Background: an optimization exercise with open tools, aiming at small area, a short achievable clock period and few clock cycles per item. Do not read the settings as production practice. At most, simulation tests tie the RTL to the original design; equivalence was not proved. Some runs may be left out. An edit can pass the tests and still lose a function that they never use. Function not checked in runs 2 to 8, 10 and 11: the RTL went through the layout flow alone.

File: design/flow/run.sh
#!/bin/bash
# synth_recipe.tcl (not shown) runs the flow's synth.tcl, then flattens the netlist and writes it again
# the make line also repeats each setting of config.mk as NAME=value (left out here)
make -C /OpenROAD-flow-scripts/flow DESIGN_CONFIG=/design/flow/config.mk WORK_HOME=/design/flow/orfs CLKGATE_MAP_FILE= SYNTH_SCRIPT=/design/flow/synth_recipe.tcl finish
File: design/flow/config.mk
export PLATFORM = sky130hd
export DESIGN_NAME = GCD_full
export DESIGN_NICKNAME = GCD_full
export VERILOG_FILES = /design/flow/design.v
export SDC_FILE = /design/flow/constraint.sdc
export NUM_CORES = 4
export LEC_CHECK = 0
export CAP_MARGIN = 20
export CORE_MARGIN = 2
export CORE_UTILIZATION = 40
export SLEW_MARGIN = 20
File: design/flow/constraint.sdc
create_clock -name core_clock -period 3.6 [get_ports {clk}]
set_input_delay 0.7200 -clock core_clock [delete_from_list [all_inputs] [get_ports {clk}]]
set_output_delay 0.7200 -clock core_clock [all_outputs]
set_load 0.01 [all_outputs]
File: design/flow/design.v
module GCD_FSM(
   input x_eq_y, x_gt_y, x_lt_y, calculate_new,
   input clk,rstn, 
   output reg x_sel, y_sel, x_ld, y_ld, data_en
   );
   reg [2:0]   state;    
   reg [2:0]   nextstate;
   parameter [2:0] X_Y_LOAD=3'b000;  
   parameter [2:0] COMPARE=3'b001;  
   parameter [2:0] Y_MINUS_X=3'b010;  
   parameter [2:0] X_MINUS_Y=3'b011;  
   parameter [2:0] DATA_READY=3'b100;  
   always @(posedge clk or negedge rstn)
     begin
       if (!rstn)  
         state=X_Y_LOAD;
       else
         state=nextstate;
     end
   always @(state,x_eq_y, x_gt_y, x_lt_y, calculate_new)
     begin
    case (state)        
            X_Y_LOAD:   begin
                            if (calculate_new==1'b1)			                                                nextstate = COMPARE;                                                                       
                            else							                                                    nextstate = X_Y_LOAD;
            end
			COMPARE: 	begin
                            if (x_gt_y==1'b1&&calculate_new==1'b0)                                              nextstate = X_MINUS_Y;
                            else if (x_lt_y==1'b1&&calculate_new==1'b0)                                         nextstate = Y_MINUS_X;
                            else if (x_eq_y==1'b1&&calculate_new==1'b0)                                         nextstate = DATA_READY;
					        else							                                                    nextstate = COMPARE;
            end
			Y_MINUS_X:	begin
                            nextstate = COMPARE;
            end
			X_MINUS_Y:    begin
                            nextstate = COMPARE;
            end
            DATA_READY:    begin
                            nextstate = X_Y_LOAD;
            end
			default:								                                                            nextstate = X_Y_LOAD;
    endcase  
     end  
   always @(state)
 begin
   case (state)
      X_Y_LOAD: 
      begin 
        x_sel <= 1'b1;
        y_sel <= 1'b1;
        x_ld <= 1'b1;
        y_ld <= 1'b1;
        data_en <= 1'b0;
      end
      COMPARE: 
      begin 
        x_sel <= 1'b0;
        y_sel <= 1'b0;
        x_ld <= 1'b0;
        y_ld <= 1'b0;
        data_en <= 1'b0;
      end
      X_MINUS_Y   : 
      begin 
        x_sel <= 1'b0;
        y_sel <= 1'b0;
        x_ld <= 1'b1;
        y_ld <= 1'b0;
        data_en <= 1'b0;
      end
      Y_MINUS_X   : 
      begin 
        x_sel <= 1'b0;
        y_sel <= 1'b0;
        x_ld <= 1'b0;
        y_ld <= 1'b1;
        data_en <= 1'b0;
      end
      DATA_READY   : 
      begin 
        x_sel <= 1'b0;
        y_sel <= 1'b0;
        x_ld <= 1'b0;
        y_ld <= 1'b0;
        data_en <= 1'b1;
      end
    default: begin 
        x_sel <= 1'b1;
        y_sel <= 1'b1;
        x_ld <= 1'b1;
        y_ld <= 1'b1;
        data_en <= 1'b0;
      end
   endcase  
 end
endmodule
module Comparator(
    input [31:0] x_i,
    input [31:0] y_i,
    output x_eq_y, x_gt_y, x_lt_y,
    output [31:0] x_o
);
    assign x_eq_y = (x_i==y_i) ? 1 : 0;
    assign x_gt_y = (x_i>y_i) ? 1 : 0;
    assign x_lt_y = (x_i<y_i) ? 1 : 0;
    assign x_o = x_i;
endmodule
module GCD_Datapath(
input [31:0] x_i,
input [31:0] y_i,
input x_sel, y_sel, x_ld, y_ld, data_en,
input clk,rstn,
output x_eq_y, x_gt_y, x_lt_y,
output [31:0] data_o
);
reg [31:0] output_reg;
wire [31:0] x_o;
wire [31:0] mux_for_x;
wire [31:0] mux_for_y;
wire [31:0] x_sub;
wire [31:0] y_sub;
reg [31:0] x_reg;
reg [31:0] y_reg;
wire [31:0] x_mid;
wire [31:0] y_mid;
assign x_sub = x_reg - y_reg;
assign y_sub = y_reg - x_reg;
assign mux_for_x = (x_sel) ? x_i : x_sub;
assign mux_for_y = (y_sel) ? y_i : y_sub;
always @ (posedge clk or negedge rstn) begin
    if (!rstn) x_reg <= 32'h0000;
    else if (x_ld) x_reg <= mux_for_x;
end
always @ (posedge clk or negedge rstn) begin
    if (!rstn) y_reg <= 32'h0000;
    else if (y_ld) y_reg <= mux_for_y;
end
assign x_mid = x_reg;
assign y_mid = y_reg;
Comparator c1(x_mid, y_mid, x_eq_y, x_gt_y, x_lt_y, x_o);
always @ (posedge clk or negedge rstn) begin
    if (!rstn) output_reg <= 32'h0000;
    else if(data_en) output_reg <= x_o;
end
assign data_o = output_reg;
endmodule
module GCD_full
(
input [31:0] x_i,
input [31:0] y_i,
input calculate_new,     
input clk,         
input rstn,     
output [31:0] data_o,
output data_ready_reg
);
wire x_sel_w, y_sel_w, x_ld_w, y_ld_w, data_en_w, x_eq_y_w, x_gt_y_w, x_lt_y_w;
GCD_FSM fsm(x_eq_y_w, x_gt_y_w, x_lt_y_w, calculate_new, clk, rstn, x_sel_w, y_sel_w, x_ld_w, y_ld_w, data_en_w);
GCD_Datapath dp(x_i, y_i, x_sel_w, y_sel_w, x_ld_w, y_ld_w, data_en_w, clk, rstn, x_eq_y_w, x_gt_y_w, x_lt_y_w, data_o);
assign data_ready_reg = data_en_w;
endmodule
Run 1, clock network drawn from the DEF:
The bar under the picture is 50 um long.
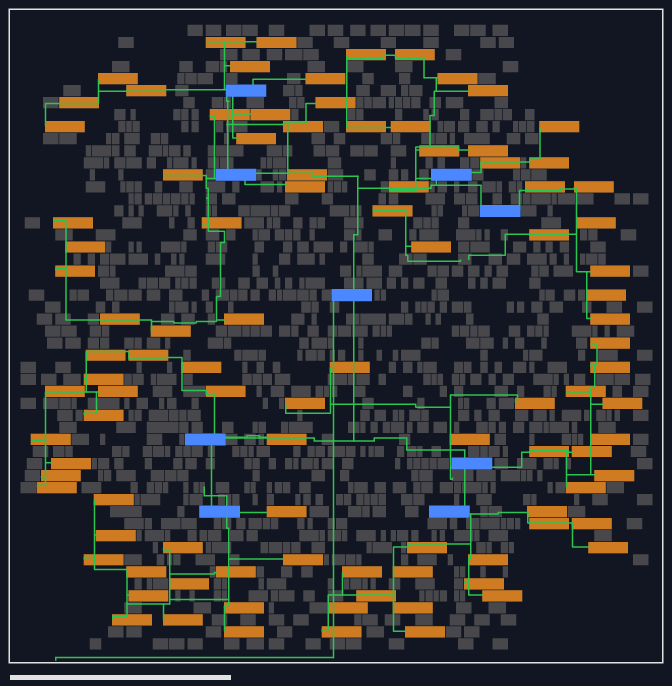
[flip-flops] orange | count: 99
[clock wires] green | length: 1550 um
[clock-net drivers] blue | count: 9
routed clock nets: 10
flops lie: widely spread
Worst Skew: 11.1 ps
worst skew pair latency: 360 ps

Run 1, wires at chosen ports, followed through buffers:
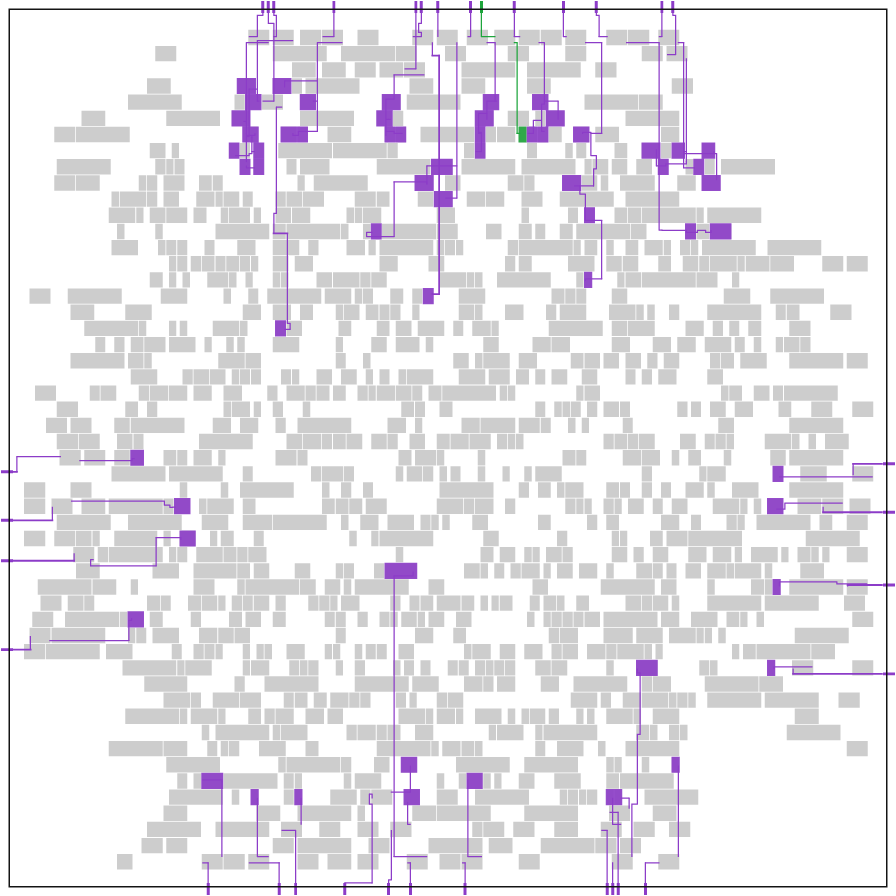
| port | color | direction | edge | end cells | buffers | wire |
|---|---|---|---|---|---|---|
| x_i | purple | input | 13 top, 11 bottom, 4 left, 4 right | 61 | 32 | 1030 um |
| calculate_new | green | input | top | 1 | 1 | 22.8 um |
Top Ports: 100
I/O Buffers: 99

==> impl_metrics.py, run 1 <==
metrics = {
    "run": {
        "drv_cap": 0,
    },
    "critical_path": {
        "critical_path.top_delay_family": "compound AO/OA/AOI/OAI gates",
        "r2r_cells": 10,
        "cp_slowest_cell": "dfrtp_1",
        "slowest_delay_ps": 470,
        "crit_chain": "ha_1 > fa_1 > and2b_1 > o31a_1 > o21ai_0 > nand2_1 > a21oi_1 > o21bai_1 > xnor2_1 > a41oi_1",
        "path_buf_inv": 0,
        "critPathKind": "reg2reg",
    },
    "grt": {
        "antenna_found_initial": 0,
        "grt.met1_usage_pct": 33.8,
        "first_global_vias": 7288,
        "grt_use_total_pct": 23.6,
        "use_met2_pct": 37.3,
        "use_met3_pct": 3.27,
        "grt_pass1_wl_mm": 40.3,
    },
    "clock_tree": {
        "cts_buffer_depth": 2,
        "cts_tree": "yes",
        "post_cts_resized": 0,
        "cts-hold-fix-buffers": 0,
        "htreeDepth": 3,
        "cts.sinks": 99,
    },
    "logic_synthesis": {
        "synth-simple-area-share_pct": 15.1,
        "syn-num-nets": 1131,
        "synth_compound_area_share_pct": 27.3,
        "synth_xor_xnor_area_share_pct": 4.68,
        "synth_top_family_by_area": "compound AO/OA/AOI/OAI gates",
        "avgSynthCellArea_um2": 8.24,
        "async_flop_share_pct": 100,
        "synth_top_cell_area_share_pct": 30.1,
        "yosys.cell_count.top_type": "dfrtp_1",
        "synth.area.top_cells": "dfrtp_1, ha_1, a21oi_1",
    },
    "final_layout": {
        "multi_input_cells": 760,
        "clkCellAreaFrac_pct": 3.00,
        "nets": 1196,
        "mostFrequentLayoutCells": "dfrtp_1, clkdlybuf4s50_1, a21oi_1, nand2_1, inv_1",
        "fin_area_um2": 9720,
        "drive_above_1_share_pct": 7.86,
        "largest_cell_class": "multi-input gates",
    },
    "drt": {
        "wl_met3_mm": 1.22,
        "wire_per_inst_um": 19.0,
        "dr_wl_met2_mm": 11.5,
        "highest_layer": "met4",
        "avgViaCountPerCell": 5.65,
    },
    "status": {
        "status": "no timing/DRC/antenna violations",
    },
    "worst_hold_path": {
        "hp-class": "in2async",
    },
    "floorplanning": {
        "start_util_pct": 40.7,
        "rows": 52,
    },
    "placed_design": {
        "dp_hpwl_mm": 19.1,
        "pre_cts_slack_ps": 561,
    },
}
Testbench counts for the RTL of run 1, summed over its fixed seeds: cycles 284,128, items 960.
Run 1, gate-type map:
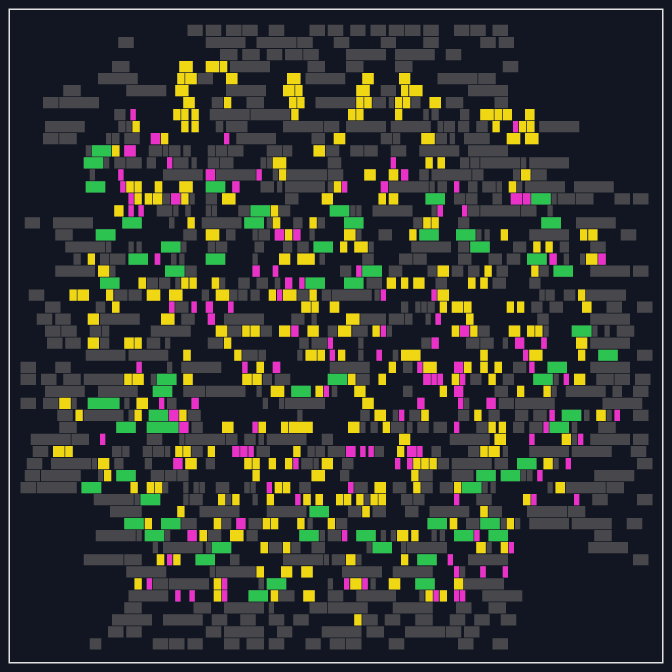
| family | color | cells |
|---|---|---|
| aoi and oai cells | yellow | 279 |
| fa/ha/maj cells | green | 65 |
| nand cells | magenta | 122 |
fin cells: 1339
most common cell after layout, fill and taps aside: dfrtp_1
fraction of area in multi-input gates: 53.4%

Run 1, ports around the boundary:
The bar under the picture is 50 um long. Pins as bars across the die edge, other pins in gray.
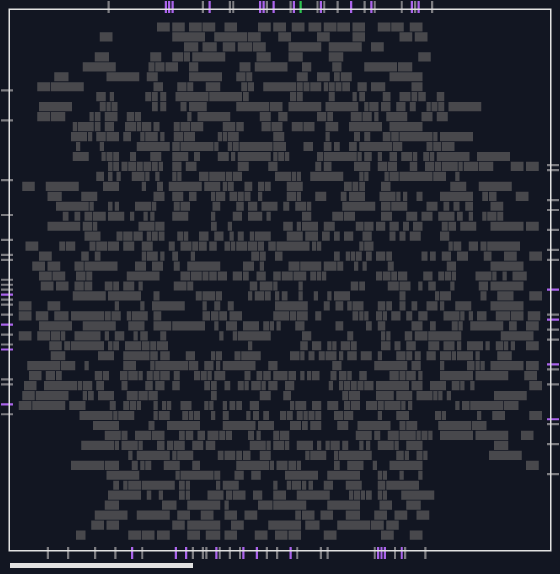
| port | color | pins | direction | edge |
|---|---|---|---|---|
| calculate_new | green | 1 | input | top |
| x_i | purple | 32 | input | 13 top, 11 bottom, 4 left, 4 right |
all pins by edge: 31 bottom, 28 top, 22 left, 19 right

==> run 1 -> run 2 <==
==> design/flow/design.v (replaced) <==
module GCD_full
(
input [31:0] x_i,
input [31:0] y_i,
input calculate_new,
input clk,
input rstn,
output [31:0] data_o,
output data_ready_reg
);
localparam N = 31;
reg        busy;      
reg        shl;       
reg [4:0]  k;         
reg [31:0] a, b;
reg [31:0] res;
wire ao = a[0];
wire bo = b[0];
wire m_sub  = ao & bo;
wire m_both = ~ao & ~bo;
wire use_a  = ~ao | bo;
wire use_b  = ao;
wire [N-1:0] A = a[31:1] & {N{use_a}};
wire [N-1:0] B = b[31:1] & {N{use_b}};
wire [N-1:0] p = ~(A ^ B);
wire [N-1:0] g = A & ~B;
wire [N-1:0] Gs [0:5];
wire [N-1:0] Ps [0:5];
assign Gs[0] = g;
assign Ps[0] = p;
genvar i, l;
generate
  for (l = 0; l < 5; l = l + 1) begin : lvl
    for (i = 0; i < N; i = i + 1) begin : bt
      if (i >= (1 << l)) begin : node
        assign Gs[l+1][i] = Gs[l][i] | (Ps[l][i] & Gs[l][i-(1<<l)]);
        assign Ps[l+1][i] = Ps[l][i] & Ps[l][i-(1<<l)];
      end else begin : pass
        assign Gs[l+1][i] = Gs[l][i];
        assign Ps[l+1][i] = Ps[l][i];
      end
    end
  end
endgenerate
wire [N-1:0] G = Gs[5];
wire [N-1:0] P = Ps[5];
wire ge = G[N-1] | P[N-1];           
wire eqv = P[N-1];                    
wire [N-1:0] c0 = {G[N-2:0], 1'b0};
wire [N-1:0] c1 = {G[N-2:0] | P[N-2:0], 1'b1};
wire [N-1:0] R = ge ? (p ^ c1) : ~(p ^ c0);
wire [2:0] dl = A[2:0] - B[2:0];
wire [1:0] t = m_both ? 2'd0 : dl[0] ? 2'd0 : dl[1] ? 2'd1 : dl[2] ? 2'd2 : 2'd3;
wire [N-1:0] Rs = R >> t;
wire kz  = (k == 5'd0);
wire k31 = (k == 5'd31);
wire eq  = (m_sub & eqv) | (m_both & k31);
wire done  = busy & kz & (shl | eq);
wire step  = busy & ~shl & ~eq;
wire a_upd = step & (m_both | (~ao & bo) | (m_sub & ge));
wire b_upd = step & ((ao & ~bo) | (m_sub & ~ge));
wire start = ~busy & calculate_new;
assign data_ready_reg = done;
assign data_o = res;
always @(posedge clk or negedge rstn) begin
    if (!rstn) begin
        busy <= 1'b0;
        shl  <= 1'b0;
    end else begin
        if (start) busy <= 1'b1;
        else if (done) busy <= 1'b0;
        if (done) shl <= 1'b0;
        else if (busy & eq & ~kz) shl <= 1'b1;
    end
end
always @(posedge clk) begin
    if (start) begin
        a <= x_i;
        k <= 5'd0;
    end else if (busy & (shl | eq) & ~kz) begin
        a <= {a[30:0], 1'b0};
        k <= k - 5'd1;
    end else begin
        if (a_upd) a <= {1'b0, Rs};
        if (step & m_both) k <= k + 5'd1;
    end
    if (start) b <= y_i;
    else if (step & m_both) b <= {1'b0, b[31:1]};
    else if (b_upd) b <= {1'b0, Rs};
    if (done) res <= a;
end
endmodule
Run 2, routing view:
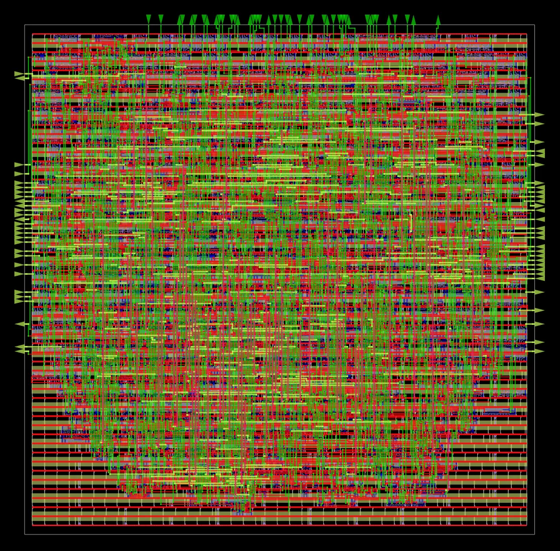
M1 wire length: 15.5 mm
Routed met3 length: 2.94 mm
Avg WL per Cell: 23.4 um

Run 2, wires at chosen ports, followed through buffers:
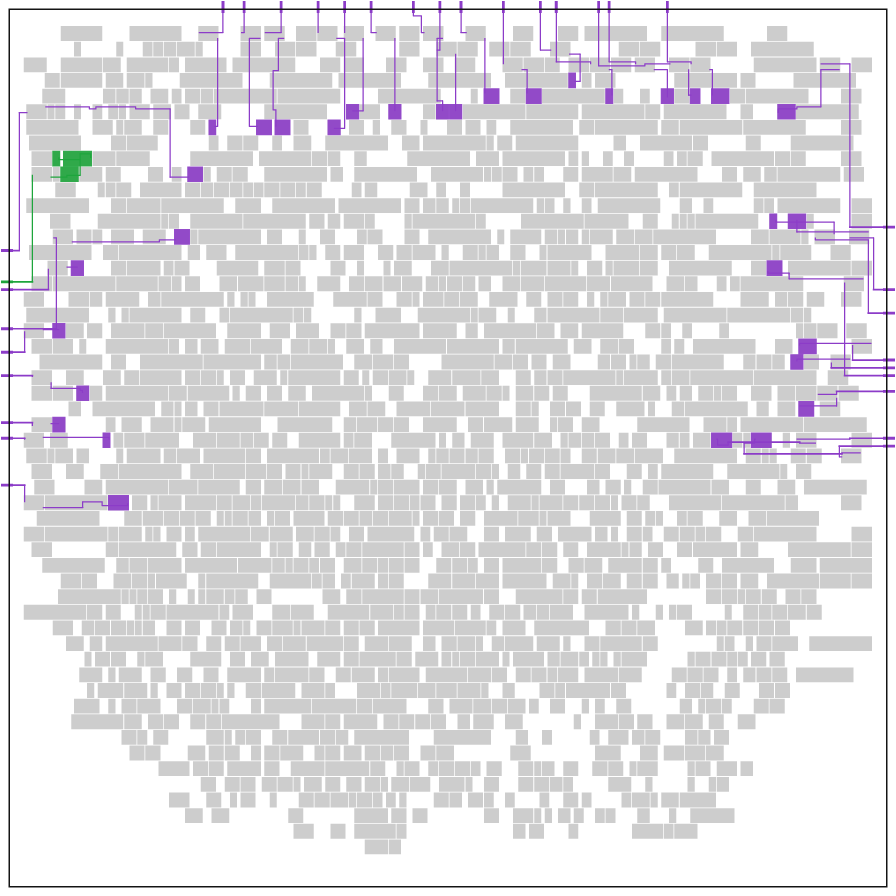
| port | color | direction | edge | end cells | buffers | wire |
|---|---|---|---|---|---|---|
| calculate_new | green | input | left | 3 | 1 | 37.7 um |
| x_i | purple | input | 15 top, 9 right, 8 left | 32 | 32 | 766 um |

==> impl_metrics.py, run 2 <==
metrics = {
    "final_layout": {
        "largest_cell_class": "multi-input gates",
        "drive_above_1_share_pct": 46.2,
        "clkCellAreaFrac_pct": 1.92,
        "nets": 1535,
        "fin_area_um2": 15100,
        "mostFrequentLayoutCells": "buf_4, clkdlybuf4s50_1, nand2_1, edfxtp_1, nor2_1",
    },
    "logic_synthesis": {
        "yosys.cell_count.top_type": "nand2_1",
        "synth-simple-area-share_pct": 19.5,
        "synth.area.top_cells": "edfxtp_1, a21oi_1, ha_1",
        "synth_top_cell_area_share_pct": 32.8,
        "syn-num-nets": 1120,
        "synth_compound_area_share_pct": 29.5,
    },
    "floorplanning": {
        "pin_count": 100,
    },
    "placed_design": {
        "pre_cts_slack_ps": -578,
    },
    "critical_path": {
        "critical_path.top_delay_family": "simple AND/OR/NAND/NOR gates",
        "path_buf_inv": 5,
        "slowest_delay_ps": 410,
        "cp_slowest_cell": "edfxtp_1",
        "critPathKind": "reg2reg",
        "crit_chain": "buf_6 > nand2b_4 > and2_4 > ha_4 > nand4_1 > nor3_4 > buf_6 > a41o_4 > o31ai_4 > buf_6 > buf_6 > a221o_1 > o21ai_2 > xor2_2 > mux2i_1 > mux2i_1 > buf_4 > a21oi_1",
    },
    "clock_tree": {
        "cts.sinks": 103,
        "post_cts_resized": 235,
        "htreeDepth": 3,
        "clock_latency_ps": 360,
        "cts-hold-fix-buffers": 0,
    },
    "grt": {
        "grt_use_total_pct": 31.9,
        "first_global_vias": 10488,
        "grt_pass1_wl_mm": 58.4,
        "grt.met1_usage_pct": 40.0,
        "use_met3_pct": 4.78,
        "antenna_found_initial": 0,
    },
    "sta": {
        "setup_viol": 98,
        "skew_ps": 8.19,
        "finalWorstSetupSlack_ps": -414,
    },
    "run": {
        "drv_cap": 0,
    },
    "status": {
        "layout.failed_checks": "setup timing",
        "status": "failed layout checks",
    },
    "drt": {
        "avgViaCountPerCell": 6.15,
        "highest_layer": "met4",
    },
}
Run 2, gate-type map:
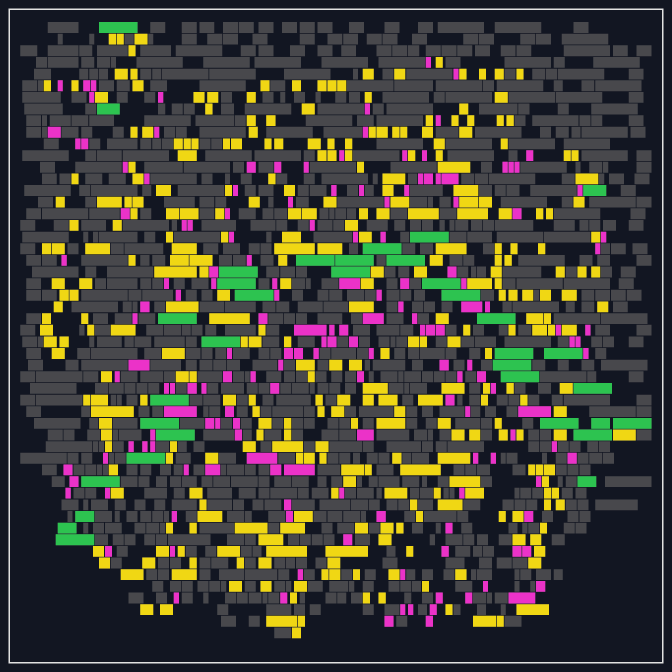
| family | color | cells |
|---|---|---|
| fa/ha/maj cells | green | 35 |
| nand cells | magenta | 163 |
| aoi and oai cells | yellow | 316 |
fraction of area in multi-input gates: 47.5%
fin cells: 1718
most common cell after layout, fill and taps aside: buf_4

==> run 2 -> run 3 <==
--- a/design/flow/design.v
+++ b/design/flow/design.v
@@ -32,9 +32,9 @@
 generate
   for (l = 0; l < 5; l = l + 1) begin : lvl
     for (i = 0; i < N; i = i + 1) begin : bt
-      if (i >= (1 << l)) begin : node
-        assign Gs[l+1][i] = Gs[l][i] | (Ps[l][i] & Gs[l][i-(1<<l)]);
-        assign Ps[l+1][i] = Ps[l][i] & Ps[l][i-(1<<l)];
+      if ((i >> l) & 1) begin : node
+        assign Gs[l+1][i] = Gs[l][i] | (Ps[l][i] & Gs[l][((i >> l) << l) - 1]);
+        assign Ps[l+1][i] = Ps[l][i] & Ps[l][((i >> l) << l) - 1];
       end else begin : pass
         assign Gs[l+1][i] = Gs[l][i];
         assign Ps[l+1][i] = Ps[l][i];
Run 3, ports around the boundary:
The bar under the picture is 50 um long. Pins as bars across the die edge, other pins in gray.
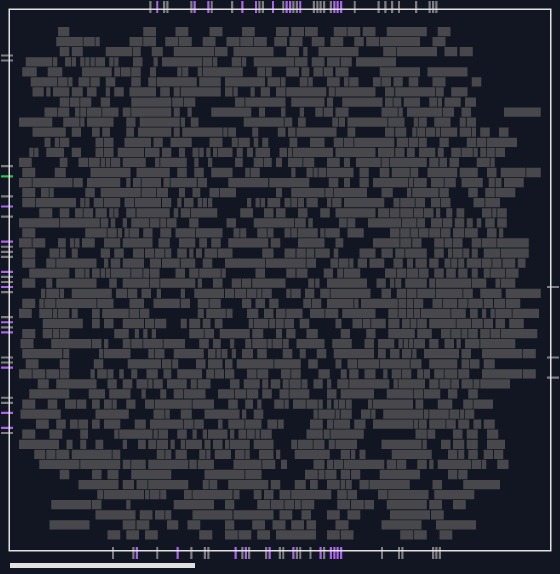
| port | color | pins | direction | edge |
|---|---|---|---|---|
| x_i | purple | 32 | input | 12 top, 11 bottom, 9 left |
| calculate_new | green | 1 | input | left |
all pins by edge: 37 top, 32 bottom, 28 left, 3 right

Run 3, wires at chosen ports, followed through buffers:
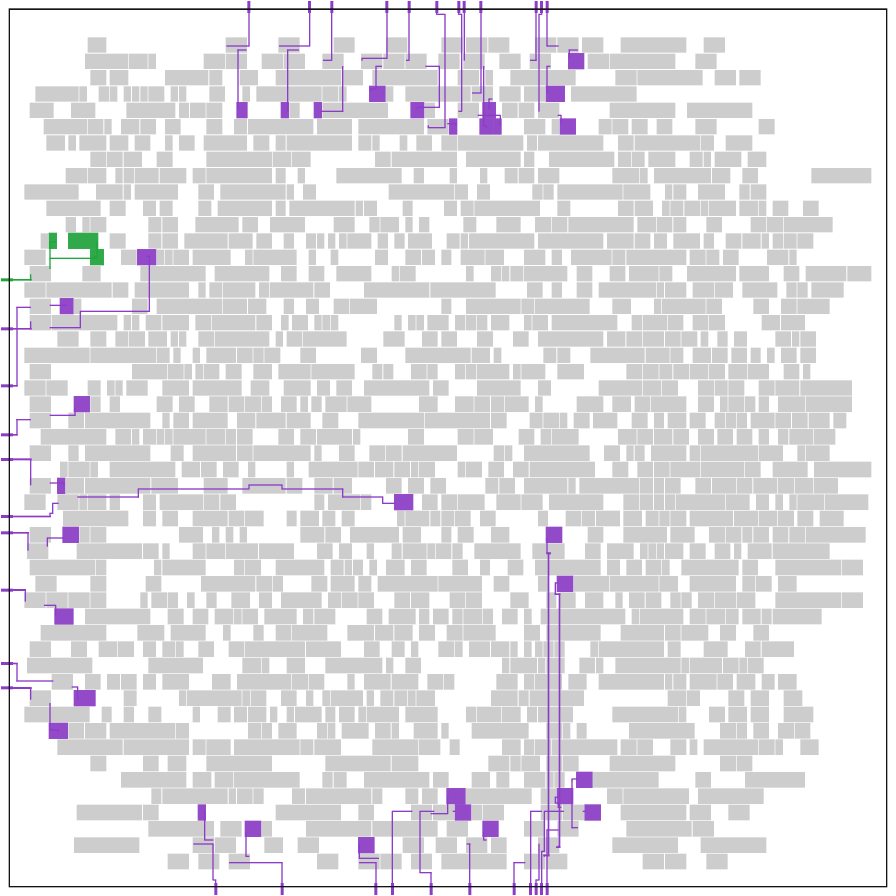
| port | color | direction | edge | end cells | buffers | wire |
|---|---|---|---|---|---|---|
| calculate_new | green | input | left | 3 | 1 | 20.1 um |
| x_i | purple | input | 12 top, 11 bottom, 9 left | 32 | 32 | 671 um |

==> impl_metrics.py, run 3 <==
metrics = {
    "final_layout": {
        "largest_cell_class": "multi-input gates",
        "multi_input_area_um2": 5770,
        "mostFrequentLayoutCells": "buf_4, clkdlybuf4s50_1, edfxtp_1, nand2_1, nor2_1",
        "layoutNonFillerInstCount": 1479,
        "seq_cell_count": 103,
        "fin_area_um2": 12900,
        "layout_commonest_cell": "buf_4",
        "areaGrowthSynthToFinish_pct": 60.6,
        "multi_input_area_share_pct": 44.6,
        "nets": 1318,
        "utilization_pct": 66.0,
        "buf_share_pct": 26.3,
        "clkCellAreaFrac_pct": 2.36,
        "diodes": 0,
        "drive_above_1_share_pct": 39.5,
        "regArea_um2": 3030,
    },
    "floorplanning": {
        "die_y_um": 146,
        "design.die.area_um2": 21300,
        "core_area_um2": 19600,
        "taps": 265,
        "rows": 51,
        "die_w_um": 146,
        "pin_count": 100,
    },
    "sta": {
        "finalWorstSetupSlack_ps": -355,
        "worst_pin_slew_ps": 882,
        "post-route-period-util_pct": 110,
        "maxSlewViolCount": 0,
        "setup_viol": 66,
        "max_freq_mhz": 253,
        "relSlewSlack_pct": 41.1,
    },
    "clock_tree": {
        "clock_latency_ps": 360,
        "post_cts_resized": 140,
        "cts-hold-fix-buffers": 0,
        "cts_buffer_depth": 2,
        "cts_tree": "yes",
        "htreeDepth": 3,
        "clock-root-buffer": "clkbuf_16",
        "cts.sinks": 103,
    },
    "logic_synthesis": {
        "yosys.cell_count.top_type": "edfxtp_1",
        "synth_cell_types": 74,
        "synth-simple-area-share_pct": 17.0,
        "synth_mux_area_share_pct": 1.88,
        "ys_warn_count": 1,
        "synth_seq_area_share_pct": 37.7,
        "synth.area.top_cells": "edfxtp_1, ha_1, nand2_1",
        "synth_edf_count": 96,
        "avgSynthCellArea_um2": 9.15,
        "synth_compound_area_share_pct": 28.0,
        "synth_top_cell_area_share_pct": 35.8,
        "syn-num-nets": 989,
        "synth_top_family_by_area": "compound AO/OA/AOI/OAI gates",
    },
    "critical_path": {
        "start_kind": "register",
        "path_buf_inv": 3,
        "critPathKind": "reg2out",
        "cp_slowest_cell": "edfxtp_1",
        "crit_chain": "nand2b_4 > buf_4 > and2_1 > ha_4 > nand4_1 > buf_4 > or3_4 > nor2_4 > nand4_1 > a21boi_2 > and2_4 > clkdlybuf4s15_2",
        "critical_path.top_delay_family": "simple AND/OR/NAND/NOR gates",
        "slowest_delay_ps": 400,
    },
    "drt": {
        "wire_per_inst_um": 21.7,
        "m1WireLength_mm": 13.7,
        "avgViaCountPerCell": 5.97,
        "drtPass1Iterations": 5,
        "drt-total-wl_mm": 32.1,
        "postRouteAntennaNets": 0,
        "highest_layer": "met4",
        "vias": 8834,
        "drtIter0Drc": 833,
        "wl_met3_mm": 2.14,
    },
    "grt": {
        "grt.met1_usage_pct": 40.3,
        "grt_busiest_layer": "met2",
        "grt.overflow.total": 0,
        "first_global_vias": 8846,
        "use_met3_pct": 3.95,
        "antenna_found_initial": 0,
        "grt_pass1_wl_mm": 49.0,
        "grt_use_total_pct": 29.4,
    },
    "worst_hold_path": {
        "hold_end": "res[31]$_DFFE_PP_",
        "min-delay-start": "a[31]$_DFFE_PP_",
    },
    "status": {
        "status": "failed layout checks",
        "layout.failed_checks": "setup timing",
    },
    "placed_design": {
        "place_inst": 1429,
        "pre_cts_slack_ps": -533,
        "io_buffers": 99,
    },
    "run": {
        "drv_cap": 0,
    },
}
Run 3, clock network drawn from the DEF:
The bar under the picture is 50 um long.
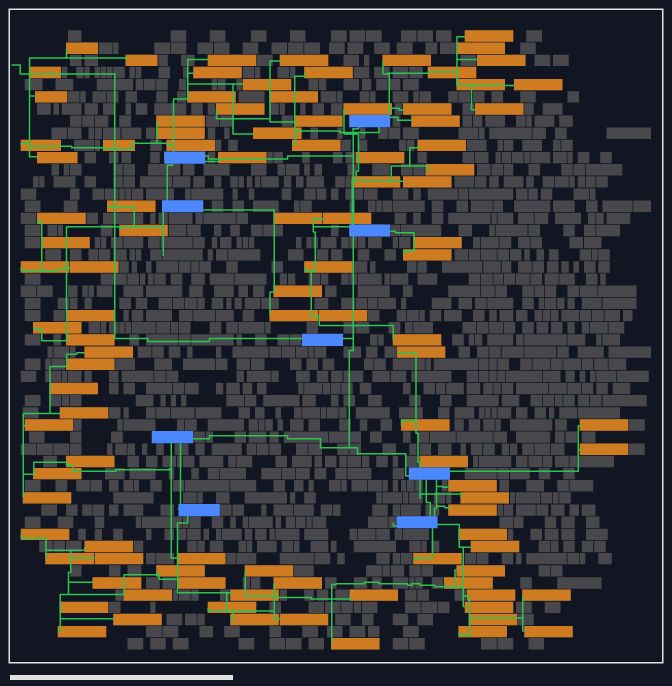
[clock wires] green | length: 1530 um
[clock-net drivers] blue | count: 9
[flip-flops] orange | count: 103
flops lie: widely spread
routed clock nets: 10
Worst Skew: 10.9 ps

==> run 3 -> run 4 <==
--- a/design/flow/design.v
+++ b/design/flow/design.v
@@ -18,10 +18,8 @@
 wire bo = b[0];
 wire m_sub  = ao & bo;
 wire m_both = ~ao & ~bo;
-wire use_a  = ~ao | bo;
-wire use_b  = ao;
-wire [N-1:0] A = a[31:1] & {N{use_a}};
-wire [N-1:0] B = b[31:1] & {N{use_b}};
+wire [N-1:0] A = a[31:1];
+wire [N-1:0] B = b[31:1] & {N{ao}};
 wire [N-1:0] p = ~(A ^ B);
 wire [N-1:0] g = A & ~B;
 wire [N-1:0] Gs [0:5];
@@ -32,9 +30,9 @@
 generate
   for (l = 0; l < 5; l = l + 1) begin : lvl
     for (i = 0; i < N; i = i + 1) begin : bt
-      if ((i >> l) & 1) begin : node
-        assign Gs[l+1][i] = Gs[l][i] | (Ps[l][i] & Gs[l][((i >> l) << l) - 1]);
-        assign Ps[l+1][i] = Ps[l][i] & Ps[l][((i >> l) << l) - 1];
+      if (i >= (1 << l)) begin : node
+        assign Gs[l+1][i] = Gs[l][i] | (Ps[l][i] & Gs[l][i-(1<<l)]);
+        assign Ps[l+1][i] = Ps[l][i] & Ps[l][i-(1<<l)];
       end else begin : pass
         assign Gs[l+1][i] = Gs[l][i];
         assign Ps[l+1][i] = Ps[l][i];
@@ -57,8 +55,9 @@
 wire eq  = (m_sub & eqv) | (m_both & k31);
 wire done  = busy & kz & (shl | eq);
 wire step  = busy & ~shl & ~eq;
-wire a_upd = step & (m_both | (~ao & bo) | (m_sub & ge));
-wire b_upd = step & ((ao & ~bo) | (m_sub & ~ge));
+wire a_upd = step & ~(ao & ~bo);
+wire b_sh  = step & ~bo;
+wire b_min = step & m_sub & ~ge;
 wire start = ~busy & calculate_new;
 assign data_ready_reg = done;
 assign data_o = res;
@@ -85,8 +84,8 @@
         if (step & m_both) k <= k + 5'd1;
     end
     if (start) b <= y_i;
-    else if (step & m_both) b <= {1'b0, b[31:1]};
-    else if (b_upd) b <= {1'b0, Rs};
+    else if (b_sh) b <= {1'b0, b[31:1]};
+    else if (b_min) b <= a;
     if (done) res <= a;
 end
 endmodule
Run 4, wires at chosen ports, followed through buffers:
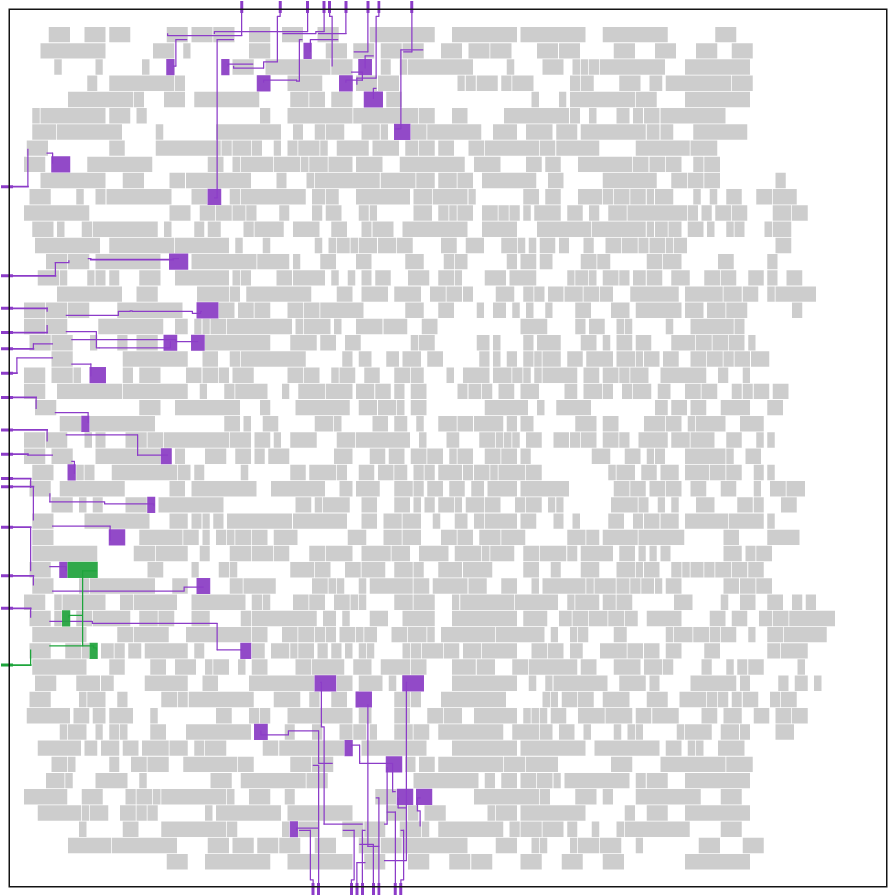
| port | color | direction | edge | end cells | buffers | wire |
|---|---|---|---|---|---|---|
| x_i | purple | input | 14 left, 9 bottom, 9 top | 32 | 32 | 781 um |
| calculate_new | green | input | left | 3 | 1 | 31.6 um |

Run 4, ports around the boundary:
The bar under the picture is 50 um long. Pins as bars across the die edge, other pins in gray.
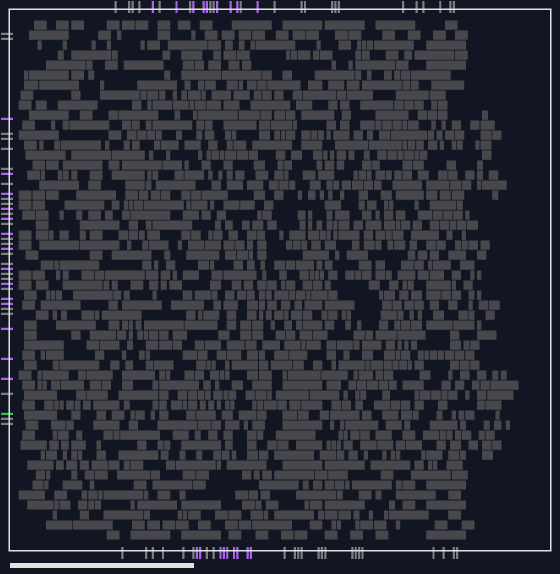
| port | color | pins | direction | edge |
|---|---|---|---|---|
| calculate_new | green | 1 | input | left |
| x_i | purple | 32 | input | 14 left, 9 bottom, 9 top |

==> impl_metrics.py, run 4 <==
metrics = {
    "final_layout": {
        "multi_input_area_um2": 5610,
        "mostFrequentLayoutCells": "buf_4, nand2_1, clkdlybuf4s50_1, edfxtp_1, nor2_1",
        "buf_share_pct": 24.7,
        "seq_cell_count": 103,
        "layout_commonest_cell": "buf_4",
        "drive_above_1_share_pct": 33.7,
        "multi_input_area_share_pct": 45.3,
        "areaGrowthSynthToFinish_pct": 51.3,
        "regArea_um2": 3030,
        "largest_cell_class": "multi-input gates",
        "nets": 1334,
        "diodes": 0,
        "multi_input_cells": 748,
        "fin_area_um2": 12400,
    },
    "drt": {
        "highest_layer": "met4",
        "drtPass1Iterations": 6,
        "postRouteAntennaNets": 0,
        "drc": 0,
        "drtIter0Drc": 966,
        "wl_met3_mm": 2.83,
        "avgViaCountPerCell": 5.80,
        "wire_per_inst_um": 21.0,
        "drt-total-wl_mm": 31.5,
    },
    "logic_synthesis": {
        "synth_compound_area_share_pct": 23.0,
        "synth_seq_area_share_pct": 37.1,
        "synth_cell_types": 76,
        "synth_top_cell_area_share_pct": 35.3,
        "ys_warn_count": 1,
        "synth_top_family_by_area": "compound AO/OA/AOI/OAI gates",
        "yosys.area.top_type": "edfxtp_1",
        "synth.area.top_cells": "edfxtp_1, mux2i_1, ha_1",
        "syn-num-nets": 1025,
        "synth_edf_count": 96,
        "synth_mux_area_share_pct": 7.78,
        "yosys.cell_count.top_type": "nand2_1",
        "synthAdderAreaFrac_pct": 7.07,
        "synth-simple-area-share_pct": 16.8,
        "avgSynthCellArea_um2": 8.95,
    },
    "worst_hold_path": {
        "hp-class": "reg2reg",
        "min-delay-start": "shl$_DFFE_PN0P_",
        "hold_end": "shl$_DFFE_PN0P_",
    },
    "grt": {
        "grt_pass1_wl_mm": 46.2,
        "grt_use_total_pct": 27.7,
        "grt.met1_usage_pct": 43.7,
        "grt.overflow.total": 0,
        "use_met3_pct": 4.35,
        "antenna_found_initial": 0,
        "first_global_vias": 8131,
        "grt_start_max_net_pins": 56,
        "grt_busiest_layer": "met1",
    },
    "clock_tree": {
        "clock_latency_ps": 360,
        "cts_buffer_depth": 2,
        "htreeDepth": 3,
        "clock-root-buffer": "clkbuf_16",
        "cts_tree": "yes",
        "cts.sinks": 103,
        "cts-hold-fix-buffers": 0,
        "post_cts_resized": 15,
    },
    "sta": {
        "maxSlewViolCount": 0,
        "skew_ps": 5.53,
        "finalWorstSetupSlack_ps": -43.7,
        "max_freq_mhz": 274,
        "setup_viol": 7,
        "rsz0062_at_grt": "true",
        "post-route-period-util_pct": 101,
        "relSlewSlack_pct": 47.0,
        "tns_ps": -147,
        "worst_pin_slew_ps": 787,
    },
    "floorplanning": {
        "design.die.area_um2": 21600,
        "die_y_um": 147,
        "taps": 270,
        "core_area_um2": 20200,
        "die_w_um": 147,
        "rows": 52,
        "pin_count": 100,
    },
    "status": {
        "status": "failed layout checks",
        "layout.failed_checks": "setup timing",
    },
    "placed_design": {
        "place_inst": 1461,
        "io_buffers": 99,
        "pre_cts_slack_ps": -138,
    },
    "critical_path": {
        "crit_chain": "buf_12 > buf_12 > nand2_2 > ha_4 > nand4_1 > nor4_2 > buf_4 > buf_4 > a21boi_4 > nand2b_4 > mux2i_1 > xor2_1 > nand2_1 > a222oi_1 > o21ai_1",
        "critPathKind": "reg2reg",
        "path_buf_inv": 4,
        "slowest_delay_ps": 410,
        "start_kind": "register",
        "rr_startpoint": "a[0]$_DFFE_PP_",
        "critical_path.top_delay_family": "simple AND/OR/NAND/NOR gates",
        "crit_end": "a[1]$_DFFE_PP_",
        "cp_slowest_cell": "edfxtp_1",
    },
    "run": {
        "drv_cap": 0,
    },
}
Run 4, routing view:
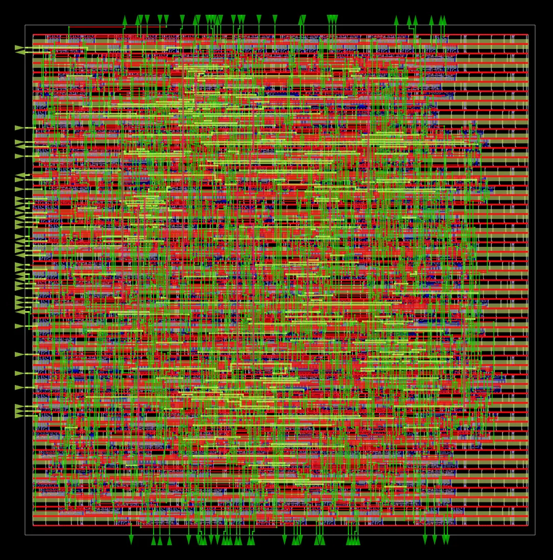
DR vias: 8676
M1 wire length: 14.8 mm

==> run 4 -> run 5 <==
--- a/design/flow/config.mk
+++ b/design/flow/config.mk
@@ -7,5 +7,5 @@
 export LEC_CHECK = 0
 export CAP_MARGIN = 20
 export CORE_MARGIN = 2
-export CORE_UTILIZATION = 40
+export CORE_UTILIZATION = 65
 export SLEW_MARGIN = 20
==> impl_metrics.py, run 5 <==
metrics = {
    "status": {
        "status": "stopped before the end",
        "failed_stage": "global routing",
        "error_message": "[ERROR GRT-0232] Routing congestion too high. Check the congestion heatmap in the GUI.",
    },
    "logic_synthesis": {
        "avgSynthCellArea_um2": 8.95,
        "synth_top_family_by_area": "compound AO/OA/AOI/OAI gates",
        "synth-simple-area-share_pct": 16.8,
        "synth.area.top_cells": "edfxtp_1, mux2i_1, ha_1",
        "postSynthCellCount": 913,
        "netlist_area_um2": 8170,
        "synth_cell_types": 76,
        "synthAdderAreaFrac_pct": 7.07,
        "synth_top_cell_area_share_pct": 35.3,
        "synth_compound_area_share_pct": 23.0,
        "ys_warn_count": 1,
        "synth_mux_area_share_pct": 7.78,
        "synth-seq-cells": 103,
        "syn-num-nets": 1025,
        "yosys.cell_count.top_type": "nand2_1",
        "yosys.area.top_type": "edfxtp_1",
        "async_flop_share_pct": 1.94,
        "synthFlopType": "edfxtp_1",
        "synth_common_cells": "nand2_1, edfxtp_1, a21oi_1",
        "synth_edf_count": 96,
        "synth_xor_xnor_area_share_pct": 4.50,
        "synth_seq_area_share_pct": 37.1,
    },
    "clock_tree": {
        "cts_buffer_depth": 2,
        "post_cts_resized": 26,
        "cts.sinks": 103,
        "cts-hold-fix-buffers": 0,
        "postCtsSetupBuffers": 8,
        "clock-root-buffer": "clkbuf_16",
        "htreeDepth": 3,
        "numCtsBuffers": 9,
    },
    "floorplanning": {
        "die_y_um": 116,
        "rows": 40,
        "start_util_pct": 67.2,
        "pin_count": 100,
        "die_w_um": 116,
    },
    "grt": {
        "use_met2_pct": 92.8,
        "grt_busiest_layer": "met2",
        "grt_use_total_pct": 74.8,
        "grt_start_max_net_pins": 47,
        "grt.overflow.total": 82,
        "grt.met1_usage_pct": 75.7,
        "use_met3_pct": 58.1,
    },
    "sta": {
        "endpoint_type": "register input",
        "crit_endpoint": "a[1]$_DFFE_PP_/D",
    },
    "placed_design": {
        "pre_cts_slack_ps": -91.0,
        "io_buffers": 99,
        "place_congestion": 1.14,
        "placed_area_um2": 10200,
        "dp_hpwl_mm": 21.4,
        "place_inst": 1250,
    },
}
==> run 5 -> run 6 <==
--- a/design/flow/config.mk
+++ b/design/flow/config.mk
@@ -8,4 +8,5 @@
 export CAP_MARGIN = 20
 export CORE_MARGIN = 2
 export CORE_UTILIZATION = 65
+export SETUP_SLACK_MARGIN = 0.15
 export SLEW_MARGIN = 20
==> impl_metrics.py, run 6 <==
metrics = {
    "logic_synthesis": {
        "syn-num-nets": 1025,
        "synth_xor_xnor_area_share_pct": 4.50,
        "synth.area.top_cells": "edfxtp_1, mux2i_1, ha_1",
        "synth-seq-cells": 103,
        "synth_compound_area_share_pct": 23.0,
        "postSynthCellCount": 913,
        "synth_top_cell_area_share_pct": 35.3,
        "synth_common_cells": "nand2_1, edfxtp_1, a21oi_1",
        "yosys.area.top_type": "edfxtp_1",
        "synth_edf_count": 96,
        "netlist_area_um2": 8170,
        "avgSynthCellArea_um2": 8.95,
        "synth_mux_area_share_pct": 7.78,
        "synth-simple-area-share_pct": 16.8,
        "ys_warn_count": 1,
        "yosys.cell_count.top_type": "nand2_1",
    },
    "placed_design": {
        "place_inst": 1246,
        "place_congestion": 1.16,
        "dp_hpwl_mm": 21.9,
    },
    "grt": {
        "use_met2_pct": 86.5,
        "use_met3_pct": 51.2,
        "grt_busiest_layer": "met2",
        "grt_start_max_net_pins": 43,
        "grt.overflow.total": 3,
        "grt_use_total_pct": 67.9,
    },
    "status": {
        "status": "stopped before the end",
        "error_message": "[ERROR GRT-0116] Global routing finished with congestion. Check the congestion regions in the DRC Viewer.",
        "failed_stage": "global routing",
    },
    "clock_tree": {
        "post_cts_resized": 158,
        "postCtsSetupBuffers": 40,
        "cts_buffer_depth": 2,
        "numCtsBuffers": 9,
        "htreeDepth": 3,
        "cts-hold-fix-buffers": 0,
        "clock-root-buffer": "clkbuf_16",
    },
    "floorplanning": {
        "die_w_um": 116,
        "rows": 40,
        "die_y_um": 116,
        "start_util_pct": 67.2,
        "pin_count": 100,
    },
}
==> run 6 -> run 7 <==
--- a/design/flow/config.mk
+++ b/design/flow/config.mk
@@ -7,6 +7,6 @@
 export LEC_CHECK = 0
 export CAP_MARGIN = 20
 export CORE_MARGIN = 2
-export CORE_UTILIZATION = 65
-export SETUP_SLACK_MARGIN = 0.15
+export CORE_UTILIZATION = 40
+export SETUP_SLACK_MARGIN = 0.2
 export SLEW_MARGIN = 20
Run 7, gate-type map:
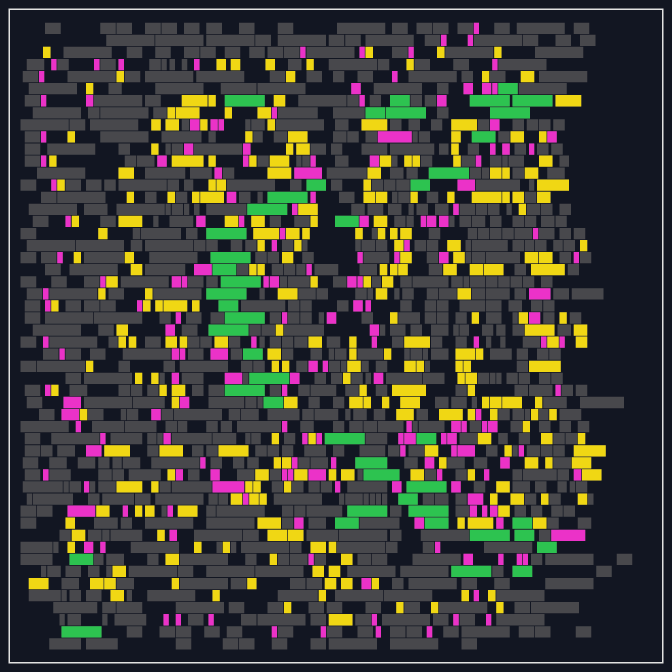
| family | color | cells |
|---|---|---|
| aoi and oai cells | yellow | 265 |
| nand cells | magenta | 181 |
| fa/ha/maj cells | green | 45 |
fraction of area in multi-input gates: 46.0%
fin cells: 1524

Run 7, clock network drawn from the DEF:
The bar under the picture is 50 um long.
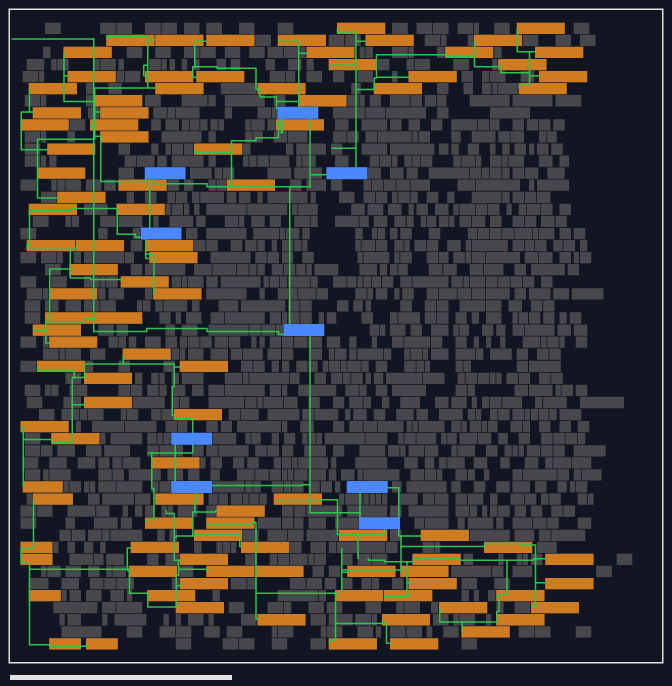
[flip-flops] orange | count: 103
[clock wires] green | length: 1530 um
[clock-net drivers] blue | count: 9
routed clock nets: 10

==> impl_metrics.py, run 7 <==
metrics = {
    "status": {
        "status": "failed layout checks",
        "layout.failed_checks": "setup timing",
    },
    "logic_synthesis": {
        "synth_mux_area_share_pct": 7.78,
        "synth.area.top_cells": "edfxtp_1, mux2i_1, ha_1",
        "synth_top_cell_area_share_pct": 35.3,
        "synth_xor_xnor_area_share_pct": 4.50,
        "syn-num-nets": 1025,
        "netlist_area_um2": 8170,
        "synth_common_cells": "nand2_1, edfxtp_1, a21oi_1",
        "yosys.cell_count.top_type": "nand2_1",
        "avgSynthCellArea_um2": 8.95,
        "synth-simple-area-share_pct": 16.8,
        "synth_compound_area_share_pct": 23.0,
        "postSynthCellCount": 913,
        "ys_warn_count": 1,
        "yosys.area.top_type": "edfxtp_1",
    },
    "clock_tree": {
        "postCtsSetupBuffers": 33,
        "clock-root-buffer": "clkbuf_16",
        "htreeDepth": 3,
        "cts-hold-fix-buffers": 0,
        "numCtsBuffers": 9,
        "cts_buffer_depth": 2,
        "post_cts_resized": 167,
    },
    "final_layout": {
        "layout_commonest_cell": "buf_4",
        "nClkBuffers": 10,
    },
    "floorplanning": {
        "rows": 52,
        "die_y_um": 147,
        "die_w_um": 147,
        "pin_count": 100,
        "start_util_pct": 40.5,
    },
    "grt": {
        "use_met2_pct": 44.6,
        "use_met3_pct": 4.81,
        "grt.overflow.total": 0,
        "grt_start_max_net_pins": 56,
    },
    "placed_design": {
        "place_congestion": 0.970,
        "place_inst": 1449,
    },
    "sta": {
        "finalWorstSetupSlack_ps": -148,
        "setup_viol": 16,
    },
    "drt": {
        "postRouteAntennaNets": 0,
    },
    "critical_path": {
        "crit_end": "a[23]$_DFFE_PP_",
    },
}
Run 7, wires at chosen ports, followed through buffers:
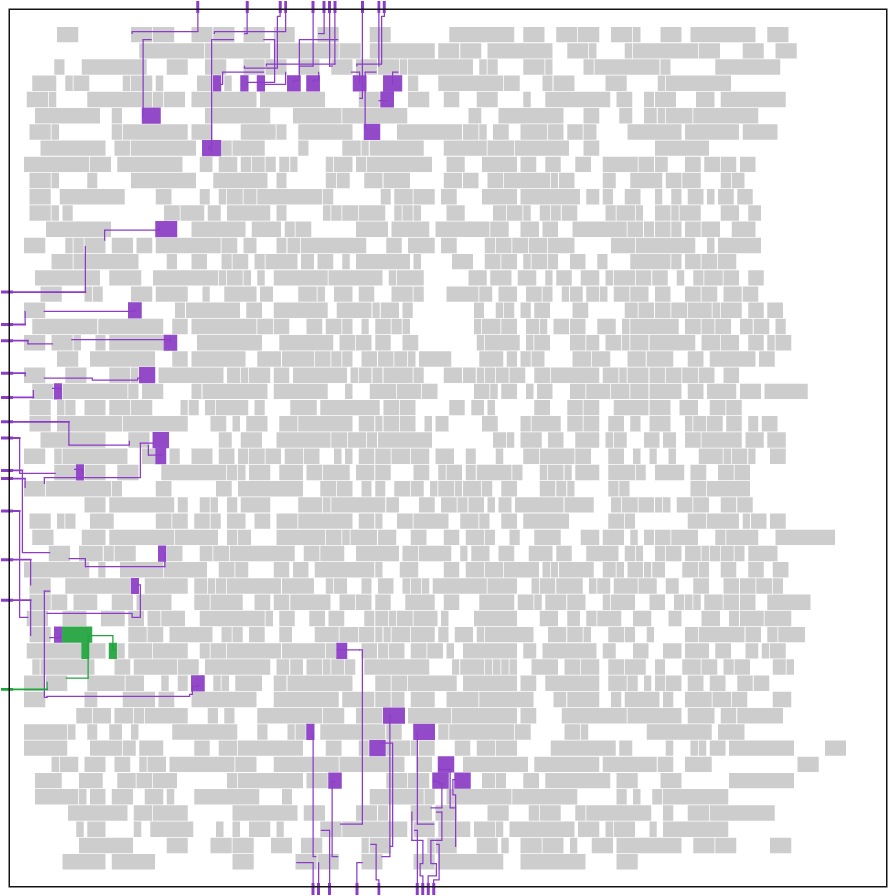
| port | color | direction | edge | end cells | buffers | wire |
|---|---|---|---|---|---|---|
| calculate_new | green | input | left | 3 | 1 | 24.7 um |
| x_i | purple | input | 12 left, 11 top, 9 bottom | 32 | 32 | 804 um |

==> run 7 -> run 8 <==
--- a/design/flow/config.mk
+++ b/design/flow/config.mk
@@ -7,6 +7,6 @@
 export LEC_CHECK = 0
 export CAP_MARGIN = 20
 export CORE_MARGIN = 2
-export CORE_UTILIZATION = 40
+export CORE_UTILIZATION = 50
 export SETUP_SLACK_MARGIN = 0.2
 export SLEW_MARGIN = 20
Run 8, ports around the boundary:
The bar under the picture is 50 um long. Pins as bars across the die edge, other pins in gray.
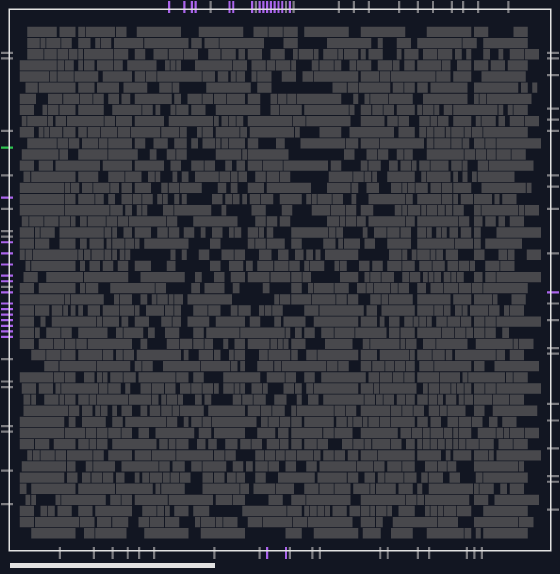
| port | color | pins | direction | edge |
|---|---|---|---|---|
| x_i | purple | 32 | input | 15 top, 14 left, 2 bottom, 1 right |
| calculate_new | green | 1 | input | left |
all pins by edge: 30 left, 29 top, 21 right, 20 bottom
Die X: 132 um
die height: 132 um

Run 8, clock network drawn from the DEF:
The bar under the picture is 50 um long.
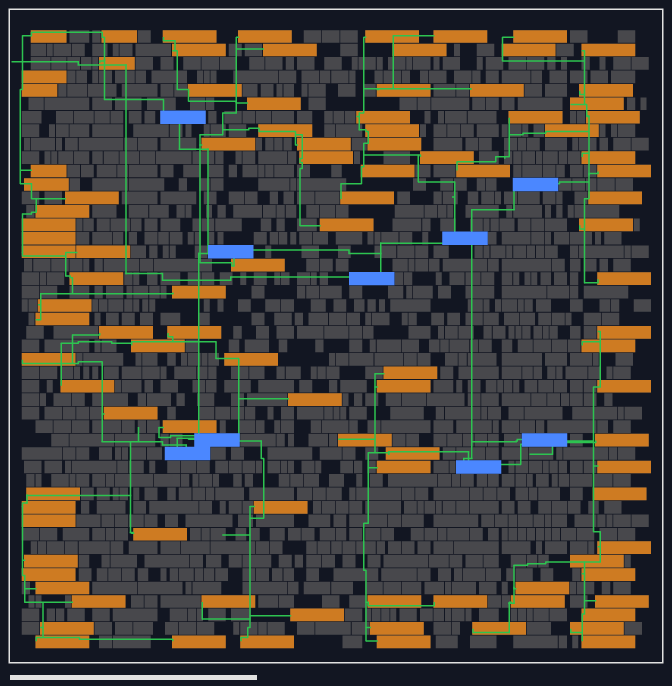
[clock-net drivers] blue | count: 9
[flip-flops] orange | count: 103
[clock wires] green | length: 1540 um
flops lie: widely spread
routed clock nets: 10
Worst Skew: 8.45 ps

==> impl_metrics.py, run 8 <==
metrics = {
    "placed_design": {
        "place_inst": 1376,
        "pre_cts_slack_ps": -567,
        "place_congestion": 0.996,
    },
    "sta": {
        "timing.hold.ws_ps": 518,
        "setup_viol": 63,
        "finalWorstSetupSlack_ps": -243,
        "relSlewSlack_pct": 59.7,
    },
    "final_layout": {
        "seq-cell-share_pct": 23.0,
        "buf_share_pct": 25.9,
        "layoutNonFillerInstCount": 1452,
        "diodes": 0,
        "layout_commonest_cell": "buf_4",
        "multi_input_area_share_pct": 46.6,
    },
    "status": {
        "layout.failed_checks": "setup timing",
        "status": "failed layout checks",
    },
    "logic_synthesis": {
        "synth-simple-area-share_pct": 16.8,
        "synth_top_cell_area_share_pct": 35.3,
        "synth_top_family_by_area": "compound AO/OA/AOI/OAI gates",
        "synth_compound_area_share_pct": 23.0,
        "synth_common_cells": "nand2_1, edfxtp_1, a21oi_1",
        "yosys.area.top_type": "edfxtp_1",
        "synth.area.top_cells": "edfxtp_1, mux2i_1, ha_1",
        "yosys.cell_count.top_type": "nand2_1",
        "netlist_area_um2": 8170,
        "synth-seq-cells": 103,
        "avgSynthCellArea_um2": 8.95,
        "synth_mux_area_share_pct": 7.78,
        "ys_warn_count": 1,
        "syn-num-nets": 1025,
    },
    "grt": {
        "use_met2_pct": 64.0,
        "use_met3_pct": 6.69,
        "grt.overflow.total": 0,
        "grt_start_max_net_pins": 48,
    },
    "floorplanning": {
        "start_util_pct": 51.3,
        "rows": 46,
        "pin_count": 100,
    },
    "critical_path": {
        "cp_slowest_cell": "edfxtp_1",
        "path_max_fanout": 7,
        "crit_end": "b[1]$_DFFE_PP_",
    },
    "clock_tree": {
        "clock-root-buffer": "clkbuf_16",
        "post_cts_resized": 127,
        "cts-hold-fix-buffers": 0,
        "cts_buffer_depth": 2,
        "htreeDepth": 3,
        "cts.sinks": 103,
        "postCtsSetupBuffers": 29,
        "numCtsBuffers": 9,
    },
    "drt": {
        "postRouteAntennaNets": 0,
    },
}
Run 8, wires at chosen ports, followed through buffers:
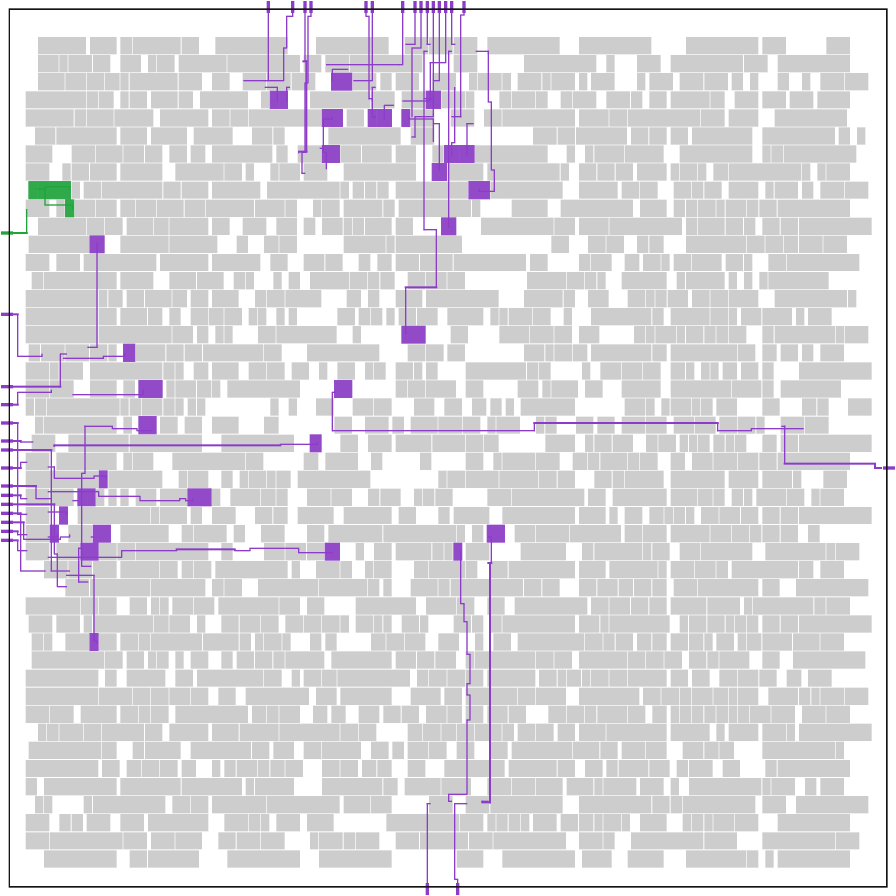
| port | color | direction | edge | end cells | buffers | wire |
|---|---|---|---|---|---|---|
| x_i | purple | input | 15 top, 14 left, 2 bottom, 1 right | 32 | 32 | 973 um |
| calculate_new | green | input | left | 3 | 1 | 18.6 um |

==> run 8 -> run 9 <==
==> design/flow/design.v (replaced) <==
module GCD_full
(
input [31:0] x_i,
input [31:0] y_i,
input calculate_new,
input clk,
input rstn,
output [31:0] data_o,
output data_ready_reg
);
reg        busy;      
reg        shl;       
reg [4:0]  k;         
reg [31:0] a, b;
reg [31:0] res;
wire eq     = (a == b);
wire sub_en = a[0] & b[0];
wire [32:0] da = {1'b0, a} - {1'b0, b & {32{sub_en}}};
wire [31:0] db = b - (a & {32{sub_en}});
wire a_lt_b = da[32];
wire kz     = (k == 5'd0);
wire done   = busy & kz & (shl | eq);
wire step   = busy & ~shl & ~eq;
wire a_upd  = step & (~a[0] | (sub_en & ~a_lt_b));
wire b_upd  = step & (~b[0] | (sub_en &  a_lt_b));
wire start  = ~busy & calculate_new;
assign data_ready_reg = done;
assign data_o = res;
always @(posedge clk or negedge rstn) begin
    if (!rstn) begin
        busy <= 1'b0;
        shl  <= 1'b0;
    end else begin
        if (start) busy <= 1'b1;
        else if (done) busy <= 1'b0;
        if (done) shl <= 1'b0;
        else if (busy & eq & ~kz) shl <= 1'b1;
    end
end
always @(posedge clk) begin
    if (start) begin
        a <= x_i;
        k <= 5'd0;
    end else if (busy & (shl | eq) & ~kz) begin
        a <= {a[30:0], 1'b0};
        k <= k - 5'd1;
    end else if (a_upd) begin
        a <= da[32:1];
    end
    if (step & ~a[0] & ~b[0]) k <= k + 5'd1;
    if (start) b <= y_i;
    else if (b_upd) b <= db[31:1];
    if (done) res <= a;
end
endmodule
--- a/design/flow/config.mk
+++ b/design/flow/config.mk
@@ -7,6 +7,5 @@
 export LEC_CHECK = 0
 export CAP_MARGIN = 20
 export CORE_MARGIN = 2
-export CORE_UTILIZATION = 50
-export SETUP_SLACK_MARGIN = 0.2
+export CORE_UTILIZATION = 40
 export SLEW_MARGIN = 20
Run 9, clock network drawn from the DEF:
The bar under the picture is 50 um long.
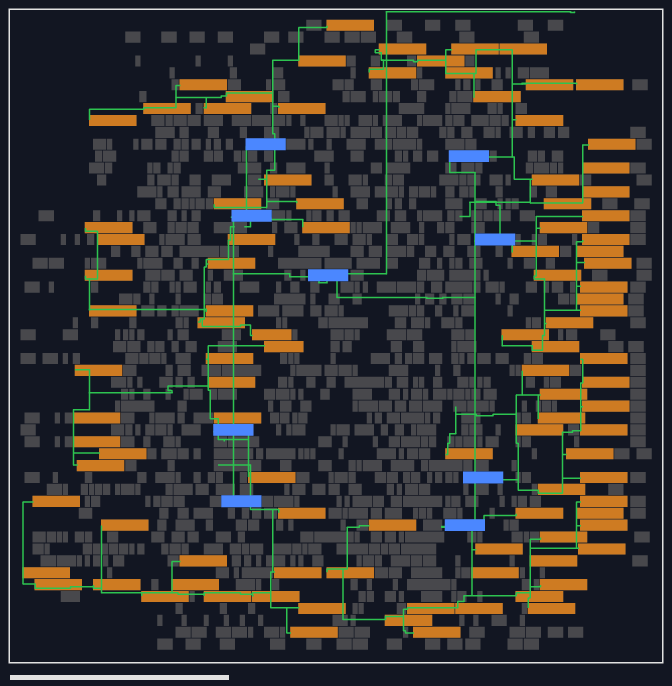
[clock wires] green | length: 1480 um
[flip-flops] orange | count: 103
[clock-net drivers] blue | count: 9
flops lie: widely spread

Run 9, gate-type map:
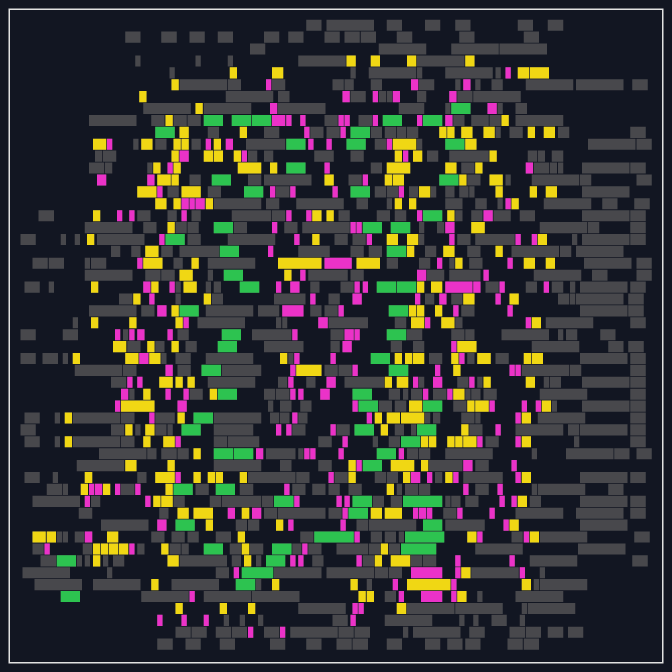
| family | color | cells |
|---|---|---|
| aoi and oai cells | yellow | 217 |
| nand cells | magenta | 216 |
| fa/ha/maj cells | green | 66 |
most common cell after layout, fill and taps aside: nand2_1
fraction of area in multi-input gates: 49.6%
fin cells: 1339

==> impl_metrics.py, run 9 <==
metrics = {
    "status": {
        "status": "no timing/DRC/antenna violations",
    },
    "grt": {
        "grt.overflow.total": 0,
        "first_global_vias": 7120,
        "use_met3_pct": 3.33,
        "use_met2_pct": 33.0,
        "antenna_found_initial": 0,
        "grt_start_max_net_pins": 59,
    },
    "logic_synthesis": {
        "yosys.area.top_type": "edfxtp_1",
        "synthFlopType": "edfxtp_1",
        "netlist_area_um2": 8410,
        "synth.area.top_cells": "edfxtp_1, ha_1, nand2_1",
        "synth_top_cell_area_share_pct": 36.1,
        "synth_top_family_by_area": "compound AO/OA/AOI/OAI gates",
        "syn-num-nets": 1072,
        "synth-seq-cells": 103,
        "synth_mux_area_share_pct": 0.729,
        "synth-simple-area-share_pct": 18.9,
        "synth_xor_xnor_area_share_pct": 8.43,
        "synth_common_cells": "nand2_1, edfxtp_1, a21oi_1",
        "avgSynthCellArea_um2": 8.96,
        "yosys.cell_count.top_type": "nand2_1",
        "synth_edf_count": 101,
        "postSynthCellCount": 939,
        "ys_warn_count": 1,
        "synth_compound_area_share_pct": 22.4,
    },
    "placed_design": {
        "place_congestion": 0.942,
        "place_inst": 1308,
        "pre_cts_slack_ps": 81.6,
        "dp_hpwl_mm": 19.1,
    },
    "critical_path": {
        "rr_endpoint": "b[31]$_SDFFCE_PN0P_",
        "cp.depth": 14,
        "r2r_slack_ps": 80,
        "slowest_delay_ps": 410,
        "r2r_cells": 14,
        "start_kind": "register",
        "crit_end": "b[31]$_SDFFCE_PN0P_",
        "critical_path.top_delay_family": "compound AO/OA/AOI/OAI gates",
        "cp_slowest_cell": "edfxtp_1",
        "end_kind": "register",
        "rr_startpoint": "a[0]$_DFFE_PP_",
        "cp.arrival_ps": 3600,
        "path_buf_inv": 3,
        "critPathKind": "reg2reg",
        "crit_chain": "ha_4 > buf_12 > nand2_8 > fa_2 > a211oi_2 > o21bai_2 > o2111ai_2 > a311oi_2 > a41o_1 > a21o_1 > or2_4 > a41oi_4 > buf_12 > clkbuf_16",
        "path_max_fanout": 11,
    },
    "clock_tree": {
        "htreeDepth": 3,
        "cts-hold-fix-buffers": 0,
        "numCtsBuffers": 9,
        "post_cts_resized": 3,
        "cts.sinks": 103,
        "postCtsSetupBuffers": 0,
        "clk_pin_slew_ps": 80,
        "cts_buffer_depth": 2,
        "clock_latency_ps": 360,
        "clock-root-buffer": "clkbuf_16",
    },
    "drt": {
        "highest_layer": "met4",
        "drc": 0,
        "wire_per_inst_um": 19.0,
        "avgViaCountPerCell": 5.65,
        "vias": 7559,
        "drt-total-wl_mm": 25.4,
        "drtIter0Drc": 593,
        "postRouteAntennaNets": 0,
        "wl_met3_mm": 1.84,
    },
    "final_layout": {
        "multi_input_area_um2": 5240,
        "mostFrequentLayoutCells": "nand2_1, edfxtp_1, clkdlybuf4s50_1, a21oi_1, nor2_1",
        "buf_share_pct": 14.4,
        "fillers": 2010,
        "largest_cell_class": "multi-input gates",
        "clkCellAreaFrac_pct": 2.87,
        "seq-cell-share_pct": 29.2,
        "nClkBuffers": 9,
        "drive_above_1_share_pct": 10.8,
        "diodes": 0,
    },
    "floorplanning": {
        "pin_count": 100,
        "start_util_pct": 40.4,
        "die_y_um": 149,
        "rows": 53,
        "design.die.area_um2": 22200,
        "core_area_um2": 20800,
        "die_w_um": 149,
    },
    "sta": {
        "finalWorstSetupSlack_ps": 78.6,
        "relSlewSlack_pct": 52.8,
        "worst_pin_slew_ps": 707,
        "setup_viol": 0,
        "post-route-period-util_pct": 97.8,
        "skew_ps": 9.60,
        "timing.hold.ws_ps": 550,
        "hold_viol": 0,
    },
    "worst_hold_path": {
        "hold_end": "shl$_DFFE_PN0P_",
    },
}
Testbench counts for the RTL of run 9, summed over its fixed seeds: cycles 39,516, items 960.
Run 9, wires at chosen ports, followed through buffers:
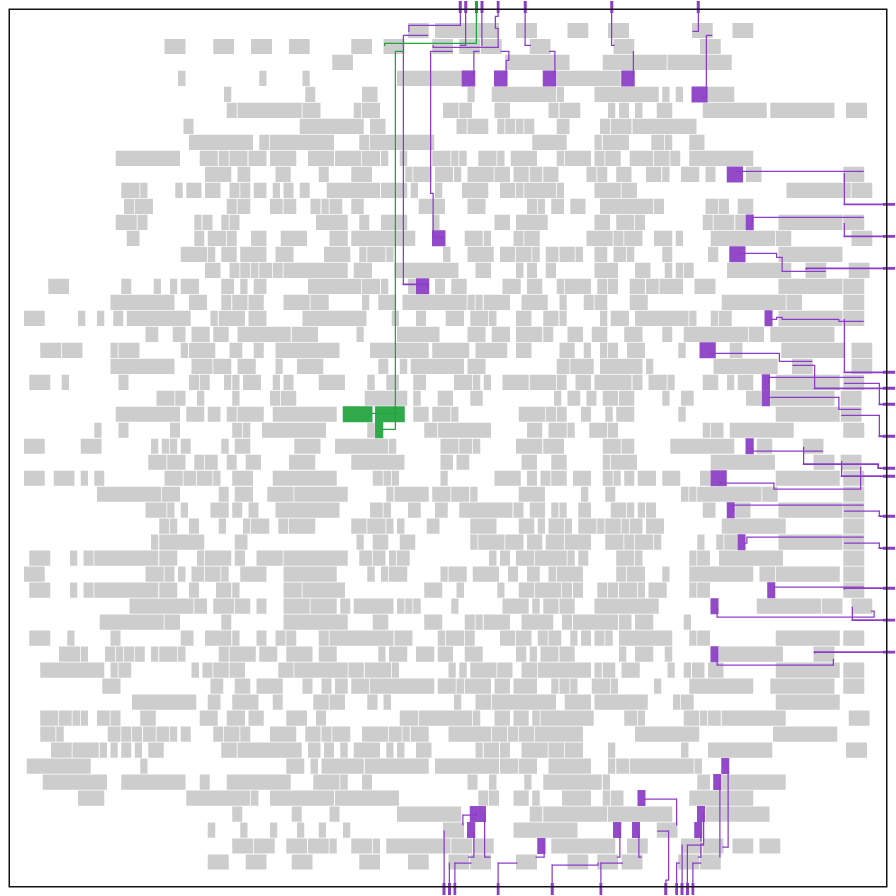
| port | color | direction | edge | end cells | buffers | wire |
|---|---|---|---|---|---|---|
| x_i | purple | input | 14 right, 11 bottom, 7 top | 32 | 32 | 783 um |
| calculate_new | green | input | top | 3 | 1 | 94.0 um |

==> run 9 -> run 10 <==
==> design/flow/design.v (replaced) <==
module GCD_full
(
input [31:0] x_i,
input [31:0] y_i,
input calculate_new,
input clk,
input rstn,
output [31:0] data_o,
output data_ready_reg
);
localparam W = 33;
reg        busy;      
reg        fin;       
reg        shl;       
reg [4:0]  k;         
reg [W-1:0] a, b;
reg [31:0] res;
wire ao  = a[0];
wire bo  = b[0];
wire sa  = a[W-1];
wire sb  = b[W-1];
wire run = ~fin & ~shl;
wire m_sub  = run & ao & bo;
wire m_both = run & ~ao & ~bo;
wire use_b = ao | fin;
wire inv   = fin ? sb : ~(sa ^ sb);
wire [W-1:0] bx = (b & {W{use_b}}) ^ {W{inv}};
wire [W:0]   rc = {a, 1'b1} + {bx, inv};
wire [W-1:0] r  = rc[W:1];
wire [1:0] t = m_both ? 2'd0 : r[1] ? 2'd0 : r[2] ? 2'd1 : r[3] ? 2'd2 : 2'd3;
wire [W-1:0] r1 = {r[W-1], r[W-1:1]};
wire [W-1:0] rs = $signed(r1) >>> t;
wire kz   = (k == 5'd0);
wire k31  = (k == 5'd31);
wire rz   = (r == {W{1'b0}});
wire done = busy & ~run & kz;
wire step = busy & run;
wire start = ~busy & calculate_new;
assign data_ready_reg = done;
assign data_o = res;
always @(posedge clk or negedge rstn) begin
    if (!rstn) begin
        busy <= 1'b0;
        fin  <= 1'b0;
        shl  <= 1'b0;
    end else begin
        if (start) busy <= 1'b1;
        else if (done) busy <= 1'b0;
        if (done) begin
            fin <= 1'b0;
            shl <= 1'b0;
        end else if (busy) begin
            if (fin) begin
                fin <= 1'b0;
                shl <= 1'b1;
            end else if ((m_sub & rz) | (m_both & k31)) begin
                fin <= 1'b1;
            end
        end
    end
end
always @(posedge clk) begin
    if (start) begin
        a <= {1'b0, x_i};
        k <= 5'd0;
    end else if (busy & ~run & ~kz) begin
        a <= {r[W-2:0], 1'b0};
        k <= k - 5'd1;
    end else if (step & ~(ao & ~bo)) begin
        a <= rs;
        if (m_both & ~k31) k <= k + 5'd1;
    end
    if (start) b <= {1'b0, y_i};
    else if (step & ~bo) b <= {b[W-1], b[W-1:1]};
    else if ((m_sub & (r[W-1] ^ sa)) | (busy & fin)) b <= a;
    if (done) res <= r[31:0];
end
endmodule
Run 10, wires at chosen ports, followed through buffers:
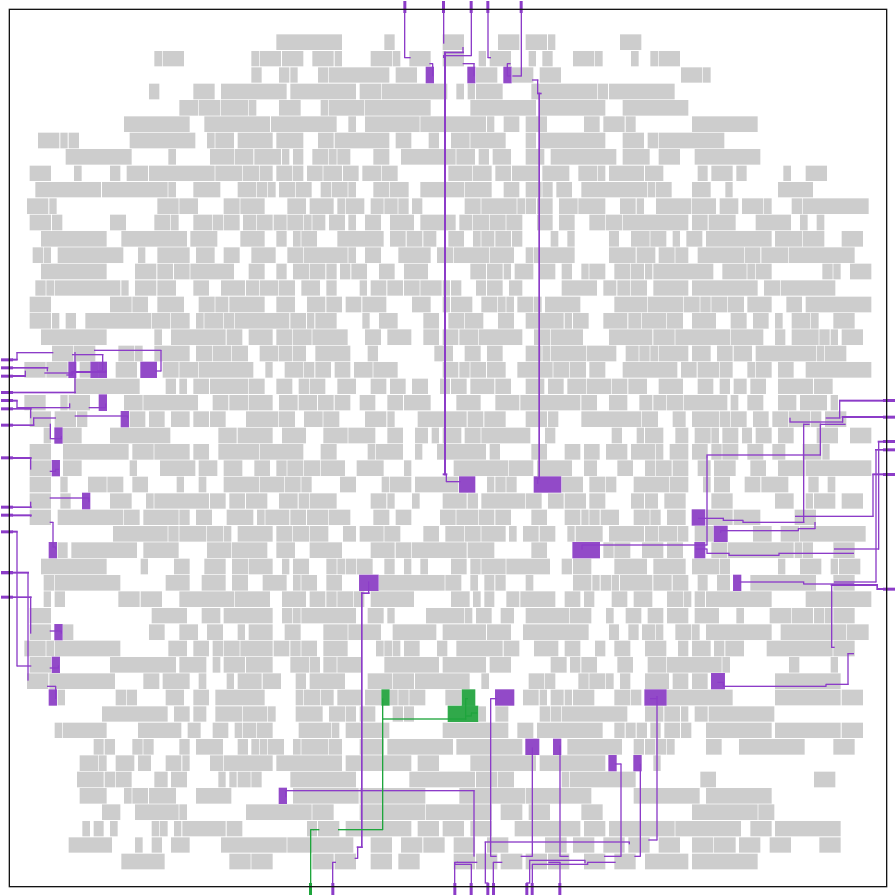
| port | color | direction | edge | end cells | buffers | wire |
|---|---|---|---|---|---|---|
| x_i | purple | input | 13 left, 8 bottom, 6 right, 5 top | 32 | 32 | 1030 um |
| calculate_new | green | input | bottom | 3 | 1 | 59.1 um |

Run 10, gate-type map:
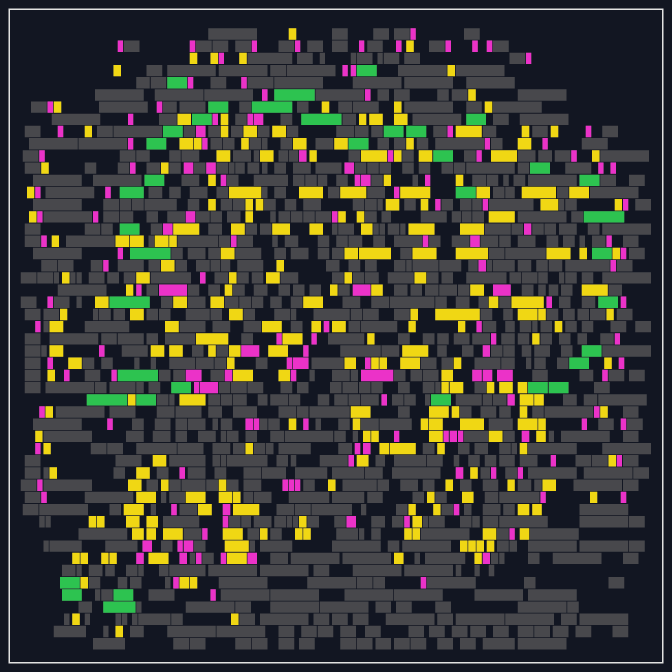
| family | color | cells |
|---|---|---|
| fa/ha/maj cells | green | 38 |
| nand cells | magenta | 157 |
| aoi and oai cells | yellow | 240 |

==> impl_metrics.py, run 10 <==
metrics = {
    "logic_synthesis": {
        "synth_top_cell_area_share_pct": 36.0,
        "yosys.cell_count.top_type": "nand2_1",
        "synth_seq_area_share_pct": 38.7,
        "synth_common_cells": "nand2_1, edfxtp_1, a21oi_1",
        "synth_xor_xnor_area_share_pct": 7.01,
        "synth_compound_area_share_pct": 21.2,
        "synth-simple-area-share_pct": 17.0,
        "synth_top_family_by_area": "compound AO/OA/AOI/OAI gates",
        "avgSynthCellArea_um2": 8.85,
        "synthFlopType": "edfxtp_1",
        "async_flop_share_pct": 2.83,
        "netlist_area_um2": 8000,
        "yosys.area.top_type": "edfxtp_1",
        "synthAdderAreaFrac_pct": 6.04,
        "postSynthCellCount": 904,
        "synth_edf_count": 96,
        "synth.area.top_cells": "edfxtp_1, nand2_1, ha_1",
        "synth-seq-cells": 106,
        "syn-num-nets": 1009,
        "synth_mux_area_share_pct": 6.88,
    },
    "worst_hold_path": {
        "min-delay-start": "k[4]$_SDFFE_PP0P_",
    },
    "drt": {
        "postRouteAntennaNets": 0,
        "drc": 0,
        "drtIter0Drc": 700,
        "highest_layer": "met4",
        "avgViaCountPerCell": 5.53,
        "m1WireLength_mm": 12.4,
        "wl_met3_mm": 1.58,
    },
    "final_layout": {
        "buf_share_pct": 25.6,
        "multi_input_area_share_pct": 45.3,
        "largest_cell_class": "multi-input gates",
        "nClkBuffers": 9,
        "clkCellAreaFrac_pct": 2.37,
        "diodes": 0,
        "mostFrequentLayoutCells": "buf_4, nand2_1, clkdlybuf4s50_1, edfxtp_1, nor2_1",
        "seq-cell-share_pct": 23.7,
        "drive_above_1_share_pct": 40.0,
        "layoutNonFillerInstCount": 1513,
        "fillers": 1588,
        "multi_input_area_um2": 5920,
    },
    "sta": {
        "setup_viol": 67,
        "worst_pin_slew_ps": 740,
        "hold_viol": 0,
        "skew_ps": 10.2,
        "timing.hold.ws_ps": 518,
        "period_minus_slack_ps": 4450,
        "finalWorstSetupSlack_ps": -845,
        "post-route-period-util_pct": 123,
        "relSlewSlack_pct": 50.5,
    },
    "clock_tree": {
        "clock-root-buffer": "clkbuf_16",
        "post_cts_resized": 156,
        "cts-hold-fix-buffers": 0,
        "numCtsBuffers": 9,
        "clock_latency_ps": 370,
        "clk_pin_slew_ps": 80,
        "htreeDepth": 3,
        "cts.sinks": 106,
        "postCtsSetupBuffers": 29,
        "cts_buffer_depth": 2,
    },
    "placed_design": {
        "dp_hpwl_mm": 21.5,
        "pre_cts_slack_ps": -936,
        "place_inst": 1452,
    },
    "critical_path": {
        "cp.arrival_ps": 4730,
        "cp_slowest_cell": "or4_1",
        "r2r_slack_ps": -850,
        "start_kind": "register",
        "rr_endpoint": "fin$_DFFE_PN0P_",
        "slowest_delay_ps": 530,
        "end_kind": "register",
        "cp.depth": 16,
        "crit_end": "fin$_DFFE_PN0P_",
        "path_buf_inv": 4,
        "path_max_fanout": 9,
        "crit_chain": "buf_6 > o21ai_4 > nand2_8 > buf_12 > xnor2_1 > ha_2 > buf_6 > buf_6 > nand2_1 > o21ai_1 > o311a_1 > a211oi_2 > or4_1 > or4_1 > or4b_1 > o31ai_2",
        "critPathKind": "reg2reg",
    },
    "grt": {
        "grt_start_max_net_pins": 89,
        "use_met2_pct": 47.3,
        "grt.overflow.total": 0,
        "first_global_vias": 8254,
        "use_met3_pct": 3.89,
    },
    "floorplanning": {
        "core_area_um2": 19500,
        "rows": 51,
        "pin_count": 100,
        "die_y_um": 145,
        "die_w_um": 145,
        "start_util_pct": 41.0,
        "design.die.area_um2": 21200,
    },
    "status": {
        "layout.failed_checks": "setup timing",
        "status": "failed layout checks",
    },
    "run": {
        "drv_cap": 0,
    },
}
Run 10, routing view:
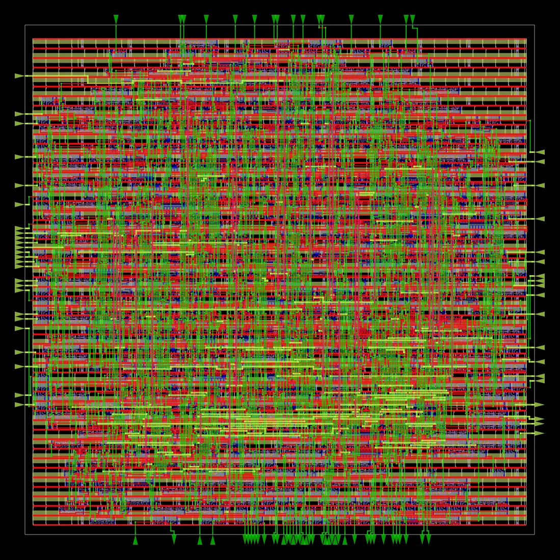
DR vias: 8371
DRT Wirelength: 30.1 mm
Total GRT Usage: 27.6%
Avg WL per Cell: 19.9 um

==> run 10 -> run 11 <==
==> design/flow/design.v (replaced) <==
module GCD_full
(
input [31:0] x_i,
input [31:0] y_i,
input calculate_new,
input clk,
input rstn,
output [31:0] data_o,
output data_ready_reg
);
localparam W = 33;
reg         busy;     
reg         fin;      
reg         shl;      
reg  [4:0]  k;        
reg  [W-1:0] a, b;
reg  [31:0] res;
reg         use_b;    
reg         inv;      
wire ao  = a[0];
wire bo  = b[0];
wire run = ~fin & ~shl;
wire m_sub  = run & ao & bo;
wire m_both = run & ~ao & ~bo;
wire [W-1:0] bx = (b & {W{use_b}}) ^ {W{inv}};
wire [W:0]   rc = {a, 1'b1} + {bx, inv};
wire [W-1:0] r  = rc[W:1];
wire rz = &(a[W-1:1] ^ bx[W-1:1]);
wire [1:0] t = m_both ? 2'd0 : r[1] ? 2'd0 : r[2] ? 2'd1 : r[3] ? 2'd2 : 2'd3;
wire [W-1:0] r1 = {r[W-1], r[W-1:1]};
wire [W-1:0] rs = $signed(r1) >>> t;
wire kz    = (k == 5'd0);
wire k31   = (k == 5'd31);
wire done  = busy & ~run & kz;
wire step  = busy & run;
wire start = ~busy & calculate_new;
wire fin_n = step & ((m_sub & rz) | (m_both & k31));
wire shl_n = busy & ~kz & (fin | shl);
reg [W-1:0] a_n, b_n;
always @(*) begin
    if (start)                  a_n = {1'b0, x_i};
    else if (busy & ~run & ~kz) a_n = {r[W-2:0], 1'b0};
    else if (step & ~(ao & ~bo)) a_n = rs;
    else                        a_n = a;
    if (start)                  b_n = {1'b0, y_i};
    else if (step & ~bo)        b_n = {b[W-1], b[W-1:1]};
    else if ((m_sub & (r[W-1] ^ a[W-1])) | (busy & fin)) b_n = a;
    else                        b_n = b;
end
assign data_ready_reg = done;
assign data_o = res;
always @(posedge clk or negedge rstn) begin
    if (!rstn) begin
        busy <= 1'b0;
        fin  <= 1'b0;
        shl  <= 1'b0;
    end else begin
        if (start) busy <= 1'b1;
        else if (done) busy <= 1'b0;
        fin <= fin_n;
        shl <= shl_n;
    end
end
always @(posedge clk) begin
    a <= a_n;
    b <= b_n;
    use_b <= a_n[0] | fin_n;
    inv   <= fin_n ? b_n[W-1] : ~(a_n[W-1] ^ b_n[W-1]);
    if (start) k <= 5'd0;
    else if (busy & ~run & ~kz) k <= k - 5'd1;
    else if (m_both & ~k31 & busy) k <= k + 5'd1;
    if (done) res <= r[31:0];
end
endmodule
Run 11, gate-type map:
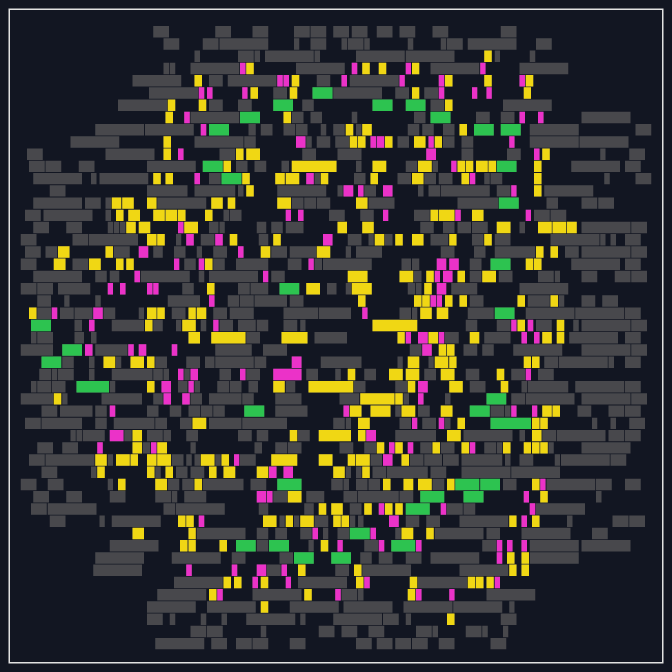
| family | color | cells |
|---|---|---|
| fa/ha/maj cells | green | 36 |
| aoi and oai cells | yellow | 258 |
| nand cells | magenta | 141 |

Run 11, wires at chosen ports, followed through buffers:
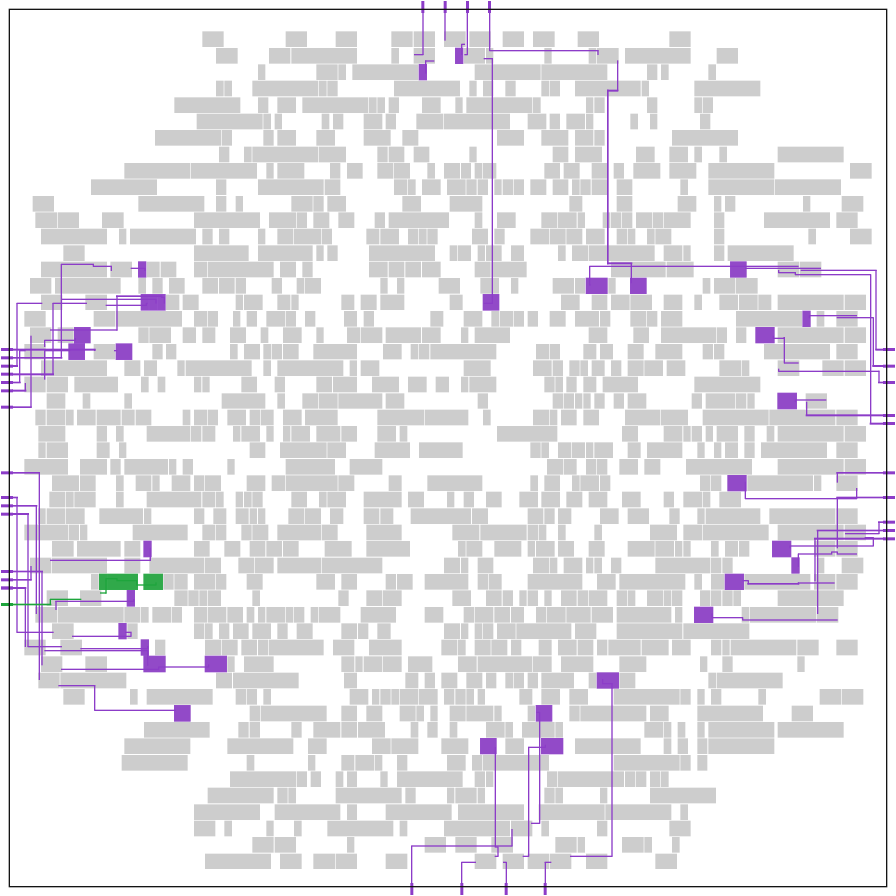
| port | color | direction | edge | end cells | buffers | wire |
|---|---|---|---|---|---|---|
| calculate_new | green | input | left | 3 | 1 | 25.1 um |
| x_i | purple | input | 14 left, 10 right, 4 bottom, 4 top | 32 | 32 | 1090 um |

==> impl_metrics.py, run 11 <==
metrics = {
    "drt": {
        "avgViaCountPerCell": 5.74,
        "drtIter0Drc": 865,
        "vias": 7463,
        "highest_layer": "met4",
        "m1WireLength_mm": 12.2,
        "drt-total-wl_mm": 26.5,
        "drc": 0,
        "postRouteAntennaNets": 0,
    },
    "logic_synthesis": {
        "synth_top_family_by_area": "compound AO/OA/AOI/OAI gates",
        "yosys.cell_count.top_type": "nand2_1",
        "synth_common_cells": "nand2_1, nor2_1, a21oi_1",
        "synth_edf_count": 95,
        "synth-simple-area-share_pct": 15.1,
        "postSynthCellCount": 893,
        "synth_compound_area_share_pct": 24.4,
        "synth_xor_xnor_area_share_pct": 8.33,
        "async_flop_share_pct": 2.78,
        "synth-seq-cells": 108,
        "synthAdderAreaFrac_pct": 5.76,
        "netlist_area_um2": 7940,
        "synth.area.top_cells": "edfxtp_1, xnor2_1, a21oi_1",
        "yosys.area.top_type": "edfxtp_1",
        "synth_seq_area_share_pct": 39.4,
        "synth_mux_area_share_pct": 2.84,
        "synthFlopType": "edfxtp_1",
        "syn-num-nets": 996,
        "synth_top_cell_area_share_pct": 35.9,
        "avgSynthCellArea_um2": 8.90,
    },
    "clock_tree": {
        "postCtsSetupBuffers": 1,
        "cts-hold-fix-buffers": 0,
        "cts.sinks": 108,
        "htreeDepth": 3,
        "clk_pin_slew_ps": 70,
        "clock_latency_ps": 360,
        "numCtsBuffers": 9,
        "post_cts_resized": 1,
        "clock-root-buffer": "clkbuf_16",
        "cts_buffer_depth": 2,
    },
    "floorplanning": {
        "die_y_um": 145,
        "rows": 51,
        "die_w_um": 145,
        "start_util_pct": 40.8,
        "core_area_um2": 19500,
        "pin_count": 100,
        "design.die.area_um2": 21000,
    },
    "sta": {
        "finalWorstSetupSlack_ps": 121,
        "timing.hold.ws_ps": 543,
        "worst_pin_slew_ps": 824,
        "maxSlewViolCount": 0,
        "setup_viol": 0,
        "max_freq_mhz": 287,
        "relSlewSlack_pct": 45.0,
        "period_minus_slack_ps": 3480,
        "skew_ps": 8.11,
        "hold_viol": 0,
        "post-route-period-util_pct": 96.6,
    },
    "grt": {
        "use_met3_pct": 4.28,
        "use_met2_pct": 38.6,
        "grt_start_max_net_pins": 38,
        "first_global_vias": 7204,
        "grt.overflow.total": 0,
        "grt.met1_usage_pct": 34.6,
    },
    "critical_path": {
        "crit_end": "b[5]$_DFFE_PP_",
        "end_kind": "register",
        "cp.arrival_ps": 3550,
        "r2r_slack_ps": 120,
        "path_buf_inv": 2,
        "path_max_fanout": 11,
        "critical_path.top_delay_family": "compound AO/OA/AOI/OAI gates",
        "start_kind": "register",
        "rr_endpoint": "b[5]$_DFFE_PP_",
        "r2r_cells": 13,
        "cp.depth": 13,
        "cp_slowest_cell": "ha_2",
        "crit_chain": "buf_12 > nand2_1 > xnor2_1 > ha_2 > nand3_4 > a211oi_4 > o211ai_2 > a2111oi_4 > o41ai_2 > xnor3_1 > o211ai_4 > or2_4 > clkbuf_16",
        "slowest_delay_ps": 430,
        "critPathKind": "reg2reg",
    },
    "final_layout": {
        "multi_input_area_share_pct": 45.4,
        "multi_input_area_um2": 4700,
        "clkCellAreaFrac_pct": 3.09,
        "diodes": 0,
        "mostFrequentLayoutCells": "nand2_1, clkdlybuf4s50_1, nor2_1, edfxtp_1, a21oi_1",
        "inverters": 21,
        "largest_cell_class": "multi-input gates",
        "seq-cell-share_pct": 30.3,
        "nClkBuffers": 12,
        "regArea_um2": 3130,
        "buf_share_pct": 17.3,
        "drive_above_1_share_pct": 15.5,
        "fillers": 1818,
        "layoutNonFillerInstCount": 1300,
    },
    "run": {
        "drv_cap": 0,
    },
    "placed_design": {
        "place_inst": 1275,
        "dp_hpwl_mm": 19.2,
        "place_congestion": 0.963,
        "pre_cts_slack_ps": -12.9,
    },
    "status": {
        "status": "no timing/DRC/antenna violations",
    },
}
Run 11, routing view:
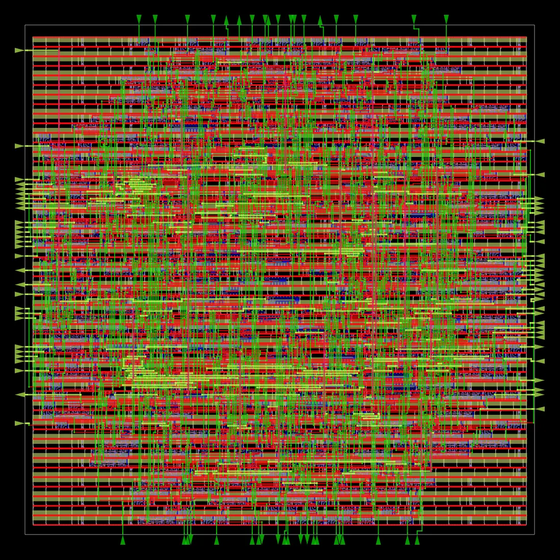
Avg WL per Cell: 20.4 um
met2 WL post-DR: 11.9 mm
Total GRT Usage: 24.6%
Routed met3 length: 1.79 mm

==> run 11 -> run 12 <==
--- a/design/flow/design.v
+++ b/design/flow/design.v
@@ -28,7 +28,8 @@
 wire rz = &(a[W-1:1] ^ bx[W-1:1]);
 wire [1:0] t = m_both ? 2'd0 : r[1] ? 2'd0 : r[2] ? 2'd1 : r[3] ? 2'd2 : 2'd3;
 wire [W-1:0] r1 = {r[W-1], r[W-1:1]};
-wire [W-1:0] rs = $signed(r1) >>> t;
+wire [W+2:0] rx = {{3{r[W-1]}}, r1} >> t;
+wire [W-1:0] rs = rx[W-1:0];
 wire kz    = (k == 5'd0);
 wire k31   = (k == 5'd31);
 wire done  = busy & ~run & kz;
--- a/design/flow/config.mk
+++ b/design/flow/config.mk
@@ -8,4 +8,5 @@
 export CAP_MARGIN = 20
 export CORE_MARGIN = 2
 export CORE_UTILIZATION = 40
+export SETUP_SLACK_MARGIN = 0.3
 export SLEW_MARGIN = 20
Run 12, gate-type map:
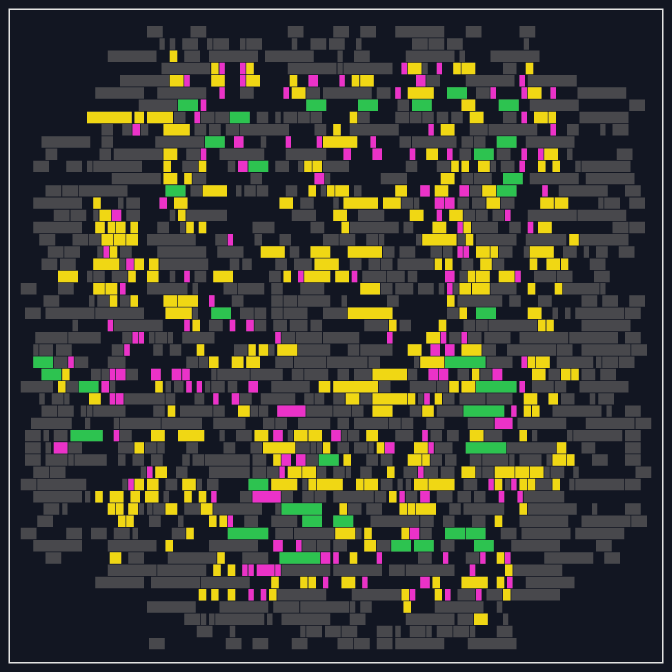
| family | color | cells |
|---|---|---|
| aoi and oai cells | yellow | 258 |
| nand cells | magenta | 141 |
| fa/ha/maj cells | green | 36 |

Run 12, wires at chosen ports, followed through buffers:
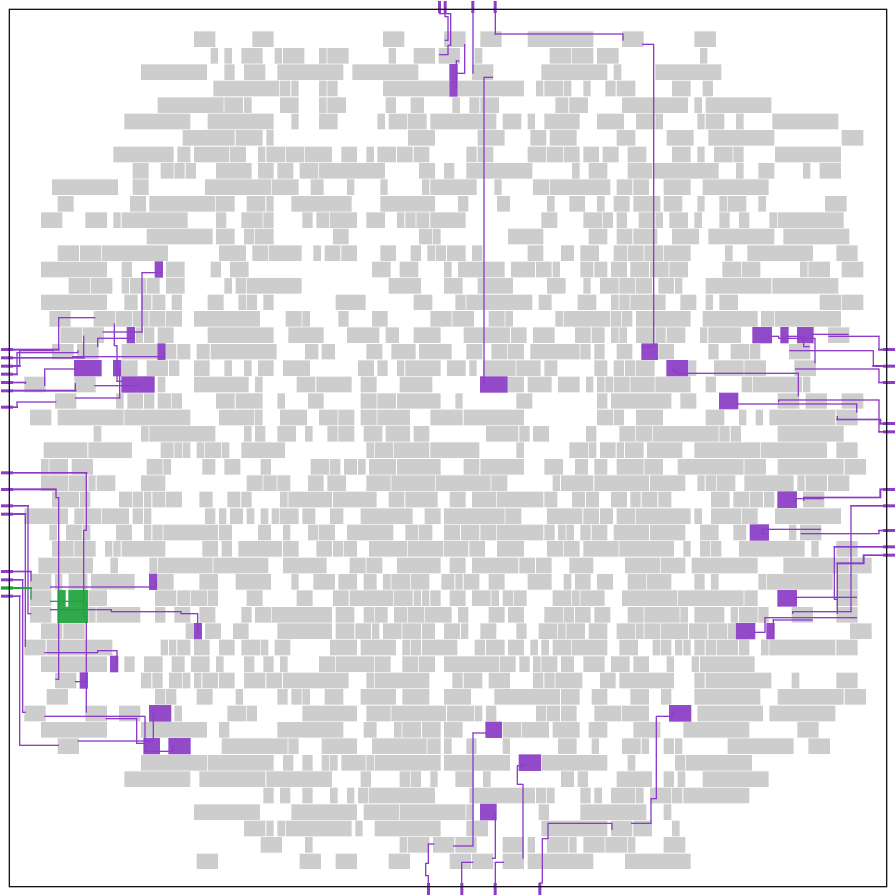
| port | color | direction | edge | end cells | buffers | wire |
|---|---|---|---|---|---|---|
| calculate_new | green | input | left | 3 | 1 | 13.6 um |
| x_i | purple | input | 14 left, 10 right, 4 bottom, 4 top | 32 | 32 | 1060 um |

==> impl_metrics.py, run 12 <==
metrics = {
    "status": {
        "status": "no timing/DRC/antenna violations",
    },
    "clock_tree": {
        "cts.sinks": 108,
        "clock_latency_ps": 370,
        "cts-hold-fix-buffers": 0,
        "postCtsSetupBuffers": 20,
        "cts_buffer_depth": 2,
        "clk_pin_slew_ps": 80,
        "clock-root-buffer": "clkbuf_16",
        "htreeDepth": 3,
        "post_cts_resized": 64,
    },
    "sta": {
        "maxSlewViolCount": 0,
        "post-route-period-util_pct": 98.3,
        "setup_viol": 0,
        "finalWorstSetupSlack_ps": 60.3,
        "skew_ps": 9.05,
        "relSlewSlack_pct": 44.4,
        "timing.hold.ws_ps": 536,
        "period_minus_slack_ps": 3540,
    },
    "logic_synthesis": {
        "postSynthCellCount": 893,
        "netlist_area_um2": 7940,
        "yosys.cell_count.top_type": "nand2_1",
        "synthAdderAreaFrac_pct": 5.76,
        "synth-simple-area-share_pct": 15.1,
        "yosys.area.top_type": "edfxtp_1",
        "synth_top_family_by_area": "compound AO/OA/AOI/OAI gates",
        "async_flop_share_pct": 2.78,
        "synthFlopType": "edfxtp_1",
        "synth_top_cell_area_share_pct": 35.9,
        "synth_edf_count": 95,
        "synth_common_cells": "nand2_1, nor2_1, a21oi_1",
        "synth_mux_area_share_pct": 2.84,
    },
    "critical_path": {
        "critPathKind": "reg2reg",
        "r2r_cells": 15,
        "slowest_delay_ps": 410,
        "crit_chain": "buf_8 > nand2_1 > xnor2_1 > ha_1 > nand2_2 > a211oi_4 > buf_6 > o211ai_4 > a2111oi_4 > o41ai_2 > xnor3_1 > o211ai_2 > buf_4 > or2_4 > buf_16",
        "critical_path.top_delay_family": "compound AO/OA/AOI/OAI gates",
        "r2r_slack_ps": 60,
        "path_buf_inv": 4,
        "cp_slowest_cell": "a2111oi_4",
        "rr_endpoint": "b[4]$_DFFE_PP_",
        "path_max_fanout": 11,
        "start_kind": "register",
        "cp.arrival_ps": 3660,
        "cp.depth": 15,
        "end_kind": "register",
    },
    "grt": {
        "use_met2_pct": 41.9,
        "grt.met1_usage_pct": 36.9,
        "grt_start_max_net_pins": 34,
        "grt.overflow.total": 0,
    },
    "drt": {
        "wl_met3_mm": 1.73,
        "drt-total-wl_mm": 28.8,
        "wire_per_inst_um": 21.2,
        "drc": 0,
        "m1WireLength_mm": 13.1,
        "avgViaCountPerCell": 5.77,
        "postRouteAntennaNets": 0,
        "dr_wl_met2_mm": 13.3,
        "drtIter0Drc": 696,
    },
    "final_layout": {
        "multi_input_area_share_pct": 46.8,
        "drive_above_1_share_pct": 29.5,
        "seq-cell-share_pct": 27.2,
        "largest_cell_class": "multi-input gates",
        "mostFrequentLayoutCells": "buf_4, clkdlybuf4s50_1, nand2_1, edfxtp_1, nor2_1",
        "diodes": 0,
        "layoutNonFillerInstCount": 1354,
        "buf_share_pct": 20.0,
    },
    "placed_design": {
        "place_inst": 1285,
        "dp_hpwl_mm": 20.2,
        "place_congestion": 0.985,
    },
    "floorplanning": {
        "pin_count": 100,
        "core_area_um2": 19500,
        "start_util_pct": 40.8,
        "design.die.area_um2": 21000,
    },
}
Testbench counts for the RTL of run 12, summed over its fixed seeds: cycles 24,109, items 960.
Run 12, ports around the boundary:
The bar under the picture is 50 um long. Pins as bars across the die edge, other pins in gray.
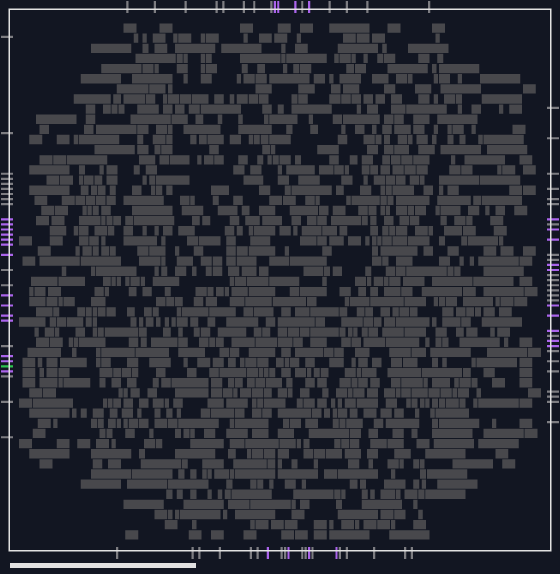
| port | color | pins | direction | edge |
|---|---|---|---|---|
| calculate_new | green | 1 | input | left |
| x_i | purple | 32 | input | 14 left, 10 right, 4 bottom, 4 top |
die height: 145 um
Die X: 145 um

==> run 12 -> run 13 <==
--- a/design/flow/config.mk
+++ b/design/flow/config.mk
@@ -8,5 +8,5 @@
 export CAP_MARGIN = 20
 export CORE_MARGIN = 2
 export CORE_UTILIZATION = 40
-export SETUP_SLACK_MARGIN = 0.3
+export GPL_TIMING_DRIVEN = 0
 export SLEW_MARGIN = 20
Run 13, clock network drawn from the DEF:
The bar under the picture is 50 um long.
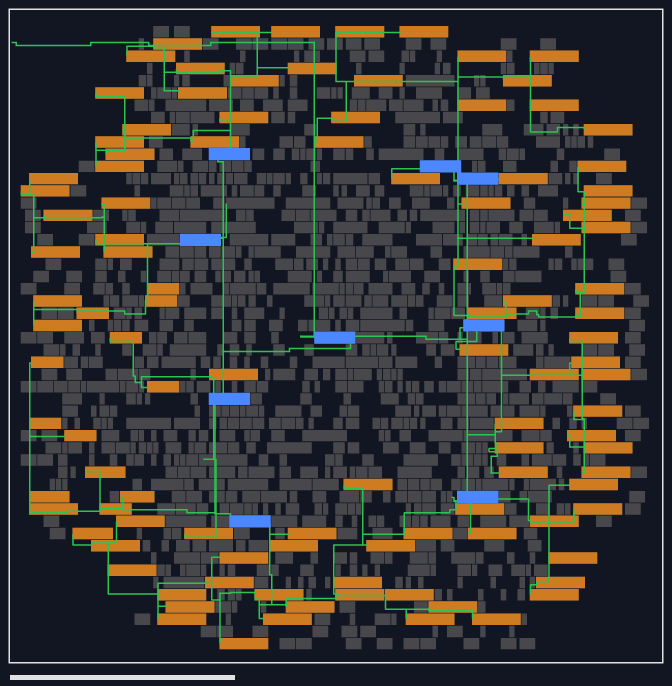
[flip-flops] orange | count: 108
[clock wires] green | length: 1610 um
[clock-net drivers] blue | count: 9
flops lie: widely spread
routed clock nets: 10

Run 13, ports around the boundary:
The bar under the picture is 50 um long. Pins as bars across the die edge, other pins in gray.
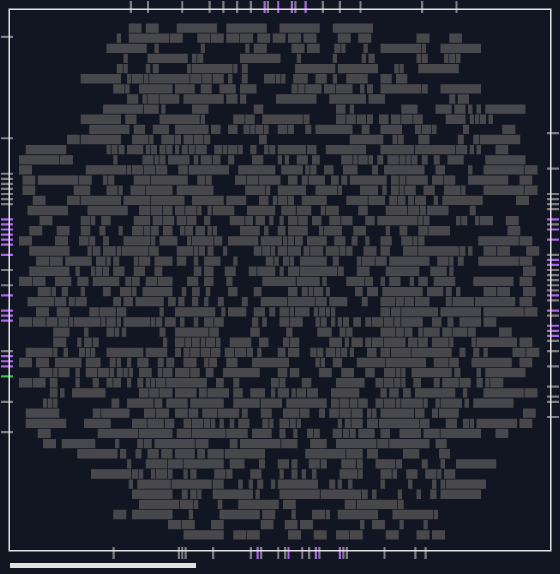
| port | color | pins | direction | edge |
|---|---|---|---|---|
| calculate_new | green | 1 | input | left |
| x_i | purple | 32 | input | 14 left, 10 right, 4 bottom, 4 top |
all pins by edge: 32 right, 29 left, 21 bottom, 18 top

==> impl_metrics.py, run 13 <==
metrics = {
    "status": {
        "status": "failed layout checks",
        "layout.failed_checks": "setup timing",
    },
    "clock_tree": {
        "htreeDepth": 3,
        "cts-hold-fix-buffers": 0,
        "cts_buffer_depth": 2,
        "cts.sinks": 108,
        "clock-root-buffer": "clkbuf_16",
        "cts_tree": "yes",
        "clk_pin_slew_ps": 80,
        "post_cts_resized": 108,
        "postCtsSetupBuffers": 40,
        "clock_latency_ps": 360,
    },
    "floorplanning": {
        "taps": 265,
        "pin_count": 100,
        "design.die.area_um2": 21000,
        "die_y_um": 145,
        "die_w_um": 145,
        "start_util_pct": 40.8,
        "rows": 51,
        "core_area_um2": 19500,
    },
    "logic_synthesis": {
        "avgSynthCellArea_um2": 8.90,
        "postSynthCellCount": 893,
        "netlist_area_um2": 7940,
        "async_flop_share_pct": 2.78,
        "synth_edf_count": 95,
        "synth-simple-area-share_pct": 15.1,
        "yosys.cell_count.top_type": "nand2_1",
        "synth_mux_area_share_pct": 2.84,
        "yosys.area.top_type": "edfxtp_1",
        "synth_seq_area_share_pct": 39.4,
        "synth_common_cells": "nand2_1, nor2_1, a21oi_1",
        "synth-seq-cells": 108,
        "synth_top_family_by_area": "compound AO/OA/AOI/OAI gates",
        "synthFlopType": "edfxtp_1",
        "synth_xor_xnor_area_share_pct": 8.33,
        "synth_top_cell_area_share_pct": 35.9,
        "synthAdderAreaFrac_pct": 5.76,
    },
    "critical_path": {
        "cp.depth": 16,
        "crit_chain": "buf_12 > clkbuf_16 > nand2_4 > xnor2_2 > ha_1 > buf_6 > a21oi_4 > o221ai_2 > a21oi_2 > a2111oi_4 > o41ai_4 > xnor3_1 > o211ai_4 > buf_6 > or2_4 > buf_12",
        "critPathKind": "reg2reg",
        "start_kind": "register",
        "slowest_delay_ps": 380,
        "path_max_fanout": 8,
        "critical_path.top_delay_family": "compound AO/OA/AOI/OAI gates",
        "cp.arrival_ps": 3830,
        "end_kind": "register",
        "cp_slowest_cell": "o41ai_4",
        "path_buf_inv": 5,
        "r2r_slack_ps": -150,
        "rr_endpoint": "b[15]$_DFFE_PP_",
        "r2r_cells": 16,
    },
    "final_layout": {
        "seq-cell-share_pct": 27.7,
        "layoutNonFillerInstCount": 1339,
        "diodes": 0,
        "mostFrequentLayoutCells": "clkdlybuf4s50_1, nand2_1, edfxtp_1, nor2_1, a21oi_1",
        "buf_share_pct": 18.4,
        "multi_input_area_um2": 5310,
        "nClkBuffers": 11,
        "drive_above_1_share_pct": 24.2,
        "layout_commonest_cell": "clkdlybuf4s50_1",
        "fillers": 1685,
        "buffers": 223,
        "areaGrowthSynthToFinish_pct": 42.1,
        "multi_input_area_share_pct": 47.0,
        "largest_cell_class": "multi-input gates",
        "seq_cell_count": 108,
    },
    "sta": {
        "relSlewSlack_pct": 25.3,
        "timing.hold.ws_ps": 535,
        "post-route-period-util_pct": 104,
        "skew_ps": 9.35,
        "period_minus_slack_ps": 3750,
        "maxSlewViolCount": 0,
        "setup_viol": 57,
        "hold_viol": 0,
        "finalWorstSetupSlack_ps": -153,
    },
    "placed_design": {
        "dp_hpwl_mm": 19.7,
        "place_inst": 1259,
        "place_congestion": 0.924,
        "placed_area_um2": 9340,
    },
    "drt": {
        "drt-total-wl_mm": 28.5,
        "postRouteAntennaNets": 0,
        "wire_per_inst_um": 21.3,
        "m1WireLength_mm": 12.5,
        "drtPass1Iterations": 6,
        "drc": 0,
        "highest_layer": "met4",
        "avgViaCountPerCell": 5.85,
        "dr_wl_met2_mm": 12.5,
        "drtIter0Drc": 758,
        "wl_met3_mm": 2.53,
    },
    "grt": {
        "use_met2_pct": 39.0,
        "grt_start_max_net_pins": 21,
        "grt.overflow.total": 0,
        "grt.met1_usage_pct": 37.3,
    },
    "run": {
        "drv_cap": 0,
    },
}
Run 13, wires at chosen ports, followed through buffers:
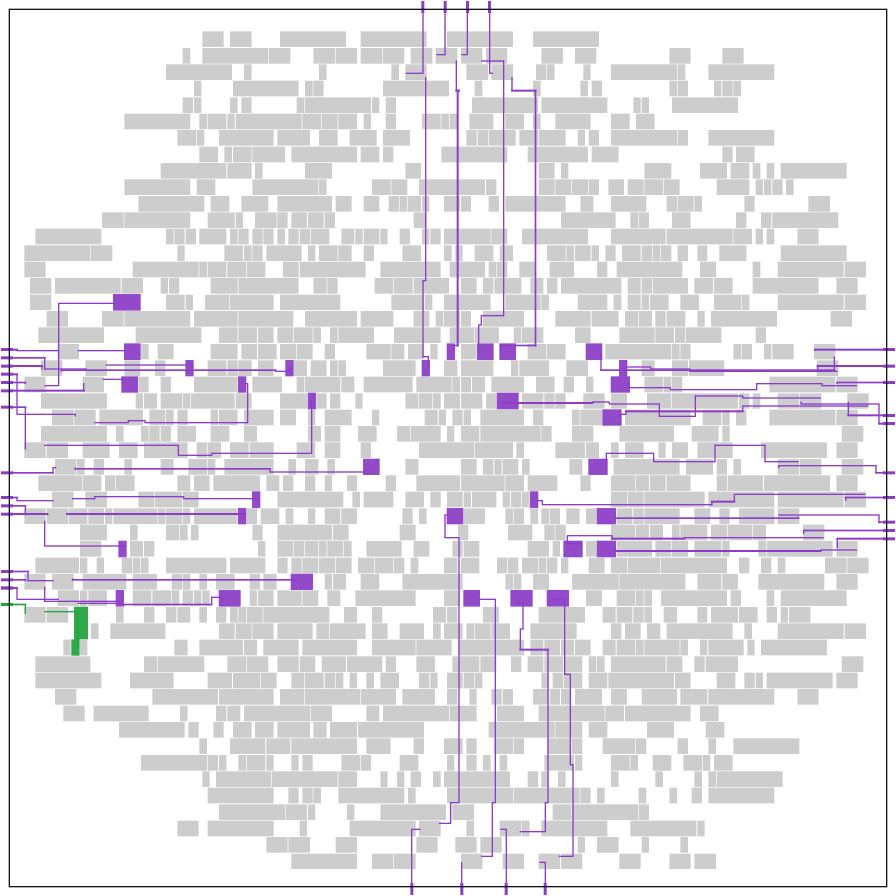
| port | color | direction | edge | end cells | buffers | wire |
|---|---|---|---|---|---|---|
| x_i | purple | input | 14 left, 10 right, 4 bottom, 4 top | 32 | 32 | 1540 um |
| calculate_new | green | input | left | 3 | 1 | 14.9 um |


==> gallery <==
Routing view.
Plate I
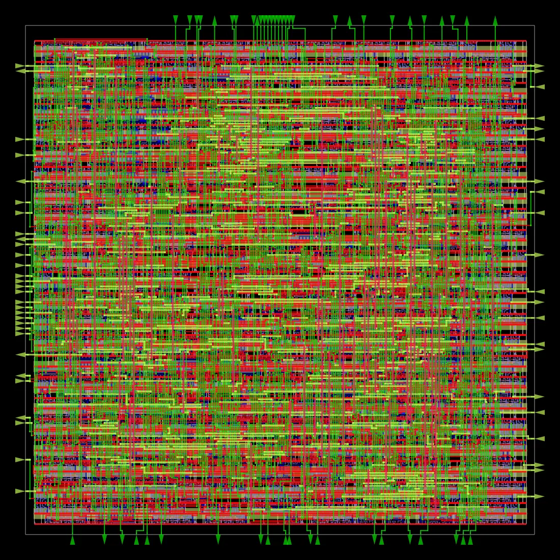
Plate II
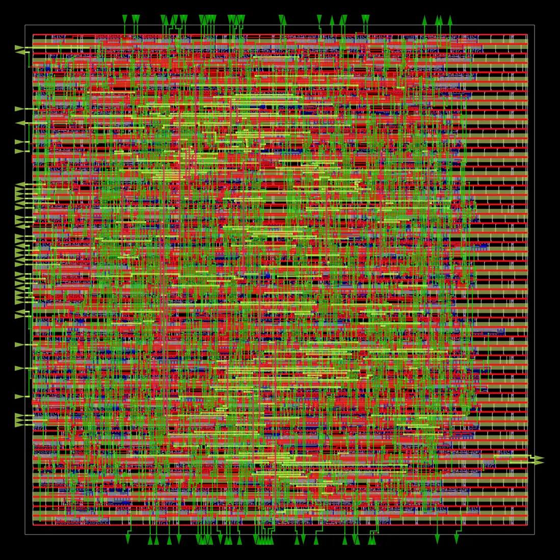
Plate III
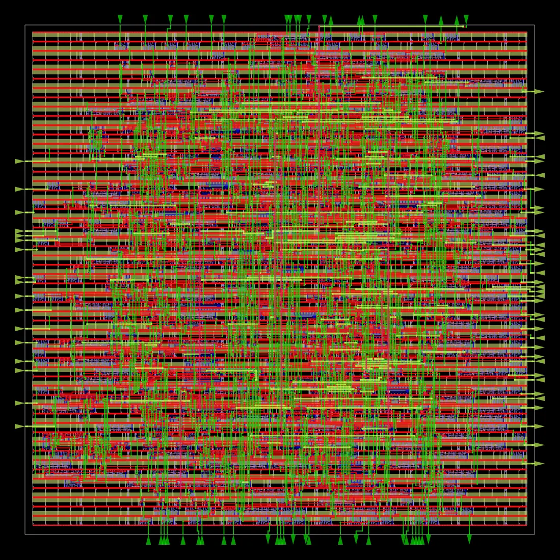
Plate IV
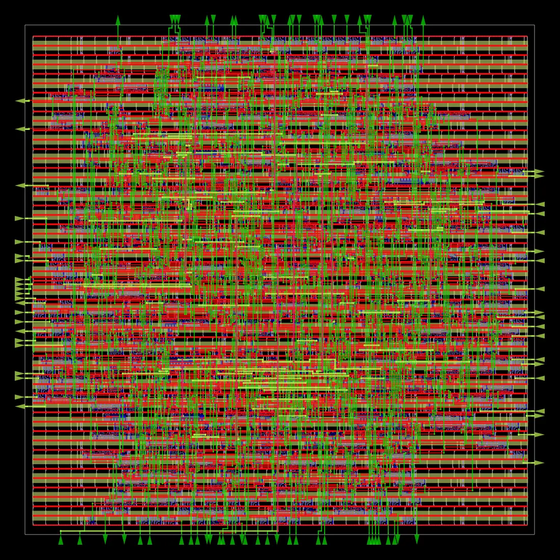
Plate V
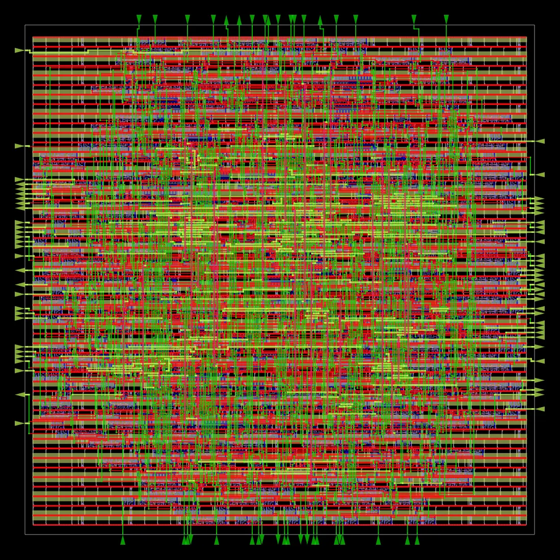
Plate VI
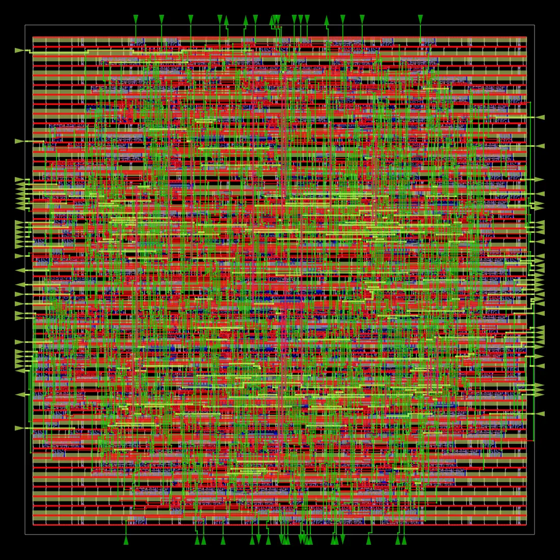
| picture | from |
|---|---|
| Plate II | run 7 |
| Plate V | run 13 |
| Plate III | run 9 |
| Plate I | run 8 |
| Plate VI | run 12 |
| Plate IV | run 1 |

-- re-timing with driven ports --
Ports are ideal in the flow. The routed layouts listed here were re-timed in OpenROAD.
Step 1, drivers: a clkbuf_16 drives clk and a buf_2 each remaining input, both assumed.
Step 2 adds t to the input delays and takes it off the output delays; t is the mean of the earliest and latest rising clock arrival at the registers after step 1. Input paths then give back, and output paths get back, about the clock's delay inside the block.
a / b / c = no drivers / after step 1 / after step 2; a / b = the first two.
run | shift t [ns] | setup slack, ns | clock arrival spread, ns
run 1 | 0.401 | 0.481 / 0.481 / 0.481 | 0.011 / 0.011
run 2 | 0.396 | -0.414 / -0.414 / -0.414 | 0.008 / 0.008
run 3 | 0.404 | -0.355 / -0.403 / -0.347 | 0.011 / 0.011
run 4 | 0.401 | -0.044 / -0.044 / -0.044 | 0.005 / 0.005
run 7 | 0.406 | -0.148 / -0.148 / -0.148 | 0.013 / 0.012
run 8 | 0.405 | -0.243 / -0.243 / -0.243 | 0.009 / 0.009
run 9 | 0.400 | 0.079 / 0.038 / 0.079 | 0.010 / 0.009
run 10 | 0.412 | -0.845 / -0.845 / -0.845 | 0.011 / 0.010
run 11 | 0.405 | 0.121 / 0.121 / 0.121 | 0.008 / 0.008
run 12 | 0.408 | 0.060 / 0.060 / 0.060 | 0.009 / 0.009
run 13 | 0.406 | -0.153 / -0.153 / -0.153 | 0.010 / 0.009
